Background: an optimization exercise with open tools, aiming at small area and a short achievable clock period. Do not read the settings as production practice. RTL that was checked went through simulation tests only; none was proved equivalent to the original. The series may have gaps, and a smaller design here may also do less where the tests do not look. For runs 2 to 4, only the layout was checked, not whether the RTL still works. Power and IR drop assume default switching activity.

$ cat design/flow/run.sh
#!/bin/bash
# synth_recipe.tcl (not shown) runs the flow's synth.tcl, then flattens the netlist and writes it again
# the make line also repeats each setting of config.mk as NAME=value (left out here)
make -C /OpenROAD-flow-scripts/flow DESIGN_CONFIG=/design/flow/config.mk WORK_HOME=/design/flow/orfs CLKGATE_MAP_FILE= SYNTH_SCRIPT=/design/flow/synth_recipe.tcl finish
$ cat design/flow/config.mk
export PLATFORM = sky130hd
export DESIGN_NAME = mac_16bit
export DESIGN_NICKNAME = mac_16bit
export VERILOG_FILES = /design/flow/design.v
export SDC_FILE = /design/flow/constraint.sdc
export NUM_CORES = 4
export LEC_CHECK = 0
export CAP_MARGIN = 20
export CORE_MARGIN = 2
export CORE_UTILIZATION = 40
export SLEW_MARGIN = 20
$ cat design/flow/constraint.sdc
create_clock -name core_clock -period 6.9 [get_ports {clk}]
set_input_delay 1.3800 -clock core_clock [delete_from_list [all_inputs] [get_ports {clk}]]
set_output_delay 1.3800 -clock core_clock [all_outputs]
set_load 0.01 [all_outputs]
$ cat design/flow/design.v
module fullAdder(sum,cout,a,b,cin);
output sum,cout;
input a,b,cin;
wire m,n,o;
xor(m,a,b);
and(n,a,b);
xor(sum,m,cin);
and(o,m,cin);
or(cout,o,n);
endmodule 
module mux2to1(out, sel, in1 ,in2);
output out;
input sel,in1,in2;
wire a,b,c;
not(a,sel);
nand(b,in1,a);
nand(c,sel,in2);
nand(out,b,c);
endmodule
module carryLookAheadAdder4bit(sum, cout, a, b, c0);
output [3:0] sum;
output cout;
input [3:0] a,b;
input c0;
wire p0,p1,p2,p3,p0not,p1not,p2not,p3not;
wire g0,g1,g2,g3,g0not,g1not,g2not,g3not;
wire c1,c2,c3,c0not;
not(c0not,c0);
nand(g0not,a[0],b[0]);
not(g0,g0not);
xnor(p0not,a[0],b[0]);
not(p0,p0not);
nand(g1not,a[1],b[1]);
not(g1,g1not);
xnor(p1not,a[1],b[1]);
not(p1,p1not);
nand(g2not,a[2],b[2]);
not(g2,g2not);
xnor(p2not,a[2],b[2]);
not(p2,p2not);
nand(g3not,a[3],b[3]);
not(g3,g3not);
xnor(p3not,a[3],b[3]);
not(p3,p3not);
cy1 carry1(.c1(c1),.p0(p0),.c0(c0),.g0not(g0not));
cy2 carry2(.c2(c2),.p0(p0),.p1(p1),.c0not(c0not),.g0(g0),.g1not(g1not));
cy3 carry3(.c3(c3),.p1(p1),.p2(p2),.p0not(p0not),.c0(c0),.g0not(g0not),.g1(g1),.g2not(g2not));
cy4 carry4(.c4(cout),.p2(p2),.p3(p3),.p1(p1),.p0(p0),.c0not(c0not),.g0(g0),.g1(g1),.g2(g2),.g3(g3));
xor(sum[0],p0,c0);
xor(sum[1],p1,c1);
xor(sum[2],p2,c2);
xor(sum[3],p3,c3);
endmodule 
module cy1(c1,p0,c0,g0not);
output c1;
input p0,c0,g0not;
wire a;
nand(a,p0,c0);
nand(c1,a,g0not);
endmodule
module cy2(c2,p0,p1,c0not,g0,g1not);
output c2;
input p0,p1,c0not,g0,g1not;
wire a,b,c,d;
nand(a,p0,p1);
nor(c,a,c0not);
nand(b,p1,g0);
nand(d,b,g1not);
or(c2,c,d);
endmodule
module cy3(c3,p1,p2,p0not,c0,g0not,g1,g2not);
output c3;
input p1,p2,p0not,c0,g0not,g1,g2not;
wire a,b,c,e,f,g,h;
nand(a,p1,p2);
or(g,a,g0not);
nand(b,p2,g1);
nor(c,a,p0not);
nand(e,b,g2not);
nand(f,c,c0);
nand(h,f,g);
or(c3,h,e);
endmodule 
module cy4(c4,p2,p3,p1,p0,c0not,g0,g1,g2,g3);
output c4;
input p2,p3,p1,p0,c0not,g0,g1,g2,g3;
wire a,b,c,d,e,f,g,h,i,j,k,l,m;
and(a,p3,g2);
and(b,p3,p2);
nand(c,p3,p2);
nand(d,p1,g0);
nand(e,p3,p2);
nand(f,p1,p0);
nor(g,g3,a);
nand(h,b,g1);
or(i,c,d);
or(j,e,f);
and(k,h,i);
or(l,j,c0not);
and(m,k,l);
nand(c4,g,m);
endmodule 
module carrySlelectAdder4bit (sum, cout, a, b, cin);
output [3:0] sum;
output cout;
input [3:0] a,b;
input cin;
wire [3:0] sum_0, sum_1;
wire cout_0, cout_1;
carryLookAheadAdder4bit cla0(sum_0[3:0], cout_0, a, b, 1'b0);
carryLookAheadAdder4bit cla1(sum_1[3:0], cout_1, a, b, 1'b1);
mux2to1 m0(sum[0], cin, sum_0[0], sum_1[0]);
mux2to1 m1(sum[1], cin, sum_0[1], sum_1[1]);
mux2to1 m2(sum[2], cin, sum_0[2], sum_1[2]);
mux2to1 m3(sum[3], cin, sum_0[3], sum_1[3]);
mux2to1 m4(cout, cin, cout_0, cout_1);
endmodule
module carrySelectAdder28bit(sum, in1, in2);
output [27:0] sum;
input wire [26:0] in1; 
input wire [27:0] in2;
wire [27:0] in1_padded;
assign in1_padded[26:0] = in1;
assign in1_padded[27] = in1[26];
wire c0,c1,c2,c3,c4,c5,c6,cout;
carrySlelectAdder4bit cla0(sum[3:0], c0, in1_padded[3:0], in2[3:0], 1'b0);
carrySlelectAdder4bit cla1(sum[7:4], c1, in1_padded[7:4], in2[7:4], c0);
carrySlelectAdder4bit cla2(sum[11:8], c2, in1_padded[11:8], in2[11:8], c1);
carrySlelectAdder4bit cla3(sum[15:12], c3, in1_padded[15:12], in2[15:12], c2);
carrySlelectAdder4bit cla4(sum[19:16], c4, in1_padded[19:16], in2[19:16], c3);
carrySlelectAdder4bit cla5(sum[23:20], c5, in1_padded[23:20], in2[23:20], c4);
carrySlelectAdder4bit cla6(sum[27:24], c6, in1_padded[27:24], in2[27:24], c5);
endmodule
module carrySelectAdder32bit(sum, in1, in2);
output [31:0] sum;
input [31:0] in1, in2;
wire c0,c1,c2,c3,c4,c5,c6,cout;
carrySlelectAdder4bit cla0(sum[3:0], c0, in1[3:0], in2[3:0], 1'b0);
carrySlelectAdder4bit cla1(sum[7:4], c1, in1[7:4], in2[7:4], c0);
carrySlelectAdder4bit cla2(sum[11:8], c2, in1[11:8], in2[11:8], c1);
carrySlelectAdder4bit cla3(sum[15:12], c3, in1[15:12], in2[15:12], c2);
carrySlelectAdder4bit cla4(sum[19:16], c4, in1[19:16], in2[19:16], c3);
carrySlelectAdder4bit cla5(sum[23:20], c5, in1[23:20], in2[23:20], c4);
carrySlelectAdder4bit cla6(sum[27:24], c6, in1[27:24], in2[27:24], c5);
carrySlelectAdder4bit cla7(sum[31:28], cout, in1[31:28], in2[31:28], c6);
endmodule
module carrySelectAdder40bit(sum, in1, in2);
output [39:0] sum;
input [39:0] in1, in2;
wire c0,c1,c2,c3,c4,c5,c6,c7,c8,cout;
carrySlelectAdder4bit cla0(sum[3:0], c0, in1[3:0], in2[3:0], 1'b0);
carrySlelectAdder4bit cla1(sum[7:4], c1, in1[7:4], in2[7:4], c0);
carrySlelectAdder4bit cla2(sum[11:8], c2, in1[11:8], in2[11:8], c1);
carrySlelectAdder4bit cla3(sum[15:12], c3, in1[15:12], in2[15:12], c2);
carrySlelectAdder4bit cla4(sum[19:16], c4, in1[19:16], in2[19:16], c3);
carrySlelectAdder4bit cla5(sum[23:20], c5, in1[23:20], in2[23:20], c4);
carrySlelectAdder4bit cla6(sum[27:24], c6, in1[27:24], in2[27:24], c5);
carrySlelectAdder4bit cla7(sum[31:28], c7, in1[31:28], in2[31:28], c6);
carrySlelectAdder4bit cla8(sum[35:32], c8, in1[35:32], in2[35:32], c7);
carrySlelectAdder4bit cla9(sum[39:36], cout, in1[39:36], in2[39:36], c8);
endmodule
module carrySaveAdder32bit(sum,carry,in1,in2,in3);
output [31:0] sum, carry;
input [31:0] in1, in2, in3;
wire garbage;
assign carry[0] = 1'b0;
fullAdder f0(.sum(sum[0]),.cout(carry[1]),.a(in1[0]),.b(in2[0]),.cin(in3[0]));
fullAdder f1(.sum(sum[1]),.cout(carry[2]),.a(in1[1]),.b(in2[1]),.cin(in3[1]));
fullAdder f2(.sum(sum[2]),.cout(carry[3]),.a(in1[2]),.b(in2[2]),.cin(in3[2]));
fullAdder f3(.sum(sum[3]),.cout(carry[4]),.a(in1[3]),.b(in2[3]),.cin(in3[3]));
fullAdder f4(.sum(sum[4]),.cout(carry[5]),.a(in1[4]),.b(in2[4]),.cin(in3[4]));
fullAdder f5(.sum(sum[5]),.cout(carry[6]),.a(in1[5]),.b(in2[5]),.cin(in3[5]));
fullAdder f6(.sum(sum[6]),.cout(carry[7]),.a(in1[6]),.b(in2[6]),.cin(in3[6]));
fullAdder f7(.sum(sum[7]),.cout(carry[8]),.a(in1[7]),.b(in2[7]),.cin(in3[7]));
fullAdder f8(.sum(sum[8]),.cout(carry[9]),.a(in1[8]),.b(in2[8]),.cin(in3[8]));
fullAdder f9(.sum(sum[9]),.cout(carry[10]),.a(in1[9]),.b(in2[9]),.cin(in3[9]));
fullAdder f10(.sum(sum[10]),.cout(carry[11]),.a(in1[10]),.b(in2[10]),.cin(in3[10]));
fullAdder f11(.sum(sum[11]),.cout(carry[12]),.a(in1[11]),.b(in2[11]),.cin(in3[11]));
fullAdder f12(.sum(sum[12]),.cout(carry[13]),.a(in1[12]),.b(in2[12]),.cin(in3[12]));
fullAdder f13(.sum(sum[13]),.cout(carry[14]),.a(in1[13]),.b(in2[13]),.cin(in3[13]));
fullAdder f14(.sum(sum[14]),.cout(carry[15]),.a(in1[14]),.b(in2[14]),.cin(in3[14]));
fullAdder f15(.sum(sum[15]),.cout(carry[16]),.a(in1[15]),.b(in2[15]),.cin(in3[15]));
fullAdder f16(.sum(sum[16]),.cout(carry[17]),.a(in1[16]),.b(in2[16]),.cin(in3[16]));
fullAdder f17(.sum(sum[17]),.cout(carry[18]),.a(in1[17]),.b(in2[17]),.cin(in3[17]));
fullAdder f18(.sum(sum[18]),.cout(carry[19]),.a(in1[18]),.b(in2[18]),.cin(in3[18]));
fullAdder f19(.sum(sum[19]),.cout(carry[20]),.a(in1[19]),.b(in2[19]),.cin(in3[19]));
fullAdder f20(.sum(sum[20]),.cout(carry[21]),.a(in1[20]),.b(in2[20]),.cin(in3[20]));
fullAdder f21(.sum(sum[21]),.cout(carry[22]),.a(in1[21]),.b(in2[21]),.cin(in3[21]));
fullAdder f22(.sum(sum[22]),.cout(carry[23]),.a(in1[22]),.b(in2[22]),.cin(in3[22]));
fullAdder f23(.sum(sum[23]),.cout(carry[24]),.a(in1[23]),.b(in2[23]),.cin(in3[23]));
fullAdder f24(.sum(sum[24]),.cout(carry[25]),.a(in1[24]),.b(in2[24]),.cin(in3[24]));
fullAdder f25(.sum(sum[25]),.cout(carry[26]),.a(in1[25]),.b(in2[25]),.cin(in3[25]));
fullAdder f26(.sum(sum[26]),.cout(carry[27]),.a(in1[26]),.b(in2[26]),.cin(in3[26]));
fullAdder f27(.sum(sum[27]),.cout(carry[28]),.a(in1[27]),.b(in2[27]),.cin(in3[27]));
fullAdder f28(.sum(sum[28]),.cout(carry[29]),.a(in1[28]),.b(in2[28]),.cin(in3[28]));
fullAdder f29(.sum(sum[29]),.cout(carry[30]),.a(in1[29]),.b(in2[29]),.cin(in3[29]));
fullAdder f30(.sum(sum[30]),.cout(carry[31]),.a(in1[30]),.b(in2[30]),.cin(in3[30]));
fullAdder f31(.sum(sum[31]),.cout(garbage),.a(in1[31]),.b(in2[31]),.cin(in3[31]));
endmodule 
module boothEncoderDecoder(PPIJ, BIP1, BI, BIM1, AJ, AJM1);
output PPIJ;
input BIP1, BI, BIM1, AJ, AJM1;
wire a,b,c,d,e,f,g,h,i;
xor(a,BI,BIM1);
xor(b,BIP1,BI);
xor(c,BIP1,AJM1);
xor(d,BI,BIM1);
xor(e,BIP1,AJ);
nand(f,b,c);
nand(g,d,e);
nor(h,a,f);
not(i,h);
nand(PPIJ,i,g);
endmodule  
module partialProductGenerator(PP, neg, MD, MRIP1, MRI, MRIM1);
output [17:0] PP;
output neg;
input [15:0] MD;
input MRIP1, MRI, MRIM1;
boothEncoderDecoder PP0(PP[0], MRIP1, MRI, MRIM1, MD[0], 1'b0);
boothEncoderDecoder PP1(PP[1], MRIP1, MRI, MRIM1, MD[1], MD[0]);
boothEncoderDecoder PP2(PP[2], MRIP1, MRI, MRIM1, MD[2], MD[1]);
boothEncoderDecoder PP3(PP[3], MRIP1, MRI, MRIM1, MD[3], MD[2]);
boothEncoderDecoder PP4(PP[4], MRIP1, MRI, MRIM1, MD[4], MD[3]);
boothEncoderDecoder PP5(PP[5], MRIP1, MRI, MRIM1, MD[5], MD[4]);
boothEncoderDecoder PP6(PP[6], MRIP1, MRI, MRIM1, MD[6], MD[5]);
boothEncoderDecoder PP7(PP[7], MRIP1, MRI, MRIM1, MD[7], MD[6]);
boothEncoderDecoder PP8(PP[8], MRIP1, MRI, MRIM1, MD[8], MD[7]);
boothEncoderDecoder PP9(PP[9], MRIP1, MRI, MRIM1, MD[9], MD[8]);
boothEncoderDecoder PP10(PP[10], MRIP1, MRI, MRIM1, MD[10], MD[9]);
boothEncoderDecoder PP11(PP[11], MRIP1, MRI, MRIM1, MD[11], MD[10]);
boothEncoderDecoder PP12(PP[12], MRIP1, MRI, MRIM1, MD[12], MD[11]);
boothEncoderDecoder PP13(PP[13], MRIP1, MRI, MRIM1, MD[13], MD[12]);
boothEncoderDecoder PP14(PP[14], MRIP1, MRI, MRIM1, MD[14], MD[13]);
boothEncoderDecoder PP15(PP[15], MRIP1, MRI, MRIM1, MD[15], MD[14]);
boothEncoderDecoder PP16(PP[16], MRIP1, MRI, MRIM1, MD[15], MD[15]);
boothEncoderDecoder PP17(PP[17], MRIP1, MRI, MRIM1, MD[15], MD[15]);
getNegBit n0(neg,MD[15],PP[17],MRIP1, MRI, MRIM1);
endmodule
module getNegBit(neg,MD_MSB, PP_MSB,MRIP1, MRI, MRIM1);
output neg;
input MRIP1, MRI, MRIM1, MD_MSB, PP_MSB;
wire all_1, all_0, a,b,c,d,e,f;
nand(a,MRIP1,MRI);
not(b,MRIM1);
nor(all_1,a,b);
nor(c,MRIP1,MRI);
not(d,MRIM1);
and(all_0,c,d);
nor(e,all_0,all_1);
xor(f,PP_MSB,MD_MSB);
and(neg,e,f);
endmodule
module generatePartialProducts(PP0,PP1,PP2,PP3,PP4,PP5,PP6,PP7,PP8,neg,MD,MR);
output [17:0] PP0,PP1,PP2,PP3,PP4,PP5,PP6,PP7,PP8;
output [7:0] neg;
input [15:0] MD, MR;
wire not_used;
partialProductGenerator P0(PP0, neg[0], MD, MR[1], MR[0], 1'b0);
partialProductGenerator P1(PP1, neg[1], MD, MR[3], MR[2], MR[1]);
partialProductGenerator P2(PP2, neg[2], MD, MR[5], MR[4], MR[3]);
partialProductGenerator P3(PP3, neg[3], MD, MR[7], MR[6], MR[5]);
partialProductGenerator P4(PP4, neg[4], MD, MR[9], MR[8], MR[7]);
partialProductGenerator P5(PP5, neg[5], MD, MR[11], MR[10], MR[9]);
partialProductGenerator P6(PP6, neg[6], MD, MR[13], MR[12], MR[11]);
partialProductGenerator P7(PP7, neg[7], MD, MR[15], MR[14], MR[13]);
partialProductGenerator P8(PP8, not_used, MD, MR[15] ,MR[15], MR[15]);
endmodule
module mac_16bit(out_rounded,md,mr,clk,rst);
output reg [26:0] out_rounded;
input [15:0] md,mr;               
input clk,rst;
reg [15:0] MD,MR;
reg [39:0] acc;
wire [39:0] mult_out;
wire [17:0] PP0,PP1,PP2,PP3,PP4,PP5,PP6,PP7,PP8;
reg [31:0] PP0_reg,PP1_reg,PP2_reg,PP3_reg,PP4_reg,PP5_reg,PP6_reg,PP7_reg,PP8_reg;
wire [31:0] PP0_FULL,PP1_FULL,PP2_FULL,PP3_FULL,PP4_FULL,PP5_FULL,PP6_FULL,PP7_FULL,PP8_FULL;
wire [7:0] neg;
wire [31:0] sum0,carry0,sum1,carry1,sum2,carry2,sum3,carry3,sum4,carry4,sum5,carry5,sum6,carry6;
wire [39:0] new_acc;
reg [2:0] setup_count;
reg setup_completed;
reg [8:0] count;
generatePartialProducts PP(.PP0(PP0),.PP1(PP1),.PP2(PP2),.PP3(PP3),.PP4(PP4),.PP5(PP5),.PP6(PP6),.PP7(PP7),.PP8(PP8),.neg(neg),.MD(MD),.MR(MR));
genvar i;
assign PP0_FULL[16:0] = PP0;
for(i=31; i>16; i=i-1) begin
  assign PP0_FULL[i] = PP0_FULL[16];
end
assign PP1_FULL[18:2] = PP1;
for(i=31; i>18; i=i-1) begin
  assign PP1_FULL[i] = PP1_FULL[18];
end
assign PP1_FULL[1] = 1'b0;
assign PP1_FULL[0] = neg[0];
assign PP2_FULL[20:4] = PP2;
for(i=31; i>20; i=i-1) begin
  assign PP2_FULL[i] = PP2_FULL[20];
end
assign PP2_FULL[3] = 1'b0;
assign PP2_FULL[2] = neg[1];
for(i=0; i<2; i=i+1) begin
  assign PP2_FULL[i] = 1'b0;
end
assign PP3_FULL[22:6] = PP3;
for(i=31; i>22; i=i-1) begin
  assign PP3_FULL[i] = PP3_FULL[22];
end
assign PP3_FULL[5] = 1'b0;
assign PP3_FULL[4] = neg[2];
for(i=0; i<4; i=i+1) begin
  assign PP3_FULL[i] = 1'b0;
end
assign PP4_FULL[24:8] = PP4;
for(i=31; i>24; i=i-1) begin
  assign PP4_FULL[i] = PP4_FULL[24];
end
assign PP4_FULL[7] = 1'b0;
assign PP4_FULL[6] = neg[3];
for(i=0; i<6; i=i+1) begin
  assign PP4_FULL[i] = 1'b0;
end
assign PP5_FULL[26:10] = PP5;
for(i=31; i>26; i=i-1) begin
  assign PP5_FULL[i] = PP5_FULL[26];
end
assign PP5_FULL[9] = 1'b0;
assign PP5_FULL[8] = neg[4];
for(i=0; i<8; i=i+1) begin
  assign PP5_FULL[i] = 1'b0;
end
assign PP6_FULL[28:12] = PP6;
for(i=31; i>28; i=i-1) begin
  assign PP6_FULL[i] = PP6_FULL[28];
end
assign PP6_FULL[11] = 1'b0;
assign PP6_FULL[10] = neg[5];
for(i=0; i<10; i=i+1) begin
  assign PP6_FULL[i] = 1'b0;
end
assign PP7_FULL[30:14] = PP7;
assign PP7_FULL[31] = PP7_FULL[30];
assign PP7_FULL[13] = 1'b0;
assign PP7_FULL[12] = neg[6];
for(i=0; i<12; i=i+1) begin
  assign PP7_FULL[i] = 1'b0;
end
assign PP8_FULL[31:16] = PP8[15:0];
assign PP8_FULL[15] = 1'b0;
assign PP8_FULL[14] = neg[7];
for(i=0; i<14; i=i+1) begin
  assign PP8_FULL[i] = 1'b0;
end
carrySaveAdder32bit csa0(.sum(sum0),.carry(carry0),.in1(PP0_reg),.in2(PP1_reg),.in3(PP2_reg));
carrySaveAdder32bit csa1(.sum(sum1),.carry(carry1),.in1(PP3_reg),.in2(PP4_reg),.in3(PP5_reg));
carrySaveAdder32bit csa2(.sum(sum2),.carry(carry2),.in1(PP6_reg),.in2(PP7_reg),.in3(PP8_reg));
carrySaveAdder32bit csa3(.sum(sum3),.carry(carry3),.in1(sum0),.in2(carry0),.in3(sum1));
carrySaveAdder32bit csa4(.sum(sum4),.carry(carry4),.in1(carry1),.in2(sum2),.in3(carry2));
carrySaveAdder32bit csa5(.sum(sum5),.carry(carry5),.in1(sum3),.in2(carry3),.in3(sum4));
carrySaveAdder32bit csa6(.sum(sum6),.carry(carry6),.in1(sum5),.in2(carry5),.in3(carry4));
carrySelectAdder32bit cla0(.sum(mult_out[31:0]), .in1(sum6), .in2(carry6));
for(i=32; i<40; i=i+1) begin
  assign mult_out[i] = mult_out[31];
end
carrySelectAdder40bit cla1(.sum(new_acc), .in1(mult_out), .in2(acc));
wire a,b,c,d,e,f,g,h,j,k,l,m,OR;
wire up_down_select;
nor(a,acc[1],acc[0]);
nor(b,acc[3],acc[2]);
nor(c,acc[5],acc[4]);
nor(d,acc[7],acc[6]);
nor(e,acc[9],acc[8]);
nor(f,acc[11],acc[10]);
and(g,a,b);
and(h,c,d);
and(m,e,f);
and(j,h,m);
nand(OR,g,j);
nand(k,acc[12],acc[13]);
nand(l,acc[12],OR);
nand(up_down_select,k,l);
wire [27:0] out_up;
wire [26:0] out_rounded_wire;
carrySelectAdder28bit add0(out_up, acc[39:13], 28'b0000000000000000000000000001);
mux2to1 m0(out_rounded_wire[0], up_down_select, acc[13], out_up[0]);
mux2to1 m1(out_rounded_wire[1], up_down_select, acc[14], out_up[1]);
mux2to1 m2(out_rounded_wire[2], up_down_select, acc[15], out_up[2]);
mux2to1 m3(out_rounded_wire[3], up_down_select, acc[16], out_up[3]);
mux2to1 m4(out_rounded_wire[4], up_down_select, acc[17], out_up[4]);
mux2to1 m5(out_rounded_wire[5], up_down_select, acc[18], out_up[5]);
mux2to1 m6(out_rounded_wire[6], up_down_select, acc[19], out_up[6]);
mux2to1 m7(out_rounded_wire[7], up_down_select, acc[20], out_up[7]);
mux2to1 m8(out_rounded_wire[8], up_down_select, acc[21], out_up[8]);
mux2to1 m9(out_rounded_wire[9], up_down_select, acc[22], out_up[9]);
mux2to1 m10(out_rounded_wire[10], up_down_select, acc[23], out_up[10]);
mux2to1 m11(out_rounded_wire[11], up_down_select, acc[24], out_up[11]);
mux2to1 m12(out_rounded_wire[12], up_down_select, acc[25], out_up[12]);
mux2to1 m13(out_rounded_wire[13], up_down_select, acc[26], out_up[13]);
mux2to1 m14(out_rounded_wire[14], up_down_select, acc[27], out_up[14]);
mux2to1 m15(out_rounded_wire[15], up_down_select, acc[28], out_up[15]);
mux2to1 m16(out_rounded_wire[16], up_down_select, acc[29], out_up[16]);
mux2to1 m17(out_rounded_wire[17], up_down_select, acc[30], out_up[17]);
mux2to1 m18(out_rounded_wire[18], up_down_select, acc[31], out_up[18]);
mux2to1 m19(out_rounded_wire[19], up_down_select, acc[32], out_up[19]);
mux2to1 m20(out_rounded_wire[20], up_down_select, acc[33], out_up[20]);
mux2to1 m21(out_rounded_wire[21], up_down_select, acc[34], out_up[21]);
mux2to1 m22(out_rounded_wire[22], up_down_select, acc[35], out_up[22]);
mux2to1 m23(out_rounded_wire[23], up_down_select, acc[36], out_up[23]);
mux2to1 m24(out_rounded_wire[24], up_down_select, acc[37], out_up[24]);
mux2to1 m25(out_rounded_wire[25], up_down_select, acc[38], out_up[25]);
mux2to1 m26(out_rounded_wire[26], up_down_select, acc[39], out_up[26]);
always @ (posedge clk)
begin
if(setup_count == 3 && !setup_completed && rst)
begin
setup_completed <= 1;
MD <= md;
MR <= mr;
PP0_reg <= PP0_FULL;
PP1_reg <= PP1_FULL;
PP2_reg <= PP2_FULL;
PP3_reg <= PP3_FULL;
PP4_reg <= PP4_FULL;
PP5_reg <= PP5_FULL;
PP6_reg <= PP6_FULL;
PP7_reg <= PP7_FULL;
PP8_reg <= PP8_FULL;
acc <= new_acc;
out_rounded <= out_rounded_wire;
count <= 1;
end
else if(!setup_completed && rst)
begin
MD <= md;
MR <= mr;
PP0_reg <= PP0_FULL;
PP1_reg <= PP1_FULL;
PP2_reg <= PP2_FULL;
PP3_reg <= PP3_FULL;
PP4_reg <= PP4_FULL;
PP5_reg <= PP5_FULL;
PP6_reg <= PP6_FULL;
PP7_reg <= PP7_FULL;
PP8_reg <= PP8_FULL;
acc <= new_acc;
out_rounded <= out_rounded_wire;
setup_count <= setup_count + 1;
end
if(count != 0 && rst)
begin
MD <= md;
MR <= mr;
PP0_reg <= PP0_FULL;
PP1_reg <= PP1_FULL;
PP2_reg <= PP2_FULL;
PP3_reg <= PP3_FULL;
PP4_reg <= PP4_FULL;
PP5_reg <= PP5_FULL;
PP6_reg <= PP6_FULL;
PP7_reg <= PP7_FULL;
PP8_reg <= PP8_FULL;
acc <= new_acc;
count <= count + 1;
out_rounded <= out_rounded_wire;
end
if(!rst)
begin
acc <= 0;
MD <= 0;
MR <= 0;
out_rounded <= 0;
setup_count <= 0;
setup_completed <= 0;
count <= 0;
PP0_reg <= 0;
PP1_reg <= 0;
PP2_reg <= 0;
PP3_reg <= 0;
PP4_reg <= 0;
PP5_reg <= 0;
PP6_reg <= 0;
PP7_reg <= 0;
PP8_reg <= 0;
end
if(count == 256)
begin
acc <= 0;
out_rounded <= 0;
setup_count <= 1;
setup_completed <= 0;
count <= 0;
PP0_reg <= 0;
PP1_reg <= 0;
PP2_reg <= 0;
PP3_reg <= 0;
PP4_reg <= 0;
PP5_reg <= 0;
PP6_reg <= 0;
PP7_reg <= 0;
PP8_reg <= 0;
end
end
endmodule
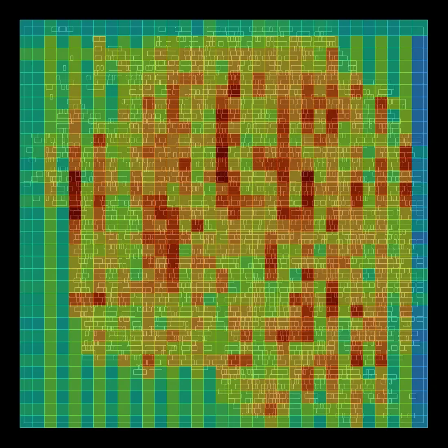
**Above:** run 1 (routing congestion map).
met2 usage: 0.326
GRT Overall Usage: 0.203
met1 global-route usage: 0.283
GR Util met3: 0.0264

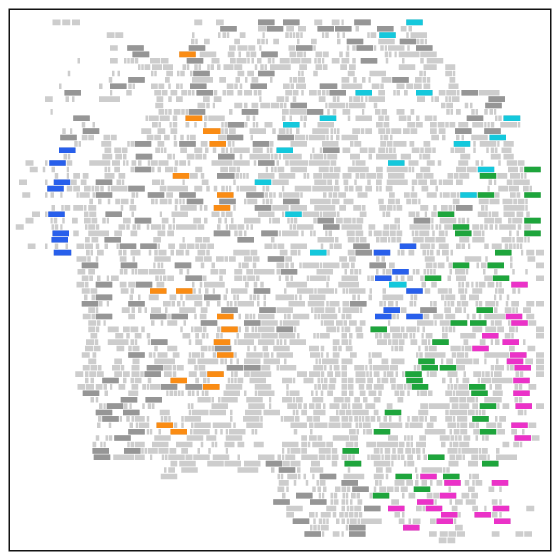
**Above:** run 1 (sequential cells grouped by signal name).
name in the netlist	colour	flops
MD	blue	16
out_rounded	magenta	27
acc	green	40
PP5_reg	orange	18
PP0_reg	cyan	17

==> summary.txt, run 1 <==
Routing
  • Met3 WL: 2.80 mm
  • WL final: 54.4 mm
  • Routed Antenna Nets: 0
  • Vias per inst: 5.57
  • Pre-antenna DRT Iters: 6
  • Post-Route M1 WL: 25.2 mm
  • Metal2 WL: 25.0 mm
  • Via count: 17300
  • Routed len/inst: 17.5 µm
  • Drt drc: 0
  • Top Layer Used: met4

Finish
  • Register area: 5130 µm²
  • Fillcell total: 4813
  • Layout cell share with drive strength beyond 1: 0.0833
  • Seq Cell Count: 256
  • Clock network area share: 0.0476
  • Nets: 2754
  • Fin cells: 3110
  • Cell type taking the most area: multi-input gates
  • Multi-input combinational area share: 0.595
  • Top flop regs: acc x40, out_rounded x27
  • Clkbuf count: 43
  • #MultiIn Comb: 1715
  • Max reg flops: 40
  • Sequential share of cell area: 0.222
  • Area grow syn2layout: 13.4%
  • Area of the multi-input gates: 13700 µm²
  • Most flops, register: acc
  • Commonest non-fill, non-tap cell in the layout: nand2_1
  • Most frequent cells in the layout: 288 x nand2_1, 260 x inv_1, 250 x dfxtp_1
  • Non-Clock Buffer Area Fraction: 0.0560
  • Bufs w/o clock: 144
  • Final core occ: 0.460
  • Cell area after layout: 23100 µm²

STA
  • Final WS setup: 274 ps
  • Transition time of the tightest slew-check pin: 962 ps
  • # setup viols final: 0
  • Max Slew Vio Count: 0
  • Minimum clock period: 6630 ps
  • Fin. Hold Viols: 0
  • Fmax: 0.151 GHz
  • TNS Setup: 0 ps
  • Final worst-path cycle share: 0.960
  • Slew headroom: 0.358

Setup path
  • Worst R2R Start: PP2_reg[13]$_SDFFE_PP0P_
  • Crit path DAT: 7070 ps
  • Critical path's slowest cell: fa_1
  • Setup crit end kind: flop
  • CP max stage delay: 530 ps
  • R2R Setup Slk: 270 ps
  • End of the critical path: acc[37]$_SDFFE_PP0P_
  • CP bufs+invs: 4
  • Worst setup startpoint: PP2_reg[13]$_SDFFE_PP0P_
  • Maximum fanout along the worst path: 3
  • Worst setup SP type: flop
  • Cell family with most CP delay: adder cells
  • Most used cell, CP: fa_1

Global routing
  • Vias in the first global route: 16700
  • Antenna violations before repair: 0
  • First-pass GRT wire length: 88.3 mm
  • Gr ovfl total: 0
  • GRT busiest layer: met2

Synthesis
  • #FFs+latches synth: 256
  • Synth warn: 1
  • Synth Area in Simple Gates: 0.137
  • Most frequent cells after synthesis: 291 x nand2_1, 263 x inv_1, 256 x dfxtp_1
  • Cells after Synth: 2446
  • Ys async rst share: 0
  • Synth Area in Compound Gates: 0.221
  • Yosys cell types: 69
  • Yosys top cell by area: dfxtp_1
  • Largest family of logic cells by synthesized area: adder cells
  • Number of enable flip-flop cells after synthesis: 0
  • Synth Flop Type: dfxtp_1
  • Top cell type's share of synthesized area: 0.252
  • Post-Syn Nets: 2785
  • Synth Area in Adders: 0.237
  • Mux contribution to synthesized area: 0.0139
  • Syn_area_per_cell: 8.33 µm²
  • Ranking of synthesized cells by area: dfxtp_1 25%, fa_1 13%, ha_1 11%
  • Sequential-to-total area share from yosys stat: 0.252
  • XOR/XNOR Fraction of Synth Area: 0.0515
  • Cell with the most instances after synthesis: nand2_1

Power and ir drop
  • Leakage power: 9.10 nW
  • Main power group: combinational logic
  • Seq. pwr: 1.81 mW
  • Power per cell area: 272 nW/µm²
  • Sequential power share: 0.289
  • Switching power total: 2.43 mW
  • Sw frac: 0.387
  • Comb power: 2.72 mW
  • Internal power: 3.85 mW
  • Total Power: 6.28 mW
  • Worst vdd ir: 0.151 mV
  • Combinational Power Share: 0.432
  • Clock power frac: 0.279

Clock network
  • Worst-skew pair later-pin latency: 550 ps
  • CTS Root Buffer Type: clkbuf_16
  • Post-CTS resize count: 7
  • H-tree depth: 2
  • Total CTS buffers: 34
  • Clock tree buffer depth: 3
  • Post-CTS Setup Bufs: 8
  • CTS sink count: 256
  • CTS tree: built
  • Clock transition at the registers of the reported paths: 60 ps
  • Hold Buf Count CTS: 0

Min path
  • Type of the most critical hold path: reg -> reg
  • Hold Path Cell Cnt: 2
  • Min-delay src: PP5_reg[21]$_SDFFE_PP0P_
  • Hold endpoint: PP5_reg[21]$_SDFFE_PP0P_

Die
  • Rows: 82
  • Ports: 61
  • # Taps: 672
  • Die ar.: 52700 µm²
  • Initial Utilization: 0.406
  • Die width: 230 µm
  • Die height: 230 µm
  • Core area: 50200 µm²

Placement
  • Place WS: -254 ps
  • Hpwl dp: 38.0 mm
  • Placed Instances: 3034
  • Routability cong.: 0.864
  • Port Buffer Count: 60
  • DP Area: 21600 µm²

Run
  • Max-Cap Viols: 0

Status
  • Outcome: complete, no violations
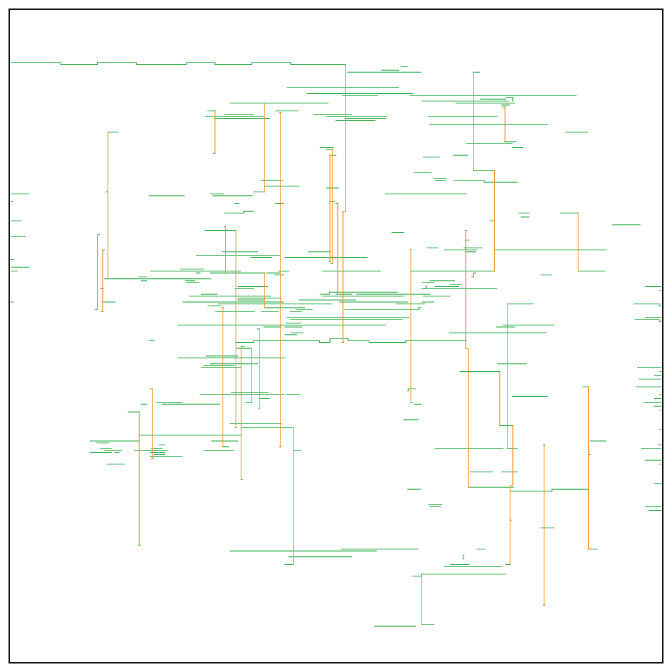
**Above:** run 1 (signal wires by layer).
Only two layers are drawn.
layer	colour	wire length
met4	orange	1330 µm
met3	green	2800 µm

--- run 2 (changed files replaced; the others as in run 1) ---
==> design/flow/design.v <==
module mac_16bit(out_rounded,md,mr,clk,rst);
output reg [26:0] out_rounded;
input [15:0] md,mr;
input clk,rst;
reg [15:0] MD;
reg [7:0] ONE, TWO, NEG;         
reg [84:0] P;                  
reg [39:0] acc;
reg [8:0] k;       
reg clr;           
reg z1;            
reg r1, z2;        
wire zero = !rst | clr;
wire [16:0] mrx = {mr, 1'b0};
wire [7:0] one_n, two_n, neg_n;
genvar g;
generate for (g = 0; g < 8; g = g + 1) begin : enc
  assign one_n[g] = mrx[2*g+1] ^ mrx[2*g];
  assign two_n[g] = (mrx[2*g+2] & ~mrx[2*g+1] & ~mrx[2*g]) | (~mrx[2*g+2] & mrx[2*g+1] & mrx[2*g]);
  assign neg_n[g] = mrx[2*g+2] & ~(mrx[2*g+1] & mrx[2*g]);
end endgenerate
wire [16:0] pp0 = (({17{ONE[0]}} & {MD[15], MD}) | ({17{TWO[0]}} & {MD, 1'b0})) ^ {17{NEG[0]}};
wire ns0 = ~pp0[16];
wire [16:0] pp1 = (({17{ONE[1]}} & {MD[15], MD}) | ({17{TWO[1]}} & {MD, 1'b0})) ^ {17{NEG[1]}};
wire ns1 = ~pp1[16];
wire [16:0] pp2 = (({17{ONE[2]}} & {MD[15], MD}) | ({17{TWO[2]}} & {MD, 1'b0})) ^ {17{NEG[2]}};
wire ns2 = ~pp2[16];
wire [16:0] pp3 = (({17{ONE[3]}} & {MD[15], MD}) | ({17{TWO[3]}} & {MD, 1'b0})) ^ {17{NEG[3]}};
wire ns3 = ~pp3[16];
wire [16:0] pp4 = (({17{ONE[4]}} & {MD[15], MD}) | ({17{TWO[4]}} & {MD, 1'b0})) ^ {17{NEG[4]}};
wire ns4 = ~pp4[16];
wire [16:0] pp5 = (({17{ONE[5]}} & {MD[15], MD}) | ({17{TWO[5]}} & {MD, 1'b0})) ^ {17{NEG[5]}};
wire ns5 = ~pp5[16];
wire [16:0] pp6 = (({17{ONE[6]}} & {MD[15], MD}) | ({17{TWO[6]}} & {MD, 1'b0})) ^ {17{NEG[6]}};
wire ns6 = ~pp6[16];
wire [16:0] pp7 = (({17{ONE[7]}} & {MD[15], MD}) | ({17{TWO[7]}} & {MD, 1'b0})) ^ {17{NEG[7]}};
wire ns7 = ~pp7[16];
wire as1, ac2; assign {ac2, as1} = {1'b0, pp0[10]} + {1'b0, pp1[8]};
wire as3, ac4; assign {ac4, as3} = {1'b0, pp0[11]} + {1'b0, pp1[9]};
wire as5, ac6; assign {ac6, as5} = {1'b0, pp0[12]} + {1'b0, pp1[10]} + {1'b0, pp2[8]};
wire as7, ac8; assign {ac8, as7} = {1'b0, pp3[6]} + {1'b0, pp4[4]};
wire as9, ac10; assign {ac10, as9} = {1'b0, pp0[13]} + {1'b0, pp1[11]} + {1'b0, pp2[9]};
wire as11, ac12; assign {ac12, as11} = {1'b0, pp3[7]} + {1'b0, pp4[5]};
wire as13, ac14; assign {ac14, as13} = {1'b0, pp0[14]} + {1'b0, pp1[12]} + {1'b0, pp2[10]};
wire as15, ac16; assign {ac16, as15} = {1'b0, pp3[8]} + {1'b0, pp4[6]} + {1'b0, pp5[4]};
wire as17, ac18; assign {ac18, as17} = {1'b0, pp6[2]} + {1'b0, pp7[0]};
wire as19, ac20; assign {ac20, as19} = {1'b0, pp0[15]} + {1'b0, pp1[13]} + {1'b0, pp2[11]};
wire as21, ac22; assign {ac22, as21} = {1'b0, pp3[9]} + {1'b0, pp4[7]} + {1'b0, pp5[5]};
wire as23, ac24; assign {ac24, as23} = {1'b0, pp6[3]} + {1'b0, pp7[1]};
wire as25 = ~(ns0 ^ pp1[14]); wire ac26 = ns0 | pp1[14];
wire as27, ac28; assign {ac28, as27} = {1'b0, pp2[12]} + {1'b0, pp3[10]} + {1'b0, pp4[8]};
wire as29, ac30; assign {ac30, as29} = {1'b0, pp5[6]} + {1'b0, pp6[4]} + {1'b0, pp7[2]};
wire as31 = ~(pp1[15] ^ pp2[13]); wire ac32 = pp1[15] | pp2[13];
wire as33, ac34; assign {ac34, as33} = {1'b0, pp3[11]} + {1'b0, pp4[9]} + {1'b0, pp5[7]};
wire as35, ac36; assign {ac36, as35} = {1'b0, pp6[5]} + {1'b0, pp7[3]};
wire as37, ac38; assign {ac38, as37} = {1'b0, ns1} + {1'b0, pp2[14]} + {1'b0, pp3[12]};
wire as39, ac40; assign {ac40, as39} = {1'b0, pp4[10]} + {1'b0, pp5[8]} + {1'b0, pp6[6]};
wire as41 = ~(pp2[15] ^ pp3[13]); wire ac42 = pp2[15] | pp3[13];
wire as43, ac44; assign {ac44, as43} = {1'b0, pp4[11]} + {1'b0, pp5[9]};
wire as45, ac46; assign {ac46, as45} = {1'b0, ns2} + {1'b0, pp3[14]} + {1'b0, pp4[12]};
wire as47 = ~pp3[15];
wire as48, ac49; assign {ac49, as48} = {1'b0, pp0[6]} + {1'b0, pp1[4]};
wire as50, ac51; assign {ac51, as50} = {1'b0, pp0[7]} + {1'b0, pp1[5]};
wire as52, ac53; assign {ac53, as52} = {1'b0, pp0[8]} + {1'b0, pp1[6]} + {1'b0, pp2[4]};
wire as54, ac55; assign {ac55, as54} = {1'b0, pp3[2]} + {1'b0, pp4[0]};
wire as56, ac57; assign {ac57, as56} = {1'b0, pp0[9]} + {1'b0, pp1[7]} + {1'b0, pp2[5]};
wire as58, ac59; assign {ac59, as58} = {1'b0, pp3[3]} + {1'b0, pp4[1]};
wire as60, ac61; assign {ac61, as60} = {1'b0, as1} + {1'b0, pp2[6]} + {1'b0, pp3[4]};
wire as62, ac63; assign {ac63, as62} = {1'b0, pp4[2]} + {1'b0, pp5[0]} + {1'b0, NEG[5]};
wire as64, ac65; assign {ac65, as64} = {1'b0, as3} + {1'b0, pp2[7]} + {1'b0, pp3[5]};
wire as66, ac67; assign {ac67, as66} = {1'b0, pp4[3]} + {1'b0, pp5[1]} + {1'b0, ac2};
wire as68, ac69; assign {ac69, as68} = {1'b0, as5} + {1'b0, as7} + {1'b0, pp5[2]};
wire as70, ac71; assign {ac71, as70} = {1'b0, pp6[0]} + {1'b0, NEG[6]} + {1'b0, ac4};
wire as72, ac73; assign {ac73, as72} = {1'b0, as9} + {1'b0, as11} + {1'b0, pp5[3]};
wire as74, ac75; assign {ac75, as74} = {1'b0, pp6[1]} + {1'b0, ac6} + {1'b0, ac8};
wire as76, ac77; assign {ac77, as76} = {1'b0, as13} + {1'b0, as15} + {1'b0, as17};
wire as78, ac79; assign {ac79, as78} = {1'b0, NEG[7]} + {1'b0, ac10} + {1'b0, ac12};
wire as80, ac81; assign {ac81, as80} = {1'b0, as19} + {1'b0, as21} + {1'b0, as23};
wire as82, ac83; assign {ac83, as82} = {1'b0, ac14} + {1'b0, ac16} + {1'b0, ac18};
wire as84, ac85; assign {ac85, as84} = {1'b0, as25} + {1'b0, as27} + {1'b0, as29};
wire as86, ac87; assign {ac87, as86} = {1'b0, ac20} + {1'b0, ac22} + {1'b0, ac24};
wire as88, ac89; assign {ac89, as88} = {1'b0, as31} + {1'b0, as33} + {1'b0, as35};
wire as90, ac91; assign {ac91, as90} = {1'b0, ac26} + {1'b0, ac28} + {1'b0, ac30};
wire as92, ac93; assign {ac93, as92} = {1'b0, as37} + {1'b0, as39} + {1'b0, pp7[4]};
wire as94, ac95; assign {ac95, as94} = {1'b0, ac32} + {1'b0, ac34} + {1'b0, ac36};
wire as96, ac97; assign {ac97, as96} = {1'b0, as41} + {1'b0, as43} + {1'b0, pp6[7]};
wire as98, ac99; assign {ac99, as98} = {1'b0, pp7[5]} + {1'b0, ac38} + {1'b0, ac40};
wire as100, ac101; assign {ac101, as100} = {1'b0, as45} + {1'b0, pp5[10]} + {1'b0, pp6[8]};
wire as102, ac103; assign {ac103, as102} = {1'b0, pp7[6]} + {1'b0, ac42} + {1'b0, ac44};
wire as104, ac105; assign {ac105, as104} = {1'b0, as47} + {1'b0, pp4[13]} + {1'b0, pp5[11]};
wire as106, ac107; assign {ac107, as106} = {1'b0, pp6[9]} + {1'b0, pp7[7]} + {1'b0, ac46};
wire as108, ac109; assign {ac109, as108} = {1'b0, ns3} + {1'b0, pp4[14]} + {1'b0, pp5[12]};
wire as110, ac111; assign {ac111, as110} = {1'b0, pp6[10]} + {1'b0, pp7[8]} + {1'b0, pp3[15]};
wire as112 = ~(pp4[15] ^ pp5[13]); wire ac113 = pp4[15] | pp5[13];
wire as114, ac115; assign {ac115, as114} = {1'b0, pp6[11]} + {1'b0, pp7[9]};
wire as116, ac117; assign {ac117, as116} = {1'b0, ns4} + {1'b0, pp5[14]} + {1'b0, pp6[12]};
wire as118 = ~pp5[15];
wire as119, ac120; assign {ac120, as119} = {1'b0, pp0[4]} + {1'b0, pp1[2]};
wire as121, ac122; assign {ac122, as121} = {1'b0, pp0[5]} + {1'b0, pp1[3]};
wire as123, ac124; assign {ac124, as123} = {1'b0, as48} + {1'b0, pp2[2]} + {1'b0, pp3[0]};
wire as125, ac126; assign {ac126, as125} = {1'b0, as50} + {1'b0, pp2[3]} + {1'b0, pp3[1]};
wire as127, ac128; assign {ac128, as127} = {1'b0, as52} + {1'b0, as54} + {1'b0, NEG[4]};
wire as129, ac130; assign {ac130, as129} = {1'b0, as56} + {1'b0, as58} + {1'b0, ac53};
wire as131, ac132; assign {ac132, as131} = {1'b0, as60} + {1'b0, as62} + {1'b0, ac57};
wire as133, ac134; assign {ac134, as133} = {1'b0, as64} + {1'b0, as66} + {1'b0, ac61};
wire as135, ac136; assign {ac136, as135} = {1'b0, as68} + {1'b0, as70} + {1'b0, ac65};
wire as137, ac138; assign {ac138, as137} = {1'b0, as72} + {1'b0, as74} + {1'b0, ac69};
wire as139, ac140; assign {ac140, as139} = {1'b0, as76} + {1'b0, as78} + {1'b0, ac73};
wire as141, ac142; assign {ac142, as141} = {1'b0, as80} + {1'b0, as82} + {1'b0, ac77};
wire as143, ac144; assign {ac144, as143} = {1'b0, as84} + {1'b0, as86} + {1'b0, ac81};
wire as145, ac146; assign {ac146, as145} = {1'b0, as88} + {1'b0, as90} + {1'b0, ac85};
wire as147, ac148; assign {ac148, as147} = {1'b0, as92} + {1'b0, as94} + {1'b0, ac89};
wire as149, ac150; assign {ac150, as149} = {1'b0, as96} + {1'b0, as98} + {1'b0, ac93};
wire as151, ac152; assign {ac152, as151} = {1'b0, as100} + {1'b0, as102} + {1'b0, ac97};
wire as153, ac154; assign {ac154, as153} = {1'b0, as104} + {1'b0, as106} + {1'b0, ac101};
wire as155, ac156; assign {ac156, as155} = {1'b0, as108} + {1'b0, as110} + {1'b0, ac105};
wire as157, ac158; assign {ac158, as157} = {1'b0, as112} + {1'b0, as114} + {1'b0, ac109};
wire as159, ac160; assign {ac160, as159} = {1'b0, as116} + {1'b0, pp7[10]} + {1'b0, ac113};
wire as161, ac162; assign {ac162, as161} = {1'b0, as118} + {1'b0, pp6[13]} + {1'b0, pp7[11]};
wire as163, ac164; assign {ac164, as163} = {1'b0, ns5} + {1'b0, pp6[14]} + {1'b0, pp7[12]};
wire as165 = ~pp6[15];
wire [84:0] pnext;
assign pnext[0] = pp0[0];
assign pnext[1] = NEG[0];
assign pnext[2] = pp0[1];
assign pnext[3] = pp0[2];
assign pnext[4] = pp1[0];
assign pnext[5] = NEG[1];
assign pnext[6] = pp0[3];
assign pnext[7] = pp1[1];
assign pnext[8] = as119;
assign pnext[9] = pp2[0];
assign pnext[10] = NEG[2];
assign pnext[11] = as121;
assign pnext[12] = pp2[1];
assign pnext[13] = ac120;
assign pnext[14] = as123;
assign pnext[15] = NEG[3];
assign pnext[16] = ac122;
assign pnext[17] = as125;
assign pnext[18] = ac49;
assign pnext[19] = ac124;
assign pnext[20] = as127;
assign pnext[21] = ac51;
assign pnext[22] = ac126;
assign pnext[23] = as129;
assign pnext[24] = ac55;
assign pnext[25] = ac128;
assign pnext[26] = as131;
assign pnext[27] = ac59;
assign pnext[28] = ac130;
assign pnext[29] = as133;
assign pnext[30] = ac63;
assign pnext[31] = ac132;
assign pnext[32] = as135;
assign pnext[33] = ac67;
assign pnext[34] = ac134;
assign pnext[35] = as137;
assign pnext[36] = ac71;
assign pnext[37] = ac136;
assign pnext[38] = as139;
assign pnext[39] = ac75;
assign pnext[40] = ac138;
assign pnext[41] = as141;
assign pnext[42] = ac79;
assign pnext[43] = ac140;
assign pnext[44] = as143;
assign pnext[45] = ac83;
assign pnext[46] = ac142;
assign pnext[47] = as145;
assign pnext[48] = ac87;
assign pnext[49] = ac144;
assign pnext[50] = as147;
assign pnext[51] = ac91;
assign pnext[52] = ac146;
assign pnext[53] = as149;
assign pnext[54] = ac95;
assign pnext[55] = ac148;
assign pnext[56] = as151;
assign pnext[57] = ac99;
assign pnext[58] = ac150;
assign pnext[59] = as153;
assign pnext[60] = ac103;
assign pnext[61] = ac152;
assign pnext[62] = as155;
assign pnext[63] = ac107;
assign pnext[64] = ac154;
assign pnext[65] = as157;
assign pnext[66] = ac111;
assign pnext[67] = ac156;
assign pnext[68] = as159;
assign pnext[69] = ac115;
assign pnext[70] = ac158;
assign pnext[71] = as161;
assign pnext[72] = ac117;
assign pnext[73] = ac160;
assign pnext[74] = as163;
assign pnext[75] = pp5[15];
assign pnext[76] = ac162;
assign pnext[77] = as165;
assign pnext[78] = pp7[13];
assign pnext[79] = ac164;
assign pnext[80] = ns6;
assign pnext[81] = pp7[14];
assign pnext[82] = pp6[15];
assign pnext[83] = pp7[15];
assign pnext[84] = ns7;
wire bs166, bc167; assign {bc167, bs166} = {1'b0, P[3]} + {1'b0, P[4]};
wire bs168, bc169; assign {bc169, bs168} = {1'b0, P[6]} + {1'b0, P[7]};
wire bs170, bc171; assign {bc171, bs170} = {1'b0, P[8]} + {1'b0, P[9]} + {1'b0, P[10]};
wire bs172, bc173; assign {bc173, bs172} = {1'b0, P[11]} + {1'b0, P[12]} + {1'b0, P[13]};
wire bs174, bc175; assign {bc175, bs174} = {1'b0, P[14]} + {1'b0, P[15]} + {1'b0, P[16]};
wire bs176, bc177; assign {bc177, bs176} = {1'b0, P[17]} + {1'b0, P[18]} + {1'b0, P[19]};
wire bs178, bc179; assign {bc179, bs178} = {1'b0, P[20]} + {1'b0, P[21]} + {1'b0, P[22]};
wire bs180, bc181; assign {bc181, bs180} = {1'b0, P[23]} + {1'b0, P[24]} + {1'b0, P[25]};
wire bs182, bc183; assign {bc183, bs182} = {1'b0, P[26]} + {1'b0, P[27]} + {1'b0, P[28]};
wire bs184, bc185; assign {bc185, bs184} = {1'b0, P[29]} + {1'b0, P[30]} + {1'b0, P[31]};
wire bs186, bc187; assign {bc187, bs186} = {1'b0, P[32]} + {1'b0, P[33]} + {1'b0, P[34]};
wire bs188, bc189; assign {bc189, bs188} = {1'b0, P[35]} + {1'b0, P[36]} + {1'b0, P[37]};
wire bs190, bc191; assign {bc191, bs190} = {1'b0, P[38]} + {1'b0, P[39]} + {1'b0, P[40]};
wire bs192, bc193; assign {bc193, bs192} = {1'b0, P[41]} + {1'b0, P[42]} + {1'b0, P[43]};
wire bs194, bc195; assign {bc195, bs194} = {1'b0, P[44]} + {1'b0, P[45]} + {1'b0, P[46]};
wire bs196, bc197; assign {bc197, bs196} = {1'b0, P[47]} + {1'b0, P[48]} + {1'b0, P[49]};
wire bs198, bc199; assign {bc199, bs198} = {1'b0, P[50]} + {1'b0, P[51]} + {1'b0, P[52]};
wire bs200, bc201; assign {bc201, bs200} = {1'b0, P[53]} + {1'b0, P[54]} + {1'b0, P[55]};
wire bs202, bc203; assign {bc203, bs202} = {1'b0, P[56]} + {1'b0, P[57]} + {1'b0, P[58]};
wire bs204, bc205; assign {bc205, bs204} = {1'b0, P[59]} + {1'b0, P[60]} + {1'b0, P[61]};
wire bs206, bc207; assign {bc207, bs206} = {1'b0, P[62]} + {1'b0, P[63]} + {1'b0, P[64]};
wire bs208, bc209; assign {bc209, bs208} = {1'b0, P[65]} + {1'b0, P[66]} + {1'b0, P[67]};
wire bs210, bc211; assign {bc211, bs210} = {1'b0, P[68]} + {1'b0, P[69]} + {1'b0, P[70]};
wire bs212, bc213; assign {bc213, bs212} = {1'b0, P[71]} + {1'b0, P[72]} + {1'b0, P[73]};
wire bs214, bc215; assign {bc215, bs214} = {1'b0, P[74]} + {1'b0, P[75]} + {1'b0, P[76]};
wire bs216, bc217; assign {bc217, bs216} = {1'b0, P[77]} + {1'b0, P[78]} + {1'b0, P[79]};
wire bs218, bc219; assign {bc219, bs218} = {1'b0, P[80]} + {1'b0, P[81]} + {1'b0, P[82]};
wire bs220 = ~P[83];
wire bs221, bc222; assign {bc222, bs221} = {1'b0, P[0]} + {1'b0, P[1]};
wire bs223, bc224; assign {bc224, bs223} = {1'b0, P[2]} + {1'b0, acc[1]};
wire bs225, bc226; assign {bc226, bs225} = {1'b0, bs166} + {1'b0, P[5]} + {1'b0, acc[2]};
wire bs227, bc228; assign {bc228, bs227} = {1'b0, bs168} + {1'b0, acc[3]} + {1'b0, bc167};
wire bs229, bc230; assign {bc230, bs229} = {1'b0, bs170} + {1'b0, acc[4]} + {1'b0, bc169};
wire bs231, bc232; assign {bc232, bs231} = {1'b0, bs172} + {1'b0, acc[5]} + {1'b0, bc171};
wire bs233, bc234; assign {bc234, bs233} = {1'b0, bs174} + {1'b0, acc[6]} + {1'b0, bc173};
wire bs235, bc236; assign {bc236, bs235} = {1'b0, bs176} + {1'b0, acc[7]} + {1'b0, bc175};
wire bs237, bc238; assign {bc238, bs237} = {1'b0, bs178} + {1'b0, acc[8]} + {1'b0, bc177};
wire bs239, bc240; assign {bc240, bs239} = {1'b0, bs180} + {1'b0, acc[9]} + {1'b0, bc179};
wire bs241, bc242; assign {bc242, bs241} = {1'b0, bs182} + {1'b0, acc[10]} + {1'b0, bc181};
wire bs243, bc244; assign {bc244, bs243} = {1'b0, bs184} + {1'b0, acc[11]} + {1'b0, bc183};
wire bs245, bc246; assign {bc246, bs245} = {1'b0, bs186} + {1'b0, acc[12]} + {1'b0, bc185};
wire bs247, bc248; assign {bc248, bs247} = {1'b0, bs188} + {1'b0, acc[13]} + {1'b0, bc187};
wire bs249, bc250; assign {bc250, bs249} = {1'b0, bs190} + {1'b0, acc[14]} + {1'b0, bc189};
wire bs251, bc252; assign {bc252, bs251} = {1'b0, bs192} + {1'b0, acc[15]} + {1'b0, bc191};
wire bs253, bc254; assign {bc254, bs253} = {1'b0, bs194} + {1'b0, acc[16]} + {1'b0, bc193};
wire bs255, bc256; assign {bc256, bs255} = {1'b0, bs196} + {1'b0, acc[17]} + {1'b0, bc195};
wire bs257, bc258; assign {bc258, bs257} = {1'b0, bs198} + {1'b0, acc[18]} + {1'b0, bc197};
wire bs259, bc260; assign {bc260, bs259} = {1'b0, bs200} + {1'b0, acc[19]} + {1'b0, bc199};
wire bs261, bc262; assign {bc262, bs261} = {1'b0, bs202} + {1'b0, acc[20]} + {1'b0, bc201};
wire bs263, bc264; assign {bc264, bs263} = {1'b0, bs204} + {1'b0, acc[21]} + {1'b0, bc203};
wire bs265, bc266; assign {bc266, bs265} = {1'b0, bs206} + {1'b0, acc[22]} + {1'b0, bc205};
wire bs267, bc268; assign {bc268, bs267} = {1'b0, bs208} + {1'b0, acc[23]} + {1'b0, bc207};
wire bs269, bc270; assign {bc270, bs269} = {1'b0, bs210} + {1'b0, acc[24]} + {1'b0, bc209};
wire bs271, bc272; assign {bc272, bs271} = {1'b0, bs212} + {1'b0, acc[25]} + {1'b0, bc211};
wire bs273, bc274; assign {bc274, bs273} = {1'b0, bs214} + {1'b0, acc[26]} + {1'b0, bc213};
wire bs275, bc276; assign {bc276, bs275} = {1'b0, bs216} + {1'b0, acc[27]} + {1'b0, bc215};
wire bs277, bc278; assign {bc278, bs277} = {1'b0, bs218} + {1'b0, acc[28]} + {1'b0, bc217};
wire bs279, bc280; assign {bc280, bs279} = {1'b0, bs220} + {1'b0, acc[29]} + {1'b0, bc219};
wire bs281, bc282; assign {bc282, bs281} = {1'b0, P[84]} + {1'b0, acc[30]} + {1'b0, P[83]};
wire bs283 = ~acc[31];
wire [7:0] yhi = 8'd0 + {7'd0, acc[31]} - 8'd1;
wire [39:0] opx = {acc[39:32], bs283, bs281, bs279, bs277, bs275, bs273, bs271, bs269, bs267, bs265, bs263, bs261, bs259, bs257, bs255, bs253, bs251, bs249, bs247, bs245, bs243, bs241, bs239, bs237, bs235, bs233, bs231, bs229, bs227, bs225, bs223, bs221};
wire [39:0] opy = {yhi, bc282, bc280, bc278, bc276, bc274, bc272, bc270, bc268, bc266, bc264, bc262, bc260, bc258, bc256, bc254, bc252, bc250, bc248, bc246, bc244, bc242, bc240, bc238, bc236, bc234, bc232, bc230, bc228, bc226, bc224, bc222, acc[0]};
wire [39:0] g0 = opx & opy;
wire [39:0] p0 = opx ^ opy;
wire G284 = g0[1] | (p0[1] & g0[0]);
wire Q285 = p0[1] & p0[0];
wire G286 = g0[3] | (p0[3] & g0[2]);
wire Q287 = p0[3] & p0[2];
wire G288 = g0[5] | (p0[5] & g0[4]);
wire Q289 = p0[5] & p0[4];
wire G290 = g0[7] | (p0[7] & g0[6]);
wire Q291 = p0[7] & p0[6];
wire G292 = g0[9] | (p0[9] & g0[8]);
wire Q293 = p0[9] & p0[8];
wire G294 = g0[11] | (p0[11] & g0[10]);
wire Q295 = p0[11] & p0[10];
wire G296 = g0[13] | (p0[13] & g0[12]);
wire Q297 = p0[13] & p0[12];
wire G298 = g0[15] | (p0[15] & g0[14]);
wire Q299 = p0[15] & p0[14];
wire G300 = g0[17] | (p0[17] & g0[16]);
wire Q301 = p0[17] & p0[16];
wire G302 = g0[19] | (p0[19] & g0[18]);
wire Q303 = p0[19] & p0[18];
wire G304 = g0[21] | (p0[21] & g0[20]);
wire Q305 = p0[21] & p0[20];
wire G306 = g0[23] | (p0[23] & g0[22]);
wire Q307 = p0[23] & p0[22];
wire G308 = g0[25] | (p0[25] & g0[24]);
wire Q309 = p0[25] & p0[24];
wire G310 = g0[27] | (p0[27] & g0[26]);
wire Q311 = p0[27] & p0[26];
wire G312 = g0[29] | (p0[29] & g0[28]);
wire Q313 = p0[29] & p0[28];
wire G314 = g0[31] | (p0[31] & g0[30]);
wire Q315 = p0[31] & p0[30];
wire G316 = g0[33] | (p0[33] & g0[32]);
wire Q317 = p0[33] & p0[32];
wire G318 = g0[35] | (p0[35] & g0[34]);
wire Q319 = p0[35] & p0[34];
wire G320 = g0[37] | (p0[37] & g0[36]);
wire Q321 = p0[37] & p0[36];
wire G322 = g0[39] | (p0[39] & g0[38]);
wire Q323 = p0[39] & p0[38];
wire G324 = g0[2] | (p0[2] & G284);
wire Q325 = p0[2] & Q285;
wire G326 = G286 | (Q287 & G284);
wire Q327 = Q287 & Q285;
wire G328 = g0[6] | (p0[6] & G288);
wire Q329 = p0[6] & Q289;
wire G330 = G290 | (Q291 & G288);
wire Q331 = Q291 & Q289;
wire G332 = g0[10] | (p0[10] & G292);
wire Q333 = p0[10] & Q293;
wire G334 = G294 | (Q295 & G292);
wire Q335 = Q295 & Q293;
wire G336 = g0[14] | (p0[14] & G296);
wire Q337 = p0[14] & Q297;
wire G338 = G298 | (Q299 & G296);
wire Q339 = Q299 & Q297;
wire G340 = g0[18] | (p0[18] & G300);
wire Q341 = p0[18] & Q301;
wire G342 = G302 | (Q303 & G300);
wire Q343 = Q303 & Q301;
wire G344 = g0[22] | (p0[22] & G304);
wire Q345 = p0[22] & Q305;
wire G346 = G306 | (Q307 & G304);
wire Q347 = Q307 & Q305;
wire G348 = g0[26] | (p0[26] & G308);
wire Q349 = p0[26] & Q309;
wire G350 = G310 | (Q311 & G308);
wire Q351 = Q311 & Q309;
wire G352 = g0[30] | (p0[30] & G312);
wire Q353 = p0[30] & Q313;
wire G354 = G314 | (Q315 & G312);
wire Q355 = Q315 & Q313;
wire G356 = g0[34] | (p0[34] & G316);
wire Q357 = p0[34] & Q317;
wire G358 = G318 | (Q319 & G316);
wire Q359 = Q319 & Q317;
wire G360 = g0[38] | (p0[38] & G320);
wire Q361 = p0[38] & Q321;
wire G362 = G322 | (Q323 & G320);
wire Q363 = Q323 & Q321;
wire G364 = g0[4] | (p0[4] & G326);
wire Q365 = p0[4] & Q327;
wire G366 = G288 | (Q289 & G326);
wire Q367 = Q289 & Q327;
wire G368 = G328 | (Q329 & G326);
wire Q369 = Q329 & Q327;
wire G370 = G330 | (Q331 & G326);
wire Q371 = Q331 & Q327;
wire G372 = g0[12] | (p0[12] & G334);
wire Q373 = p0[12] & Q335;
wire G374 = G296 | (Q297 & G334);
wire Q375 = Q297 & Q335;
wire G376 = G336 | (Q337 & G334);
wire Q377 = Q337 & Q335;
wire G378 = G338 | (Q339 & G334);
wire Q379 = Q339 & Q335;
wire G380 = g0[20] | (p0[20] & G342);
wire Q381 = p0[20] & Q343;
wire G382 = G304 | (Q305 & G342);
wire Q383 = Q305 & Q343;
wire G384 = G344 | (Q345 & G342);
wire Q385 = Q345 & Q343;
wire G386 = G346 | (Q347 & G342);
wire Q387 = Q347 & Q343;
wire G388 = g0[28] | (p0[28] & G350);
wire Q389 = p0[28] & Q351;
wire G390 = G312 | (Q313 & G350);
wire Q391 = Q313 & Q351;
wire G392 = G352 | (Q353 & G350);
wire Q393 = Q353 & Q351;
wire G394 = G354 | (Q355 & G350);
wire Q395 = Q355 & Q351;
wire G396 = g0[36] | (p0[36] & G358);
wire Q397 = p0[36] & Q359;
wire G398 = G320 | (Q321 & G358);
wire Q399 = Q321 & Q359;
wire G400 = G360 | (Q361 & G358);
wire Q401 = Q361 & Q359;
wire G402 = G362 | (Q363 & G358);
wire Q403 = Q363 & Q359;
wire G404 = g0[8] | (p0[8] & G370);
wire Q405 = p0[8] & Q371;
wire G406 = G292 | (Q293 & G370);
wire Q407 = Q293 & Q371;
wire G408 = G332 | (Q333 & G370);
wire Q409 = Q333 & Q371;
wire G410 = G334 | (Q335 & G370);
wire Q411 = Q335 & Q371;
wire G412 = G372 | (Q373 & G370);
wire Q413 = Q373 & Q371;
wire G414 = G374 | (Q375 & G370);
wire Q415 = Q375 & Q371;
wire G416 = G376 | (Q377 & G370);
wire Q417 = Q377 & Q371;
wire G418 = G378 | (Q379 & G370);
wire Q419 = Q379 & Q371;
wire G420 = g0[24] | (p0[24] & G386);
wire Q421 = p0[24] & Q387;
wire G422 = G308 | (Q309 & G386);
wire Q423 = Q309 & Q387;
wire G424 = G348 | (Q349 & G386);
wire Q425 = Q349 & Q387;
wire G426 = G350 | (Q351 & G386);
wire Q427 = Q351 & Q387;
wire G428 = G388 | (Q389 & G386);
wire Q429 = Q389 & Q387;
wire G430 = G390 | (Q391 & G386);
wire Q431 = Q391 & Q387;
wire G432 = G392 | (Q393 & G386);
wire Q433 = Q393 & Q387;
wire G434 = G394 | (Q395 & G386);
wire Q435 = Q395 & Q387;
wire G436 = g0[16] | (p0[16] & G418);
wire Q437 = p0[16] & Q419;
wire G438 = G300 | (Q301 & G418);
wire Q439 = Q301 & Q419;
wire G440 = G340 | (Q341 & G418);
wire Q441 = Q341 & Q419;
wire G442 = G342 | (Q343 & G418);
wire Q443 = Q343 & Q419;
wire G444 = G380 | (Q381 & G418);
wire Q445 = Q381 & Q419;
wire G446 = G382 | (Q383 & G418);
wire Q447 = Q383 & Q419;
wire G448 = G384 | (Q385 & G418);
wire Q449 = Q385 & Q419;
wire G450 = G386 | (Q387 & G418);
wire Q451 = Q387 & Q419;
wire G452 = G420 | (Q421 & G418);
wire Q453 = Q421 & Q419;
wire G454 = G422 | (Q423 & G418);
wire Q455 = Q423 & Q419;
wire G456 = G424 | (Q425 & G418);
wire Q457 = Q425 & Q419;
wire G458 = G426 | (Q427 & G418);
wire Q459 = Q427 & Q419;
wire G460 = G428 | (Q429 & G418);
wire Q461 = Q429 & Q419;
wire G462 = G430 | (Q431 & G418);
wire Q463 = Q431 & Q419;
wire G464 = G432 | (Q433 & G418);
wire Q465 = Q433 & Q419;
wire G466 = G434 | (Q435 & G418);
wire Q467 = Q435 & Q419;
wire G468 = g0[32] | (p0[32] & G466);
wire Q469 = p0[32] & Q467;
wire G470 = G316 | (Q317 & G466);
wire Q471 = Q317 & Q467;
wire G472 = G356 | (Q357 & G466);
wire Q473 = Q357 & Q467;
wire G474 = G358 | (Q359 & G466);
wire Q475 = Q359 & Q467;
wire G476 = G396 | (Q397 & G466);
wire Q477 = Q397 & Q467;
wire G478 = G398 | (Q399 & G466);
wire Q479 = Q399 & Q467;
wire G480 = G400 | (Q401 & G466);
wire Q481 = Q401 & Q467;
wire G482 = G402 | (Q403 & G466);
wire Q483 = Q403 & Q467;
wire [39:0] sum;
assign sum[0] = p0[0];
assign sum[1] = p0[1] ^ g0[0];
assign sum[2] = p0[2] ^ G284;
assign sum[3] = p0[3] ^ G324;
assign sum[4] = p0[4] ^ G326;
assign sum[5] = p0[5] ^ G364;
assign sum[6] = p0[6] ^ G366;
assign sum[7] = p0[7] ^ G368;
assign sum[8] = p0[8] ^ G370;
assign sum[9] = p0[9] ^ G404;
assign sum[10] = p0[10] ^ G406;
assign sum[11] = p0[11] ^ G408;
assign sum[12] = p0[12] ^ G410;
assign sum[13] = p0[13] ^ G412;
assign sum[14] = p0[14] ^ G414;
assign sum[15] = p0[15] ^ G416;
assign sum[16] = p0[16] ^ G418;
assign sum[17] = p0[17] ^ G436;
assign sum[18] = p0[18] ^ G438;
assign sum[19] = p0[19] ^ G440;
assign sum[20] = p0[20] ^ G442;
assign sum[21] = p0[21] ^ G444;
assign sum[22] = p0[22] ^ G446;
assign sum[23] = p0[23] ^ G448;
assign sum[24] = p0[24] ^ G450;
assign sum[25] = p0[25] ^ G452;
assign sum[26] = p0[26] ^ G454;
assign sum[27] = p0[27] ^ G456;
assign sum[28] = p0[28] ^ G458;
assign sum[29] = p0[29] ^ G460;
assign sum[30] = p0[30] ^ G462;
assign sum[31] = p0[31] ^ G464;
assign sum[32] = p0[32] ^ G466;
assign sum[33] = p0[33] ^ G468;
assign sum[34] = p0[34] ^ G470;
assign sum[35] = p0[35] ^ G472;
assign sum[36] = p0[36] ^ G474;
assign sum[37] = p0[37] ^ G476;
assign sum[38] = p0[38] ^ G478;
assign sum[39] = p0[39] ^ G480;
wire up = acc[12] & (acc[13] | (|acc[11:0]));
wire [26:0] rnd = acc[39:13] + {26'd0, up};
always @(posedge clk) begin
  MD <= md;
  ONE <= one_n;
  TWO <= two_n;
  NEG <= neg_n;
  P <= pnext;
  z1 <= zero;
  r1 <= !rst;
  z2 <= r1;
  if (zero | z1 | z2) acc <= 40'd0;
  else acc <= sum;
  out_rounded <= zero ? 27'd0 : rnd;
  if (zero) k <= {8'd0, clr};
  else k <= k + 9'd1;
  clr <= rst & !clr & (k == 9'd258);
end
endmodule
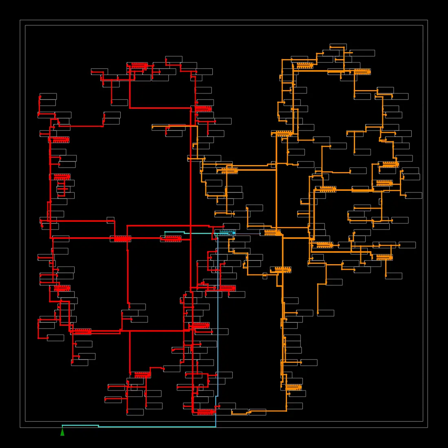
**Above:** run 2 (the clock tree on the layout).
Seq Cell Count: 205
CTS sink count: 205
H-tree depth: 1

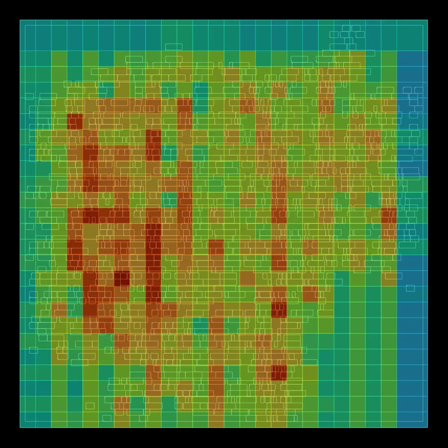
**Above:** run 2 (routing congestion map).
GR Util met3: 0.0293
GRT Overall Usage: 0.173
routed len/inst: 16.5 µm

==> run 2 against run 1 <==
Net effect: sequential share of layout area grew 7.2 points; critical path depth shrank 15; synthesized cell count shrank 52%; die area shrank 39%; via count shrank 53%; global-route usage shrank 3.0 points; sequential power shrank 6%; setup slack gained 2900 ps; routed wire length shrank 51%; non-clock buffer count shrank 76; final cell count shrank 48%; largest cell class unchanged; largest power group unchanged.
==> summary.txt, run 2 <==
Status
  • Outcome: complete, no violations

STA
  • Max Slew Vio Count: 0
  • Minimum clock period: 3700 ps
  • # setup viols final: 0
  • Fmax: 0.271 GHz
  • Fin. Hold Viols: 0
  • Final worst-path cycle share: 0.536
  • Slew headroom: 0.239
  • Transition time of the tightest slew-check pin: 1140 ps
  • Final WS setup: 3200 ps

Min path
  • Type of the most critical hold path: reg -> reg
  • Min-delay src: r1$_DFF_P_
  • Hold Path Cell Cnt: 0
  • Hold endpoint: z2$_DFF_P_

Global routing
  • Met1 global-route usage: 0.247
  • Met2 usage: 0.271
  • GRT busiest layer: met2
  • First-pass GRT wire length: 44.1 mm
  • Gr ovfl total: 0
  • Antenna violations before repair: 0

Synthesis
  • Post-Syn Nets: 1409
  • Synth Area in Adders: 0.269
  • Most frequent cells after synthesis: 205 x dfxtp_1, 120 x a22oi_1, 120 x fa_1
  • Cell with the most instances after synthesis: dfxtp_1
  • Syn_area_per_cell: 10.4 µm²
  • Cells after Synth: 1183
  • Ys async rst share: 0
  • Sequential-to-total area share from yosys stat: 0.335
  • XOR/XNOR Fraction of Synth Area: 0.136
  • Number of enable flip-flop cells after synthesis: 0
  • Synth Flop Type: dfxtp_1
  • Mux contribution to synthesized area: 0.00347
  • Yosys top cell by area: dfxtp_1
  • Synth Area in Simple Gates: 0.0836
  • Largest family of logic cells by synthesized area: adder cells
  • Synth warn: 1
  • Top cell type's share of synthesized area: 0.335
  • #FFs+latches synth: 205

Finish
  • Fin cells: 1613
  • Register area: 4100 µm²
  • Most frequent cells in the layout: 205 x dfxtp_1, 120 x a22oi_1, 120 x fa_1
  • Non-Clock Buffer Area Fraction: 0.0472
  • Sequential share of cell area: 0.295
  • Final core occ: 0.458
  • Cell type taking the most area: multi-input gates
  • Fillcell total: 2900
  • Bufs w/o clock: 68
  • Cell area after layout: 13900 µm²
  • Clkbuf count: 32
  • Area grow syn2layout: 13.6%
  • Area of the multi-input gates: 7500 µm²
  • Commonest non-fill, non-tap cell in the layout: dfxtp_1
  • Layout cell share with drive strength beyond 1: 0.0551
  • Max reg flops: 85
  • Clock network area share: 0.0579
  • Multi-input combinational area share: 0.539
  • Nets: 1425
  • Top flop regs: P x85, acc x40, out_rounded x27
  • #MultiIn Comb: 802

Power and ir drop
  • Clock power frac: 0.184
  • Internal power: 3.97 mW
  • Combinational Power Share: 0.566
  • Comb power: 3.88 mW
  • Switching power total: 2.87 mW
  • Power per cell area: 491 nW/µm²
  • Seq. pwr: 1.71 mW
  • Main power group: combinational logic
  • Sequential power share: 0.250
  • Worst vdd ir: 0.212 mV
  • Sw frac: 0.419

Setup path
  • Maximum fanout along the worst path: 5
  • Cell family with most CP delay: adder cells
  • CP max stage delay: 550 ps
  • R2r worst-path depth: 13
  • Worst setup SP type: flop
  • End of the critical path: acc[33]$_SDFF_PP0_
  • Critical path's slowest cell: fa_1
  • CP bufs+invs: 0
  • R2R Setup Slk: 3200 ps
  • Crit path DAT: 4070 ps
  • Worst R2R Start: P[23]$_DFF_P_
  • Setup crit end kind: flop
  • Worst setup startpoint: P[23]$_DFF_P_

Die
  • Initial Utilization: 0.403
  • Rows: 64
  • Die ar.: 32100 µm²
  • Die width: 179 µm
  • # Taps: 396
  • Die height: 179 µm
  • Core area: 30400 µm²
  • Ports: 61

Routing
  • Routed Antenna Nets: 0
  • Met3 WL: 1.61 mm
  • Pre-antenna DRT Iters: 5
  • Via count: 8146
  • WL final: 26.7 mm
  • Metal2 WL: 11.5 mm
  • Drt drc: 0
  • Vias per inst: 5.05
  • Top Layer Used: met4
  • Post-Route M1 WL: 12.9 mm

Clock network
  • Post-CTS resize count: 0
  • Total CTS buffers: 25
  • Hold Buf Count CTS: 0
  • Clock transition at the registers of the reported paths: 60 ps
  • Clock tree buffer depth: 3
  • Post-CTS Setup Bufs: 0
  • CTS tree: built
  • Worst-skew pair later-pin latency: 530 ps
  • CTS Root Buffer Type: clkbuf_16

Placement
  • Placed Instances: 1568
  • Routability cong.: 0.845
  • Hpwl dp: 19.1 mm
  • DP Area: 13100 µm²
  • Place WS: 3180 ps
  • Port Buffer Count: 60
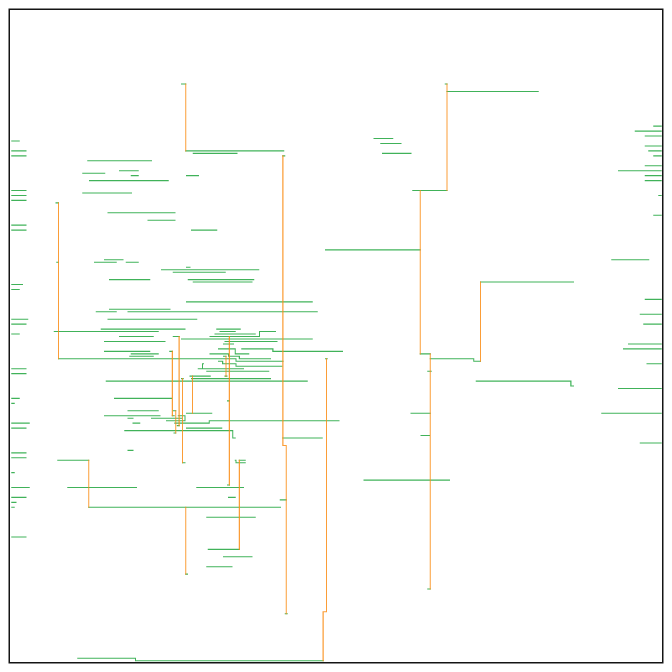
**Above:** run 2 (signal wires by layer).
Only two layers are drawn.
layer	colour	wire length
met4	orange	616 µm
met3	green	1610 µm

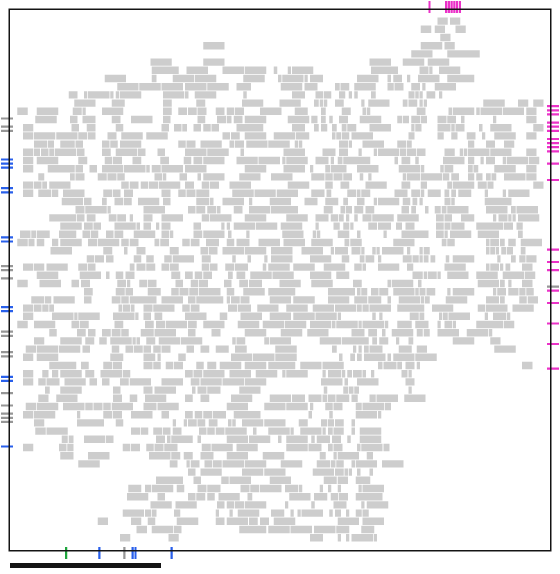
**Above:** run 2 (pin map).
Scale bar: 50 µm. Pins as bars across the die edge, other pins in grey.
port	colour	pins	direction	edge
clk	green	1	input	south
mr	blue	16	input	12 west, 4 south
out_rounded	magenta	27	output	20 east, 7 north

==> run 2 -> run 3 <==
--- a/design/flow/config.mk
+++ b/design/flow/config.mk
@@ -10,2 +10,4 @@
 export CORE_UTILIZATION = 40
+export SETUP_SLACK_MARGIN = 4.4
 export SLEW_MARGIN = 20
+export TNS_END_PERCENT = 100
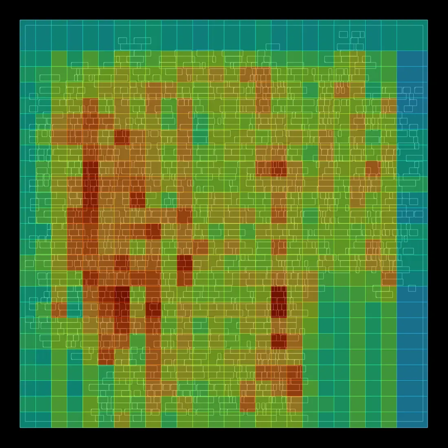
**Above:** run 3 (routing congestion map).
met1 global-route usage: 0.254
GRT busiest layer: met2
GR Util met3: 0.0356
met2 usage: 0.283
GRT Overall Usage: 0.182

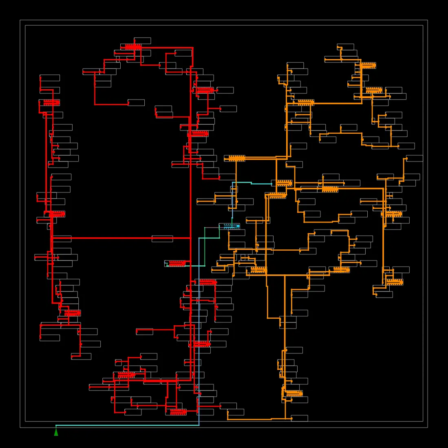
**Above:** run 3 (the clock tree on the layout).
CTS Root Buffer Type: clkbuf_16
total CTS buffers: 24

==> run 3 against run 2 <==
Net effect: clock-buffer cell count is the same; global-route usage grew 0.89 points; largest power group unchanged; first-iteration DRC count grew 5.3%; power grew 19%.
==> summary.txt, run 3 <==
Global routing
  • First-pass GRT wire length: 46.1 mm
  • Gr ovfl total: 0
  • Vias in the first global route: 8721
  • Antenna violations before repair: 0

Finish
  • Most frequent cells in the layout: 166 x dfxtp_1, 111 x fa_1, 106 x xnor2_1
  • Bufs w/o clock: 171
  • Max reg flops: 85
  • Fin cells: 1712
  • Nets: 1527
  • #MultiIn Comb: 802
  • Most flops, register: P
  • Clkbuf count: 32
  • Cell type taking the most area: multi-input gates
  • Non-Clock Buffer Area Fraction: 0.0953
  • Clock network area share: 0.0486
  • Sequential share of cell area: 0.274
  • Cell area after layout: 15500 µm²
  • Commonest non-fill, non-tap cell in the layout: dfxtp_1
  • Seq Cell Count: 205
  • Top flop regs: P x85, acc x40, out_rounded x27
  • Area grow syn2layout: 26.1%
  • Final core occ: 0.509

Setup path
  • Data required, critical path: 7320 ps
  • Worst R2R Start: P[17]$_DFF_P_
  • Worst setup startpoint: P[17]$_DFF_P_
  • Maximum fanout along the worst path: 4
  • End of the critical path: acc[32]$_SDFF_PP0_
  • Worst setup SP type: flop
  • Crit path DAT: 3840 ps
  • R2R Setup Slk: 3470 ps
  • Critical path's slowest cell: fa_1
  • Cell family with most CP delay: adder cells
  • CP bufs+invs: 2
  • Setup crit end kind: flop
  • Critical path cell sequence: fa_1 > inv_2 > fa_2 > inv_2 > ha_4 > and4_1 > o311a_4 > o21ai_4 > a21oi_4 > nor2_2 > nor2_2 > a31o_2 > fa_2 > and2_1
  • R2r worst-path depth: 14

Power and ir drop
  • Leakage power: 6.35 nW
  • Main power group: combinational logic
  • Worst vdd ir: 0.300 mV
  • Total Power: 8.13 mW
  • Sw frac: 0.415
  • Clock power frac: 0.147
  • Internal power: 4.76 mW
  • Comb power: 5.25 mW
  • Sequential power share: 0.206
  • Power per cell area: 525 nW/µm²
  • Seq. pwr: 1.68 mW
  • Switching power total: 3.37 mW

Routing
  • Top Layer Used: met4
  • Routed Antenna Nets: 0
  • Met3 WL: 2.00 mm
  • Post-Route M1 WL: 13.4 mm
  • Pre-antenna DRT Iters: 5
  • Via count: 8824
  • Vias per inst: 5.15
  • Metal2 WL: 13.1 mm
  • WL final: 29.3 mm
  • Routed len/inst: 17.1 µm
  • Drt drc: 0

Synthesis
  • Synth Area in Simple Gates: 0.0836
  • Synth warn: 1
  • Post-Syn Nets: 1409
  • Largest family of logic cells by synthesized area: adder cells
  • Synth Area in Compound Gates: 0.120
  • XOR/XNOR Fraction of Synth Area: 0.136
  • Cells after Synth: 1183
  • Sequential-to-total area share from yosys stat: 0.335
  • Top cell type's share of synthesized area: 0.335
  • Yosys cell types: 51
  • Cell with the most instances after synthesis: dfxtp_1
  • Number of enable flip-flop cells after synthesis: 0
  • Syn_area_per_cell: 10.4 µm²
  • Ranking of synthesized cells by area: dfxtp_1 33%, fa_1 20%, xnor2_1 7.9%
  • #FFs+latches synth: 205
  • Yosys top cell by area: dfxtp_1
  • Ys async rst share: 0
  • Mux contribution to synthesized area: 0.00347
  • Synth Area in Adders: 0.269
  • Synth Flop Type: dfxtp_1

Placement
  • Place WS: 3160 ps
  • Port Buffer Count: 60
  • Routability cong.: 0.828
  • DP Area: 13300 µm²
  • Placed Instances: 1565
  • Hpwl dp: 19.2 mm

Clock network
  • CTS sink count: 205
  • H-tree depth: 1
  • Clock transition at the registers of the reported paths: 60 ps
  • Clock tree buffer depth: 3
  • Post-CTS Setup Bufs: 38
  • Hold Buf Count CTS: 0
  • Post-CTS resize count: 139
  • CTS tree: built
  • Worst-skew pair later-pin latency: 520 ps

Die
  • Die width: 179 µm
  • Ports: 61
  • Initial Utilization: 0.403
  • Core area: 30400 µm²
  • # Taps: 396
  • Die height: 179 µm
  • Die ar.: 32100 µm²
  • Rows: 64

STA
  • TNS Setup: 0 ps
  • Fin. Hold Viols: 0
  • Max Slew Vio Count: 0
  • Transition time of the tightest slew-check pin: 424 ps
  • # setup viols final: 0
  • Minimum clock period: 3430 ps
  • Slew headroom: 0.717
  • Final worst-path cycle share: 0.497
  • Final WS setup: 3470 ps

Min path
  • Hold endpoint: z2$_DFF_P_
  • Min-delay src: r1$_DFF_P_
  • Hold Path Cell Cnt: 0
  • Type of the most critical hold path: reg -> reg

Status
  • Outcome: complete, no violations

Run
  • Max-Cap Viols: 0
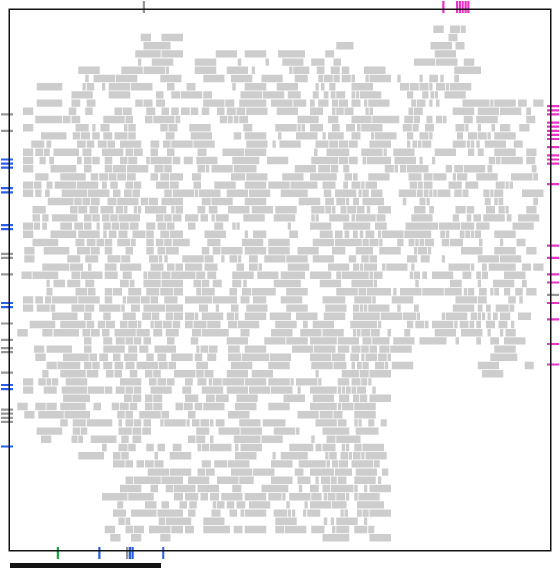
**Above:** run 3 (pin map).
Scale bar: 50 µm. Pins as bars across the die edge, other pins in grey.
port	colour	pins	direction	edge
clk	green	1	input	south
mr	blue	16	input	12 west, 4 south
out_rounded	magenta	27	output	21 east, 6 north

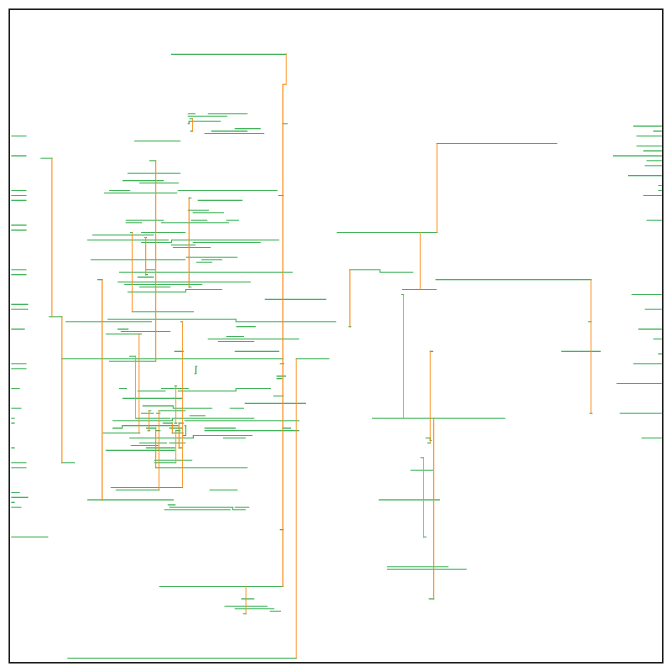
**Above:** run 3 (signal wires by layer).
Only two layers are drawn.
layer	colour	wire length
met4	orange	875 µm
met3	green	2000 µm

==> run 3 -> run 4 <==
--- a/design/flow/config.mk
+++ b/design/flow/config.mk
@@ -10,4 +10,3 @@
 export CORE_UTILIZATION = 40
-export SETUP_SLACK_MARGIN = 4.4
+export SETUP_SLACK_MARGIN = 3.6
 export SLEW_MARGIN = 20
-export TNS_END_PERCENT = 100
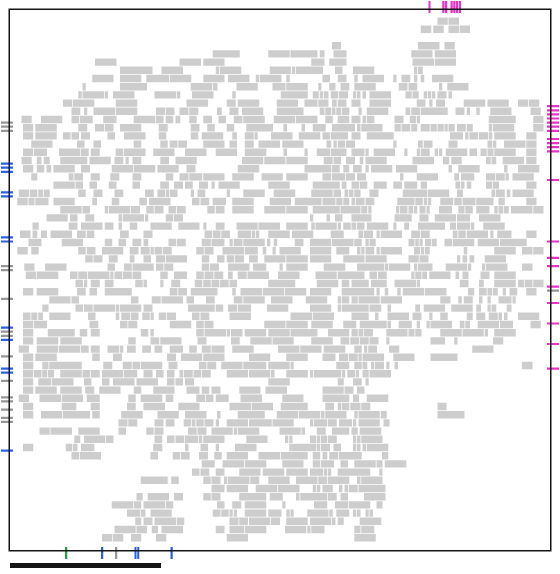
**Above:** run 4 (pin map).
Scale bar: 50 µm. Pins as bars across the die edge, other pins in grey.
port	colour	pins	direction	edge
clk	green	1	input	south
mr	blue	16	input	12 west, 4 south
out_rounded	magenta	27	output	20 east, 7 north
all pins by edge	27 west, 21 east, 7 north, 6 south

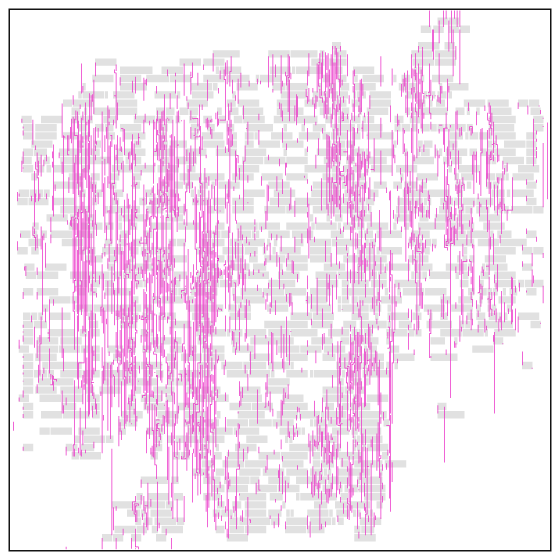
**Above:** run 4 (M2 wires).
share of all routed wire	44%
nets with wire on the layer	1144
wire length on this layer	12300 µm

==> run 4 against run 3 <==
Net effect: still clean; clock-buffer cell count decreased by 1; via count decreased by 5.0%; worst hold slack got worse by 3.2 ps; critical path type unchanged; largest cell class unchanged; largest power group unchanged.
==> summary.txt, run 4 <==
Setup path
  • Critical path's slowest cell: fa_1
  • Worst setup SP type: flop
  • CP Depth: 11
  • Critical path cell sequence: fa_1 > fa_1 > ha_4 > o21ai_1 > o21bai_1 > a221oi_2 > o21ai_2 > a21oi_2 > a21oi_4 > or4_1 > and3_1
  • Worst R2R Start: P[64]$_DFF_P_
  • CP max stage delay: 580 ps
  • CP bufs+invs: 0
  • Worst setup startpoint: P[64]$_DFF_P_
  • Setup crit end kind: flop
  • R2r worst-path depth: 11
  • Crit path DAT: 3860 ps
  • Cell family with most CP delay: adder cells
  • Data required, critical path: 7300 ps
  • R2R Setup Slk: 3440 ps
  • Maximum fanout along the worst path: 5
  • Most used cell, CP: fa_1
  • End of the critical path: acc[36]$_SDFF_PP0_

STA
  • Final worst-path cycle share: 0.501
  • Final WS setup: 3440 ps
  • Fin. Hold Viols: 0
  • Slew headroom: 0.268
  • Transition time of the tightest slew-check pin: 1100 ps
  • # setup viols final: 0
  • Fmax: 0.289 GHz
  • TNS Setup: 0 ps
  • Minimum clock period: 3460 ps
  • Max Slew Vio Count: 0

Synthesis
  • #FFs+latches synth: 205
  • Synth Area in Compound Gates: 0.120
  • Syn_area_per_cell: 10.4 µm²
  • Synth warn: 1
  • Ys async rst share: 0
  • Sequential-to-total area share from yosys stat: 0.335
  • Top cell type's share of synthesized area: 0.335
  • Most frequent cells after synthesis: 205 x dfxtp_1, 120 x a22oi_1, 120 x fa_1
  • XOR/XNOR Fraction of Synth Area: 0.136
  • Synth Area in Adders: 0.269
  • Yosys cell types: 51
  • Cells after Synth: 1183
  • Mux contribution to synthesized area: 0.00347
  • Synth Area in Simple Gates: 0.0836
  • Post-Syn Nets: 1409
  • Number of enable flip-flop cells after synthesis: 0
  • Ranking of synthesized cells by area: dfxtp_1 33%, fa_1 20%, xnor2_1 7.9%
  • Yosys top cell by area: dfxtp_1
  • Largest family of logic cells by synthesized area: adder cells
  • Synth Flop Type: dfxtp_1
  • Cell with the most instances after synthesis: dfxtp_1

Run
  • Max-Cap Viols: 0

Finish
  • Final core occ: 0.480
  • Cell area after layout: 14600 µm²
  • Fin cells: 1633
  • Commonest non-fill, non-tap cell in the layout: dfxtp_1
  • Most frequent cells in the layout: 202 x dfxtp_1, 120 x a22oi_1, 119 x fa_1
  • Max reg flops: 85
  • Seq Cell Count: 205
  • Top flop regs: P x85, acc x40, out_rounded x27
  • Multi-input combinational area share: 0.543
  • Area of the multi-input gates: 7930 µm²
  • Area grow syn2layout: 19.0%
  • Fillcell total: 2788
  • Non-Clock Buffer Area Fraction: 0.0568
  • Most flops, register: P
  • Bufs w/o clock: 90
  • Sequential share of cell area: 0.281
  • Nets: 1446
  • Clkbuf count: 31
  • Layout cell share with drive strength beyond 1: 0.119
  • Clock network area share: 0.0600
  • #MultiIn Comb: 802
  • Cell type taking the most area: multi-input gates
  • Register area: 4110 µm²

Routing
  • Vias per inst: 5.14
  • Post-Route M1 WL: 13.4 mm
  • WL final: 27.7 mm
  • Top Layer Used: met4
  • Via count: 8386
  • Drt drc: 0
  • Pre-antenna DRT Iters: 5
  • Metal2 WL: 12.3 mm
  • Routed Antenna Nets: 0
  • Routed len/inst: 17.0 µm
  • Drt initial violations: 540
  • Met3 WL: 1.39 mm

Global routing
  • Met2 usage: 0.280
  • Gr ovfl total: 0
  • GRT busiest layer: met2
  • Antenna violations before repair: 0
  • First-pass GRT wire length: 45.0 mm
  • Vias in the first global route: 8526
  • GRT Overall Usage: 0.176
  • Met1 global-route usage: 0.250
  • Largest net degree at the start of global routing: 40
  • GR Util met3: 0.0297

Clock network
  • CTS sink count: 205
  • H-tree depth: 1
  • Worst-skew pair later-pin latency: 530 ps
  • Clock tree buffer depth: 3
  • Clock transition at the registers of the reported paths: 60 ps
  • CTS Root Buffer Type: clkbuf_16
  • Post-CTS Setup Bufs: 9
  • Hold Buf Count CTS: 0
  • Total CTS buffers: 24
  • CTS tree: built
  • Post-CTS resize count: 32

Power and ir drop
  • Worst vdd ir: 0.315 mV
  • Leakage power: 5.89 nW
  • Total Power: 8.25 mW
  • Seq. pwr: 1.71 mW
  • Comb power: 5.16 mW
  • Internal power: 4.85 mW
  • Sequential power share: 0.207
  • Combinational Power Share: 0.626
  • Sw frac: 0.412
  • Main power group: combinational logic
  • Power per cell area: 565 nW/µm²
  • Switching power total: 3.40 mW
  • Clock power frac: 0.166

Min path
  • Hold endpoint: z2$_DFF_P_
  • Hold Path Cell Cnt: 0
  • Type of the most critical hold path: reg -> reg
  • Min-delay src: r1$_DFF_P_

Placement
  • Hpwl dp: 18.9 mm
  • Routability cong.: 0.824
  • DP Area: 13200 µm²
  • Port Buffer Count: 60
  • Placed Instances: 1567
  • Place WS: 3180 ps

Die
  • Die ar.: 32100 µm²
  • Rows: 64
  • Die height: 179 µm
  • Ports: 61
  • Die width: 179 µm
  • Core area: 30400 µm²
  • Initial Utilization: 0.403
  • # Taps: 396

Status
  • Outcome: complete, no violations
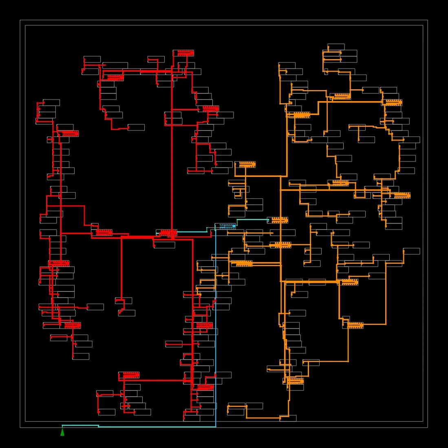
**Above:** run 4 (the clock tree on the layout).

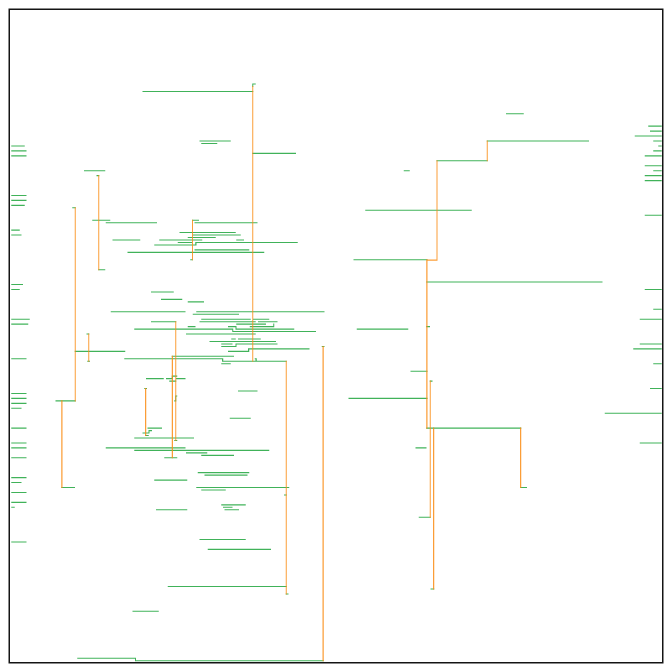
**Above:** run 4 (signal wires by layer).
Only two layers are drawn.
layer	colour	wire length
met3	green	1390 µm
met4	orange	600 µm

==> run 4 -> run 5 <==
--- a/design/flow/design.v
+++ b/design/flow/design.v
@@ -6,3 +6,3 @@
 reg [7:0] ONE, TWO, NEG;         
-reg [84:0] P;                  
+reg [60:0] P;                  
 reg [39:0] acc;
@@ -121,3 +121,31 @@
 wire as165 = ~pp6[15];
-wire [84:0] pnext;
+wire as166, ac167; assign {ac167, as166} = {1'b0, pp0[2]} + {1'b0, pp1[0]};
+wire as168, ac169; assign {ac169, as168} = {1'b0, pp0[3]} + {1'b0, pp1[1]};
+wire as170, ac171; assign {ac171, as170} = {1'b0, as119} + {1'b0, pp2[0]} + {1'b0, NEG[2]};
+wire as172, ac173; assign {ac173, as172} = {1'b0, as121} + {1'b0, pp2[1]} + {1'b0, ac120};
+wire as174, ac175; assign {ac175, as174} = {1'b0, as123} + {1'b0, NEG[3]} + {1'b0, ac122};
+wire as176, ac177; assign {ac177, as176} = {1'b0, as125} + {1'b0, ac49} + {1'b0, ac124};
+wire as178, ac179; assign {ac179, as178} = {1'b0, as127} + {1'b0, ac51} + {1'b0, ac126};
+wire as180, ac181; assign {ac181, as180} = {1'b0, as129} + {1'b0, ac55} + {1'b0, ac128};
+wire as182, ac183; assign {ac183, as182} = {1'b0, as131} + {1'b0, ac59} + {1'b0, ac130};
+wire as184, ac185; assign {ac185, as184} = {1'b0, as133} + {1'b0, ac63} + {1'b0, ac132};
+wire as186, ac187; assign {ac187, as186} = {1'b0, as135} + {1'b0, ac67} + {1'b0, ac134};
+wire as188, ac189; assign {ac189, as188} = {1'b0, as137} + {1'b0, ac71} + {1'b0, ac136};
+wire as190, ac191; assign {ac191, as190} = {1'b0, as139} + {1'b0, ac75} + {1'b0, ac138};
+wire as192, ac193; assign {ac193, as192} = {1'b0, as141} + {1'b0, ac79} + {1'b0, ac140};
+wire as194, ac195; assign {ac195, as194} = {1'b0, as143} + {1'b0, ac83} + {1'b0, ac142};
+wire as196, ac197; assign {ac197, as196} = {1'b0, as145} + {1'b0, ac87} + {1'b0, ac144};
+wire as198, ac199; assign {ac199, as198} = {1'b0, as147} + {1'b0, ac91} + {1'b0, ac146};
+wire as200, ac201; assign {ac201, as200} = {1'b0, as149} + {1'b0, ac95} + {1'b0, ac148};
+wire as202, ac203; assign {ac203, as202} = {1'b0, as151} + {1'b0, ac99} + {1'b0, ac150};
+wire as204, ac205; assign {ac205, as204} = {1'b0, as153} + {1'b0, ac103} + {1'b0, ac152};
+wire as206, ac207; assign {ac207, as206} = {1'b0, as155} + {1'b0, ac107} + {1'b0, ac154};
+wire as208, ac209; assign {ac209, as208} = {1'b0, as157} + {1'b0, ac111} + {1'b0, ac156};
+wire as210, ac211; assign {ac211, as210} = {1'b0, as159} + {1'b0, ac115} + {1'b0, ac158};
+wire as212, ac213; assign {ac213, as212} = {1'b0, as161} + {1'b0, ac117} + {1'b0, ac160};
+wire as214, ac215; assign {ac215, as214} = {1'b0, as163} + {1'b0, pp5[15]} + {1'b0, ac162};
+wire as216, ac217; assign {ac217, as216} = {1'b0, as165} + {1'b0, pp7[13]} + {1'b0, ac164};
+wire as218, ac219; assign {ac219, as218} = {1'b0, ns6} + {1'b0, pp7[14]} + {1'b0, pp6[15]};
+wire as220 = ~pp7[15];
+wire [60:0] pnext;
 assign pnext[0] = pp0[0];
@@ -125,143 +153,91 @@
 assign pnext[2] = pp0[1];
-assign pnext[3] = pp0[2];
-assign pnext[4] = pp1[0];
-assign pnext[5] = NEG[1];
-assign pnext[6] = pp0[3];
-assign pnext[7] = pp1[1];
-assign pnext[8] = as119;
-assign pnext[9] = pp2[0];
-assign pnext[10] = NEG[2];
-assign pnext[11] = as121;
-assign pnext[12] = pp2[1];
-assign pnext[13] = ac120;
-assign pnext[14] = as123;
-assign pnext[15] = NEG[3];
-assign pnext[16] = ac122;
-assign pnext[17] = as125;
-assign pnext[18] = ac49;
-assign pnext[19] = ac124;
-assign pnext[20] = as127;
-assign pnext[21] = ac51;
-assign pnext[22] = ac126;
-assign pnext[23] = as129;
-assign pnext[24] = ac55;
-assign pnext[25] = ac128;
-assign pnext[26] = as131;
-assign pnext[27] = ac59;
-assign pnext[28] = ac130;
-assign pnext[29] = as133;
-assign pnext[30] = ac63;
-assign pnext[31] = ac132;
-assign pnext[32] = as135;
-assign pnext[33] = ac67;
-assign pnext[34] = ac134;
-assign pnext[35] = as137;
-assign pnext[36] = ac71;
-assign pnext[37] = ac136;
-assign pnext[38] = as139;
-assign pnext[39] = ac75;
-assign pnext[40] = ac138;
-assign pnext[41] = as141;
-assign pnext[42] = ac79;
-assign pnext[43] = ac140;
-assign pnext[44] = as143;
-assign pnext[45] = ac83;
-assign pnext[46] = ac142;
-assign pnext[47] = as145;
-assign pnext[48] = ac87;
-assign pnext[49] = ac144;
-assign pnext[50] = as147;
-assign pnext[51] = ac91;
-assign pnext[52] = ac146;
-assign pnext[53] = as149;
-assign pnext[54] = ac95;
-assign pnext[55] = ac148;
-assign pnext[56] = as151;
-assign pnext[57] = ac99;
-assign pnext[58] = ac150;
-assign pnext[59] = as153;
-assign pnext[60] = ac103;
-assign pnext[61] = ac152;
-assign pnext[62] = as155;
-assign pnext[63] = ac107;
-assign pnext[64] = ac154;
-assign pnext[65] = as157;
-assign pnext[66] = ac111;
-assign pnext[67] = ac156;
-assign pnext[68] = as159;
-assign pnext[69] = ac115;
-assign pnext[70] = ac158;
-assign pnext[71] = as161;
-assign pnext[72] = ac117;
-assign pnext[73] = ac160;
-assign pnext[74] = as163;
-assign pnext[75] = pp5[15];
-assign pnext[76] = ac162;
-assign pnext[77] = as165;
-assign pnext[78] = pp7[13];
-assign pnext[79] = ac164;
-assign pnext[80] = ns6;
-assign pnext[81] = pp7[14];
-assign pnext[82] = pp6[15];
-assign pnext[83] = pp7[15];
-assign pnext[84] = ns7;
-wire bs166, bc167; assign {bc167, bs166} = {1'b0, P[3]} + {1'b0, P[4]};
-wire bs168, bc169; assign {bc169, bs168} = {1'b0, P[6]} + {1'b0, P[7]};
-wire bs170, bc171; assign {bc171, bs170} = {1'b0, P[8]} + {1'b0, P[9]} + {1'b0, P[10]};
-wire bs172, bc173; assign {bc173, bs172} = {1'b0, P[11]} + {1'b0, P[12]} + {1'b0, P[13]};
-wire bs174, bc175; assign {bc175, bs174} = {1'b0, P[14]} + {1'b0, P[15]} + {1'b0, P[16]};
-wire bs176, bc177; assign {bc177, bs176} = {1'b0, P[17]} + {1'b0, P[18]} + {1'b0, P[19]};
-wire bs178, bc179; assign {bc179, bs178} = {1'b0, P[20]} + {1'b0, P[21]} + {1'b0, P[22]};
-wire bs180, bc181; assign {bc181, bs180} = {1'b0, P[23]} + {1'b0, P[24]} + {1'b0, P[25]};
-wire bs182, bc183; assign {bc183, bs182} = {1'b0, P[26]} + {1'b0, P[27]} + {1'b0, P[28]};
-wire bs184, bc185; assign {bc185, bs184} = {1'b0, P[29]} + {1'b0, P[30]} + {1'b0, P[31]};
-wire bs186, bc187; assign {bc187, bs186} = {1'b0, P[32]} + {1'b0, P[33]} + {1'b0, P[34]};
-wire bs188, bc189; assign {bc189, bs188} = {1'b0, P[35]} + {1'b0, P[36]} + {1'b0, P[37]};
-wire bs190, bc191; assign {bc191, bs190} = {1'b0, P[38]} + {1'b0, P[39]} + {1'b0, P[40]};
-wire bs192, bc193; assign {bc193, bs192} = {1'b0, P[41]} + {1'b0, P[42]} + {1'b0, P[43]};
-wire bs194, bc195; assign {bc195, bs194} = {1'b0, P[44]} + {1'b0, P[45]} + {1'b0, P[46]};
-wire bs196, bc197; assign {bc197, bs196} = {1'b0, P[47]} + {1'b0, P[48]} + {1'b0, P[49]};
-wire bs198, bc199; assign {bc199, bs198} = {1'b0, P[50]} + {1'b0, P[51]} + {1'b0, P[52]};
-wire bs200, bc201; assign {bc201, bs200} = {1'b0, P[53]} + {1'b0, P[54]} + {1'b0, P[55]};
-wire bs202, bc203; assign {bc203, bs202} = {1'b0, P[56]} + {1'b0, P[57]} + {1'b0, P[58]};
-wire bs204, bc205; assign {bc205, bs204} = {1'b0, P[59]} + {1'b0, P[60]} + {1'b0, P[61]};
-wire bs206, bc207; assign {bc207, bs206} = {1'b0, P[62]} + {1'b0, P[63]} + {1'b0, P[64]};
-wire bs208, bc209; assign {bc209, bs208} = {1'b0, P[65]} + {1'b0, P[66]} + {1'b0, P[67]};
-wire bs210, bc211; assign {bc211, bs210} = {1'b0, P[68]} + {1'b0, P[69]} + {1'b0, P[70]};
-wire bs212, bc213; assign {bc213, bs212} = {1'b0, P[71]} + {1'b0, P[72]} + {1'b0, P[73]};
-wire bs214, bc215; assign {bc215, bs214} = {1'b0, P[74]} + {1'b0, P[75]} + {1'b0, P[76]};
-wire bs216, bc217; assign {bc217, bs216} = {1'b0, P[77]} + {1'b0, P[78]} + {1'b0, P[79]};
-wire bs218, bc219; assign {bc219, bs218} = {1'b0, P[80]} + {1'b0, P[81]} + {1'b0, P[82]};
-wire bs220 = ~P[83];
+assign pnext[3] = as166;
+assign pnext[4] = NEG[1];
+assign pnext[5] = as168;
+assign pnext[6] = ac167;
+assign pnext[7] = as170;
+assign pnext[8] = ac169;
+assign pnext[9] = as172;
+assign pnext[10] = ac171;
+assign pnext[11] = as174;
+assign pnext[12] = ac173;
+assign pnext[13] = as176;
+assign pnext[14] = ac175;
+assign pnext[15] = as178;
+assign pnext[16] = ac177;
+assign pnext[17] = as180;
+assign pnext[18] = ac179;
+assign pnext[19] = as182;
+assign pnext[20] = ac181;
+assign pnext[21] = as184;
+assign pnext[22] = ac183;
+assign pnext[23] = as186;
+assign pnext[24] = ac185;
+assign pnext[25] = as188;
+assign pnext[26] = ac187;
+assign pnext[27] = as190;
+assign pnext[28] = ac189;
+assign pnext[29] = as192;
+assign pnext[30] = ac191;
+assign pnext[31] = as194;
+assign pnext[32] = ac193;
+assign pnext[33] = as196;
+assign pnext[34] = ac195;
+assign pnext[35] = as198;
+assign pnext[36] = ac197;
+assign pnext[37] = as200;
+assign pnext[38] = ac199;
+assign pnext[39] = as202;
+assign pnext[40] = ac201;
+assign pnext[41] = as204;
+assign pnext[42] = ac203;
+assign pnext[43] = as206;
+assign pnext[44] = ac205;
+assign pnext[45] = as208;
+assign pnext[46] = ac207;
+assign pnext[47] = as210;
+assign pnext[48] = ac209;
+assign pnext[49] = as212;
+assign pnext[50] = ac211;
+assign pnext[51] = as214;
+assign pnext[52] = ac213;
+assign pnext[53] = as216;
+assign pnext[54] = ac215;
+assign pnext[55] = as218;
+assign pnext[56] = ac217;
+assign pnext[57] = as220;
+assign pnext[58] = ac219;
+assign pnext[59] = ns7;
+assign pnext[60] = pp7[15];
 wire bs221, bc222; assign {bc222, bs221} = {1'b0, P[0]} + {1'b0, P[1]};
 wire bs223, bc224; assign {bc224, bs223} = {1'b0, P[2]} + {1'b0, acc[1]};
-wire bs225, bc226; assign {bc226, bs225} = {1'b0, bs166} + {1'b0, P[5]} + {1'b0, acc[2]};
-wire bs227, bc228; assign {bc228, bs227} = {1'b0, bs168} + {1'b0, acc[3]} + {1'b0, bc167};
-wire bs229, bc230; assign {bc230, bs229} = {1'b0, bs170} + {1'b0, acc[4]} + {1'b0, bc169};
-wire bs231, bc232; assign {bc232, bs231} = {1'b0, bs172} + {1'b0, acc[5]} + {1'b0, bc171};
-wire bs233, bc234; assign {bc234, bs233} = {1'b0, bs174} + {1'b0, acc[6]} + {1'b0, bc173};
-wire bs235, bc236; assign {bc236, bs235} = {1'b0, bs176} + {1'b0, acc[7]} + {1'b0, bc175};
-wire bs237, bc238; assign {bc238, bs237} = {1'b0, bs178} + {1'b0, acc[8]} + {1'b0, bc177};
-wire bs239, bc240; assign {bc240, bs239} = {1'b0, bs180} + {1'b0, acc[9]} + {1'b0, bc179};
-wire bs241, bc242; assign {bc242, bs241} = {1'b0, bs182} + {1'b0, acc[10]} + {1'b0, bc181};
-wire bs243, bc244; assign {bc244, bs243} = {1'b0, bs184} + {1'b0, acc[11]} + {1'b0, bc183};
-wire bs245, bc246; assign {bc246, bs245} = {1'b0, bs186} + {1'b0, acc[12]} + {1'b0, bc185};
-wire bs247, bc248; assign {bc248, bs247} = {1'b0, bs188} + {1'b0, acc[13]} + {1'b0, bc187};
-wire bs249, bc250; assign {bc250, bs249} = {1'b0, bs190} + {1'b0, acc[14]} + {1'b0, bc189};
-wire bs251, bc252; assign {bc252, bs251} = {1'b0, bs192} + {1'b0, acc[15]} + {1'b0, bc191};
-wire bs253, bc254; assign {bc254, bs253} = {1'b0, bs194} + {1'b0, acc[16]} + {1'b0, bc193};
-wire bs255, bc256; assign {bc256, bs255} = {1'b0, bs196} + {1'b0, acc[17]} + {1'b0, bc195};
-wire bs257, bc258; assign {bc258, bs257} = {1'b0, bs198} + {1'b0, acc[18]} + {1'b0, bc197};
-wire bs259, bc260; assign {bc260, bs259} = {1'b0, bs200} + {1'b0, acc[19]} + {1'b0, bc199};
-wire bs261, bc262; assign {bc262, bs261} = {1'b0, bs202} + {1'b0, acc[20]} + {1'b0, bc201};
-wire bs263, bc264; assign {bc264, bs263} = {1'b0, bs204} + {1'b0, acc[21]} + {1'b0, bc203};
-wire bs265, bc266; assign {bc266, bs265} = {1'b0, bs206} + {1'b0, acc[22]} + {1'b0, bc205};
-wire bs267, bc268; assign {bc268, bs267} = {1'b0, bs208} + {1'b0, acc[23]} + {1'b0, bc207};
-wire bs269, bc270; assign {bc270, bs269} = {1'b0, bs210} + {1'b0, acc[24]} + {1'b0, bc209};
-wire bs271, bc272; assign {bc272, bs271} = {1'b0, bs212} + {1'b0, acc[25]} + {1'b0, bc211};
-wire bs273, bc274; assign {bc274, bs273} = {1'b0, bs214} + {1'b0, acc[26]} + {1'b0, bc213};
-wire bs275, bc276; assign {bc276, bs275} = {1'b0, bs216} + {1'b0, acc[27]} + {1'b0, bc215};
-wire bs277, bc278; assign {bc278, bs277} = {1'b0, bs218} + {1'b0, acc[28]} + {1'b0, bc217};
-wire bs279, bc280; assign {bc280, bs279} = {1'b0, bs220} + {1'b0, acc[29]} + {1'b0, bc219};
-wire bs281, bc282; assign {bc282, bs281} = {1'b0, P[84]} + {1'b0, acc[30]} + {1'b0, P[83]};
+wire bs225, bc226; assign {bc226, bs225} = {1'b0, P[3]} + {1'b0, P[4]} + {1'b0, acc[2]};
+wire bs227, bc228; assign {bc228, bs227} = {1'b0, P[5]} + {1'b0, P[6]} + {1'b0, acc[3]};
+wire bs229, bc230; assign {bc230, bs229} = {1'b0, P[7]} + {1'b0, P[8]} + {1'b0, acc[4]};
+wire bs231, bc232; assign {bc232, bs231} = {1'b0, P[9]} + {1'b0, P[10]} + {1'b0, acc[5]};
+wire bs233, bc234; assign {bc234, bs233} = {1'b0, P[11]} + {1'b0, P[12]} + {1'b0, acc[6]};
+wire bs235, bc236; assign {bc236, bs235} = {1'b0, P[13]} + {1'b0, P[14]} + {1'b0, acc[7]};
+wire bs237, bc238; assign {bc238, bs237} = {1'b0, P[15]} + {1'b0, P[16]} + {1'b0, acc[8]};
+wire bs239, bc240; assign {bc240, bs239} = {1'b0, P[17]} + {1'b0, P[18]} + {1'b0, acc[9]};
+wire bs241, bc242; assign {bc242, bs241} = {1'b0, P[19]} + {1'b0, P[20]} + {1'b0, acc[10]};
+wire bs243, bc244; assign {bc244, bs243} = {1'b0, P[21]} + {1'b0, P[22]} + {1'b0, acc[11]};
+wire bs245, bc246; assign {bc246, bs245} = {1'b0, P[23]} + {1'b0, P[24]} + {1'b0, acc[12]};
+wire bs247, bc248; assign {bc248, bs247} = {1'b0, P[25]} + {1'b0, P[26]} + {1'b0, acc[13]};
+wire bs249, bc250; assign {bc250, bs249} = {1'b0, P[27]} + {1'b0, P[28]} + {1'b0, acc[14]};
+wire bs251, bc252; assign {bc252, bs251} = {1'b0, P[29]} + {1'b0, P[30]} + {1'b0, acc[15]};
+wire bs253, bc254; assign {bc254, bs253} = {1'b0, P[31]} + {1'b0, P[32]} + {1'b0, acc[16]};
+wire bs255, bc256; assign {bc256, bs255} = {1'b0, P[33]} + {1'b0, P[34]} + {1'b0, acc[17]};
+wire bs257, bc258; assign {bc258, bs257} = {1'b0, P[35]} + {1'b0, P[36]} + {1'b0, acc[18]};
+wire bs259, bc260; assign {bc260, bs259} = {1'b0, P[37]} + {1'b0, P[38]} + {1'b0, acc[19]};
+wire bs261, bc262; assign {bc262, bs261} = {1'b0, P[39]} + {1'b0, P[40]} + {1'b0, acc[20]};
+wire bs263, bc264; assign {bc264, bs263} = {1'b0, P[41]} + {1'b0, P[42]} + {1'b0, acc[21]};
+wire bs265, bc266; assign {bc266, bs265} = {1'b0, P[43]} + {1'b0, P[44]} + {1'b0, acc[22]};
+wire bs267, bc268; assign {bc268, bs267} = {1'b0, P[45]} + {1'b0, P[46]} + {1'b0, acc[23]};
+wire bs269, bc270; assign {bc270, bs269} = {1'b0, P[47]} + {1'b0, P[48]} + {1'b0, acc[24]};
+wire bs271, bc272; assign {bc272, bs271} = {1'b0, P[49]} + {1'b0, P[50]} + {1'b0, acc[25]};
+wire bs273, bc274; assign {bc274, bs273} = {1'b0, P[51]} + {1'b0, P[52]} + {1'b0, acc[26]};
+wire bs275, bc276; assign {bc276, bs275} = {1'b0, P[53]} + {1'b0, P[54]} + {1'b0, acc[27]};
+wire bs277, bc278; assign {bc278, bs277} = {1'b0, P[55]} + {1'b0, P[56]} + {1'b0, acc[28]};
+wire bs279, bc280; assign {bc280, bs279} = {1'b0, P[57]} + {1'b0, P[58]} + {1'b0, acc[29]};
+wire bs281, bc282; assign {bc282, bs281} = {1'b0, P[59]} + {1'b0, P[60]} + {1'b0, acc[30]};
 wire bs283 = ~acc[31];
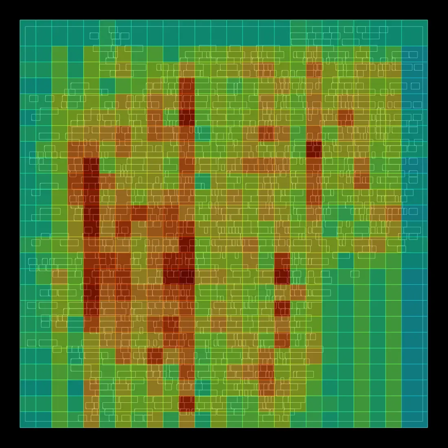
**Above:** run 5 (routing congestion map).
GRT Overall Usage: 0.180
routed len/inst: 16.9 µm
met2 usage: 0.288

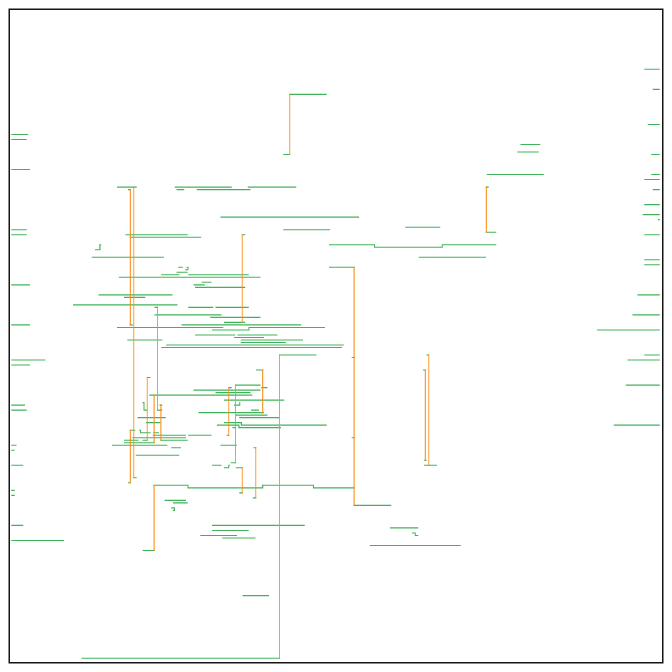
**Above:** run 5 (signal wires by layer).
Only two layers are drawn.
layer	colour	wire length
met3	green	1420 µm
met4	orange	535 µm

==> run 5 against run 4 <==
Net effect: final cell count down 0.49%; non-clock buffer count decreased by 14; global-route usage grew 0.40 points; synthesized area down 2.5%; combinational power is 26% lower; setup slack gained 110 ps; clock skew fell by 10 ps; critical endpoint is now acc[32]$_SDFF_PP0_; largest cell class unchanged.
==> summary.txt, run 5 <==
Synthesis
  • Synth Area in Adders: 0.275
  • Synth warn: 1
  • Ys async rst share: 0
  • Synth Area in Compound Gates: 0.129
  • Yosys top cell by area: dfxtp_1
  • Yosys cell types: 53
  • Synth Flop Type: dfxtp_1
  • Cells after Synth: 1205
  • Sequential-to-total area share from yosys stat: 0.303
  • Largest family of logic cells by synthesized area: adder cells
  • XOR/XNOR Fraction of Synth Area: 0.132
  • Mux contribution to synthesized area: 0.00439
  • Syn_area_per_cell: 9.92 µm²
  • Post-Syn Nets: 1430
  • Synth Area in Simple Gates: 0.0902
  • #FFs+latches synth: 181

Die
  • Rows: 63
  • # Taps: 390
  • Die width: 177 µm
  • Die ar.: 31300 µm²
  • Core area: 29600 µm²
  • Ports: 61
  • Die height: 177 µm

Placement
  • Placed Instances: 1584
  • Place WS: 3160 ps
  • DP Area: 12800 µm²
  • Port Buffer Count: 60
  • Routability cong.: 0.853

Power and ir drop
  • Leakage power: 5.66 nW
  • Internal power: 3.65 mW
  • Seq. pwr: 1.64 mW
  • Total Power: 6.41 mW
  • Clock power frac: 0.150
  • Sw frac: 0.430
  • Switching power total: 2.76 mW
  • Combinational Power Share: 0.594
  • Comb power: 3.81 mW
  • Power per cell area: 467 nW/µm²
  • Sequential power share: 0.256
  • Main power group: combinational logic

Routing
  • WL final: 27.4 mm
  • Drt drc: 0
  • Post-Route M1 WL: 13.0 mm
  • Via count: 8412
  • Vias per inst: 5.18
  • Drt initial violations: 521
  • Top Layer Used: met4
  • Metal2 WL: 12.5 mm
  • Routed Antenna Nets: 0
  • Met3 WL: 1.42 mm
  • Pre-antenna DRT Iters: 7

Finish
  • Sequential share of cell area: 0.269
  • Commonest non-fill, non-tap cell in the layout: dfxtp_1
  • Multi-input combinational area share: 0.562
  • Most frequent cells in the layout: 137 x dfxtp_1, 131 x inv_1, 120 x a22oi_1
  • Fin cells: 1625
  • Most flops, register: P
  • Area of the multi-input gates: 7720 µm²
  • Bufs w/o clock: 76
  • Layout cell share with drive strength beyond 1: 0.104
  • Fillcell total: 2804
  • Clock network area share: 0.0432
  • Final core occ: 0.465
  • Non-Clock Buffer Area Fraction: 0.0525
  • Nets: 1447
  • Clkbuf count: 17
  • Max reg flops: 61
  • # diodes: 0
  • Area grow syn2layout: 14.8%
  • Top flop regs: P x61, acc x40, out_rounded x27

Global routing
  • GRT busiest layer: met2
  • Gr ovfl total: 0
  • Antenna violations before repair: 0
  • GR Util met3: 0.0339
  • Vias in the first global route: 8358
  • Met1 global-route usage: 0.246
  • First-pass GRT wire length: 44.1 mm

Setup path
  • Maximum fanout along the worst path: 4
  • Setup crit end kind: flop
  • CP Depth: 13
  • Worst R2R Start: P[5]$_DFF_P_
  • CP max stage delay: 540 ps
  • Cell family with most CP delay: adder cells
  • End of the critical path: acc[32]$_SDFF_PP0_
  • Worst setup startpoint: P[5]$_DFF_P_
  • Crit path DAT: 3690 ps
  • Critical path cell sequence: inv_1 > fa_1 > inv_2 > ha_4 > o211ai_1 > buf_4 > a211oi_4 > o2111ai_4 > a211o_4 > a21oi_4 > or2_4 > fa_2 > and2_4
  • Data required, critical path: 7240 ps
  • CP bufs+invs: 3

STA
  • Fin. Hold Viols: 0
  • Fmax: 0.299 GHz
  • Transition time of the tightest slew-check pin: 672 ps
  • Final worst-path cycle share: 0.485
  • Final WS setup: 3550 ps
  • Max Slew Vio Count: 0
  • Minimum clock period: 3350 ps
  • TNS Setup: 0 ps
  • # setup viols final: 0

Clock network
  • Clock transition at the registers of the reported paths: 80 ps
  • Worst-skew pair later-pin latency: 440 ps
  • Clock tree buffer depth: 2
  • CTS tree: built

Run
  • Max-Cap Viols: 0

Status
  • Outcome: complete, no violations

Min path
  • Type of the most critical hold path: reg -> reg
  • Hold endpoint: z2$_DFF_P_
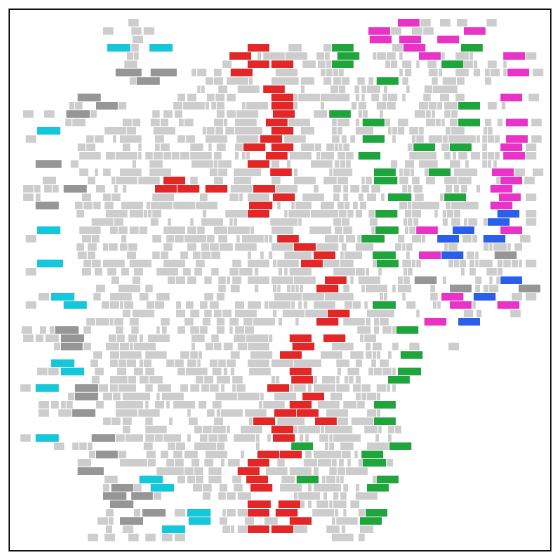
**Above:** run 5 (sequential cells grouped by signal name).
name in the netlist	colour	flops
k	blue	9
acc	green	40
MD	cyan	16
P	red	61
out_rounded	magenta	27
not coloured	28

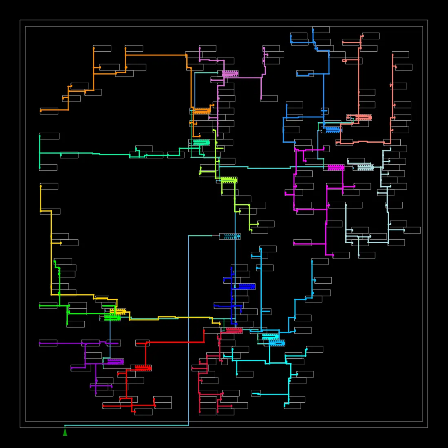
**Above:** run 5 (the clock tree on the layout).
Seq Cell Count: 181
CTS sink count: 181
total CTS buffers: 17
H-tree depth: 4

==> run 5 -> run 6 <==
--- a/design/flow/config.mk
+++ b/design/flow/config.mk
@@ -10,3 +10,4 @@
 export CORE_UTILIZATION = 40
-export SETUP_SLACK_MARGIN = 3.6
+export SETUP_SLACK_MARGIN = 4.4
 export SLEW_MARGIN = 20
+export TNS_END_PERCENT = 100
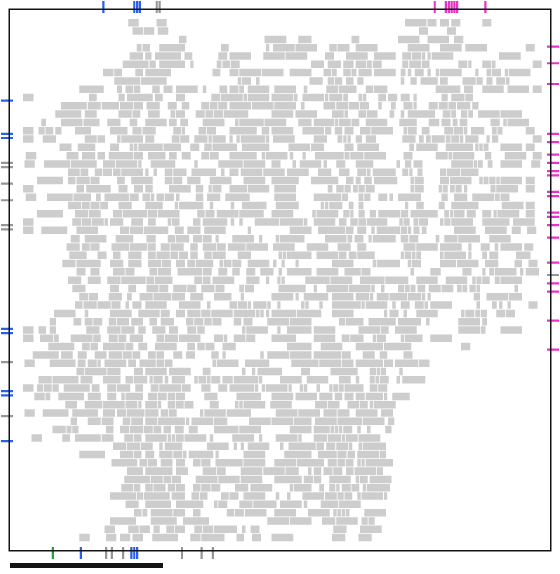
**Above:** run 6 (pin map).
Scale bar: 50 µm. Pins as bars across the die edge, other pins in grey.
port	colour	pins	direction	edge
mr	blue	16	input	8 west, 4 south, 4 north
out_rounded	magenta	27	output	20 east, 7 north
clk	green	1	input	south
all pins by edge	21 east, 16 west, 13 north, 11 south

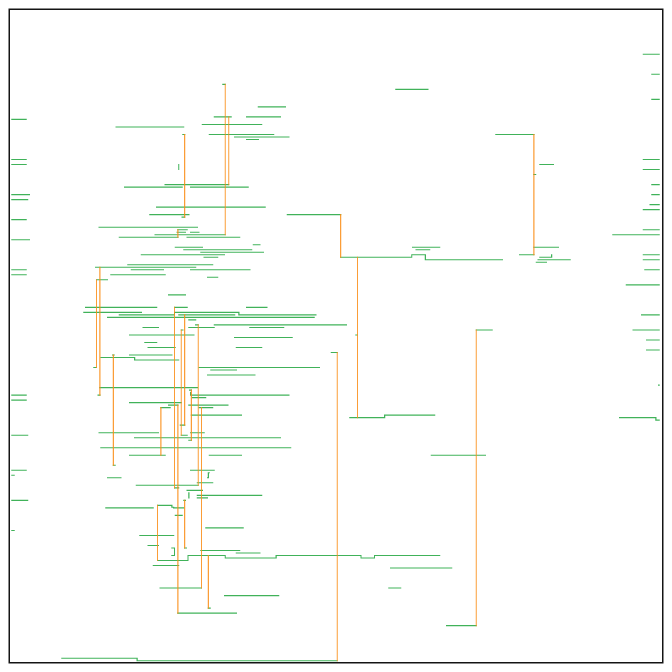
**Above:** run 6 (signal wires by layer).
Only two layers are drawn.
layer	colour	wire length
met4	orange	749 µm
met3	green	1720 µm

==> run 6 against run 5 <==
Net effect: clock power is essentially flat; register-to-register slack improved by 90 ps; sequential share of layout area is 3.1 points lower; critical path type unchanged; critical endpoint unchanged; sequential power barely moved; first-iteration DRC count up 20%; synthesized area did not move; setup slack better by 94 ps; worst hold slack gained 7.7 ps; maximum frequency up 2.9%; utilization grew 7.2 points; still clean on timing, DRC and antenna.
==> summary.txt, run 6 <==
Die
  • Die height: 177 µm
  • # Taps: 390
  • Ports: 61
  • Initial Utilization: 0.405
  • Die ar.: 31300 µm²
  • Core area: 29600 µm²
  • Die width: 177 µm
  • Rows: 63

Setup path
  • Setup crit end kind: flop
  • Most used cell, CP: inv_2
  • Critical path cell sequence: inv_2 > fa_1 > inv_2 > ha_4 > o211ai_1 > buf_4 > a211oi_4 > o2111ai_4 > a211o_1 > a21oi_4 > or2_4 > fa_2 > and2_4
  • Critical path's slowest cell: fa_1
  • Worst setup startpoint: P[6]$_DFF_P_
  • End of the critical path: acc[32]$_SDFF_PP0_
  • Reg-to-reg endpoint: acc[32]$_SDFF_PP0_
  • Crit path DAT: 3600 ps
  • R2R Setup Slk: 3640 ps
  • Cell family with most CP delay: adder cells
  • Maximum fanout along the worst path: 5
  • CP Depth: 13
  • Worst setup SP type: flop
  • R2r worst-path depth: 13
  • CP max stage delay: 540 ps
  • CP bufs+invs: 3
  • Data required, critical path: 7240 ps
  • Worst R2R Start: P[6]$_DFF_P_

Synthesis
  • Yosys top cell by area: dfxtp_1
  • Sequential-to-total area share from yosys stat: 0.303
  • Ys async rst share: 0
  • Top cell type's share of synthesized area: 0.303
  • Synth Area in Compound Gates: 0.129
  • Most frequent cells after synthesis: 181 x dfxtp_1, 135 x inv_1, 120 x a22oi_1
  • Ranking of synthesized cells by area: dfxtp_1 30%, fa_1 20%, xnor2_1 8.0%
  • Synth Cell Area: 12000 µm²
  • XOR/XNOR Fraction of Synth Area: 0.132
  • Cell with the most instances after synthesis: dfxtp_1
  • Synth Area in Simple Gates: 0.0902
  • Mux contribution to synthesized area: 0.00439
  • Number of enable flip-flop cells after synthesis: 0
  • Synth Flop Type: dfxtp_1
  • Synth Area in Adders: 0.275
  • #FFs+latches synth: 181
  • Post-Syn Nets: 1430
  • Synth warn: 1
  • Largest family of logic cells by synthesized area: adder cells
  • Cells after Synth: 1205
  • Syn_area_per_cell: 9.92 µm²
  • Yosys cell types: 53

Finish
  • Bufs w/o clock: 199
  • Layout cell share with drive strength beyond 1: 0.330
  • Area of the multi-input gates: 8570 µm²
  • Clkbuf count: 17
  • Cell type taking the most area: multi-input gates
  • Non-Clock Buffer Area Fraction: 0.121
  • Nets: 1570
  • Final core occ: 0.536
  • Top flop regs: P x61, acc x40, out_rounded x27
  • Register area: 3780 µm²
  • # diodes: 0
  • Most frequent cells in the layout: 129 x dfxtp_1, 107 x inv_1, 93 x xnor2_1
  • Area grow syn2layout: 32.6%
  • Commonest non-fill, non-tap cell in the layout: dfxtp_1
  • Fillcell total: 2572
  • Cell area after layout: 15900 µm²
  • Max reg flops: 61
  • Most flops, register: P
  • Sequential share of cell area: 0.238
  • Clock network area share: 0.0368
  • Fin cells: 1748
  • Multi-input combinational area share: 0.540
  • #MultiIn Comb: 809
  • Seq Cell Count: 181

Clock network
  • Worst-skew pair later-pin latency: 440 ps
  • CTS Root Buffer Type: clkbuf_16
  • Clock transition at the registers of the reported paths: 80 ps
  • CTS tree: built
  • CTS sink count: 181
  • H-tree depth: 4
  • Clock tree buffer depth: 2
  • Post-CTS resize count: 232
  • Post-CTS Setup Bufs: 103
  • Hold Buf Count CTS: 0
  • Total CTS buffers: 17

Power and ir drop
  • Switching power total: 3.10 mW
  • Clock power frac: 0.130
  • Worst vdd ir: 0.221 mV
  • Sw frac: 0.421
  • Sequential power share: 0.219
  • Main power group: combinational logic
  • Leakage power: 6.61 nW
  • Total Power: 7.36 mW
  • Power per cell area: 464 nW/µm²
  • Seq. pwr: 1.61 mW
  • Comb power: 4.79 mW
  • Combinational Power Share: 0.651
  • Clock group: 0.956 mW
  • Internal power: 4.26 mW

Global routing
  • Largest net degree at the start of global routing: 40
  • First-pass GRT wire length: 46.9 mm
  • Met1 global-route usage: 0.259
  • Antenna violations before repair: 0
  • GRT busiest layer: met2
  • Met2 usage: 0.311
  • Vias in the first global route: 8744
  • Gr ovfl total: 0

STA
  • Final worst-path cycle share: 0.472
  • Transition time of the tightest slew-check pin: 418 ps
  • Slew headroom: 0.720
  • Minimum clock period: 3260 ps
  • Fin. Hold Viols: 0
  • Max Slew Vio Count: 0
  • # setup viols final: 0
  • Fmax: 0.307 GHz
  • Final WS setup: 3640 ps
  • TNS Setup: 0 ps
  • WHS: 369 ps

Placement
  • Routability cong.: 0.831
  • Hpwl dp: 19.2 mm
  • Port Buffer Count: 60
  • DP Area: 13200 µm²
  • Place WS: 3250 ps
  • Placed Instances: 1583

Routing
  • Metal2 WL: 13.6 mm
  • Drt initial violations: 624
  • Met3 WL: 1.72 mm
  • Top Layer Used: met4
  • Via count: 8863
  • Vias per inst: 5.07
  • Drt drc: 0
  • WL final: 29.6 mm
  • Pre-antenna DRT Iters: 6
  • Post-Route M1 WL: 13.5 mm
  • Routed Antenna Nets: 0

Min path
  • Hold Path Cell Cnt: 0
  • Hold endpoint: z2$_DFF_P_
  • Type of the most critical hold path: reg -> reg
  • Min-delay src: r1$_DFF_P_

Run
  • Max-Cap Viols: 0

Status
  • Outcome: complete, no violations
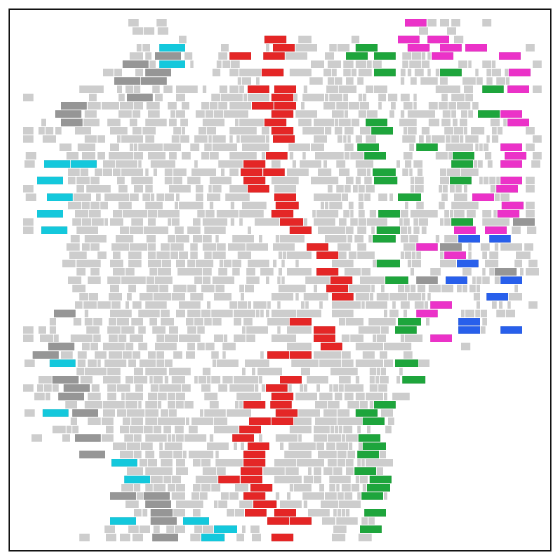
**Above:** run 6 (sequential cells grouped by signal name).
name in the netlist	colour	flops
acc	green	40
P	red	61
MD	cyan	16
out_rounded	magenta	27
k	blue	9

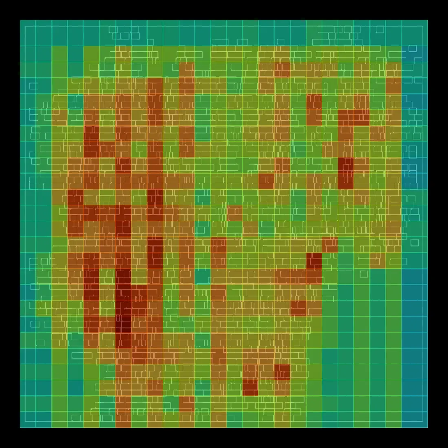
**Above:** run 6 (routing congestion map).
GRT Overall Usage: 0.193
routed len/inst: 16.9 µm
GR Util met3: 0.0352

==> static timing again, ports no longer ideal <==
The flow's constraints put no driver on any port. The routed layouts listed below were extracted and timed again, unchanged, in two steps. Step 1, drivers: a clkbuf_16 drives clk and a buf_2 each remaining input, both assumed. Step 2 adds t to the input delays and takes it off the output delays; t is the mean of the earliest and latest rising clock arrival at the registers after step 1. Input paths then give back, and output paths get back, about the clock's delay inside the block. Three values: ideal, step 1, step 2; two values: the first two.
run | t (ns) | setup WS [ns] | hold slack, ns | worst setup path at the end | slew at the worst register clock pin (ns)
run 1 | 0.597 | 0.274 / 0.274 / 0.274 | 0.452 / 0.452 / 0.452 | register to register | 0.06 / 0.06
run 2 | 0.558 | 3.205 / 3.205 / 3.205 | 0.331 / 0.331 / 0.331 | register to register | 0.07 / 0.07
run 3 | 0.557 | 3.471 / 3.471 / 3.471 | 0.329 / 0.329 / 0.329 | register to register | 0.06 / 0.06
run 4 | 0.562 | 3.442 / 3.442 / 3.315 | 0.325 / 0.325 / 0.325 | input to register | 0.07 / 0.07
run 5 | 0.478 | 3.551 / 3.551 / 3.286 | 0.362 / 0.362 / 0.362 | input to register | 0.08 / 0.08
run 6 | 0.482 | 3.645 / 3.645 / 3.645 | 0.369 / 0.369 / 0.369 | register to register | 0.08 / 0.08
After both steps setup and hold are still met in every run listed. For run 5, which loses most, drivers alone change the setup slack by 0.000 ns; drivers and shift together by -0.265 ns.
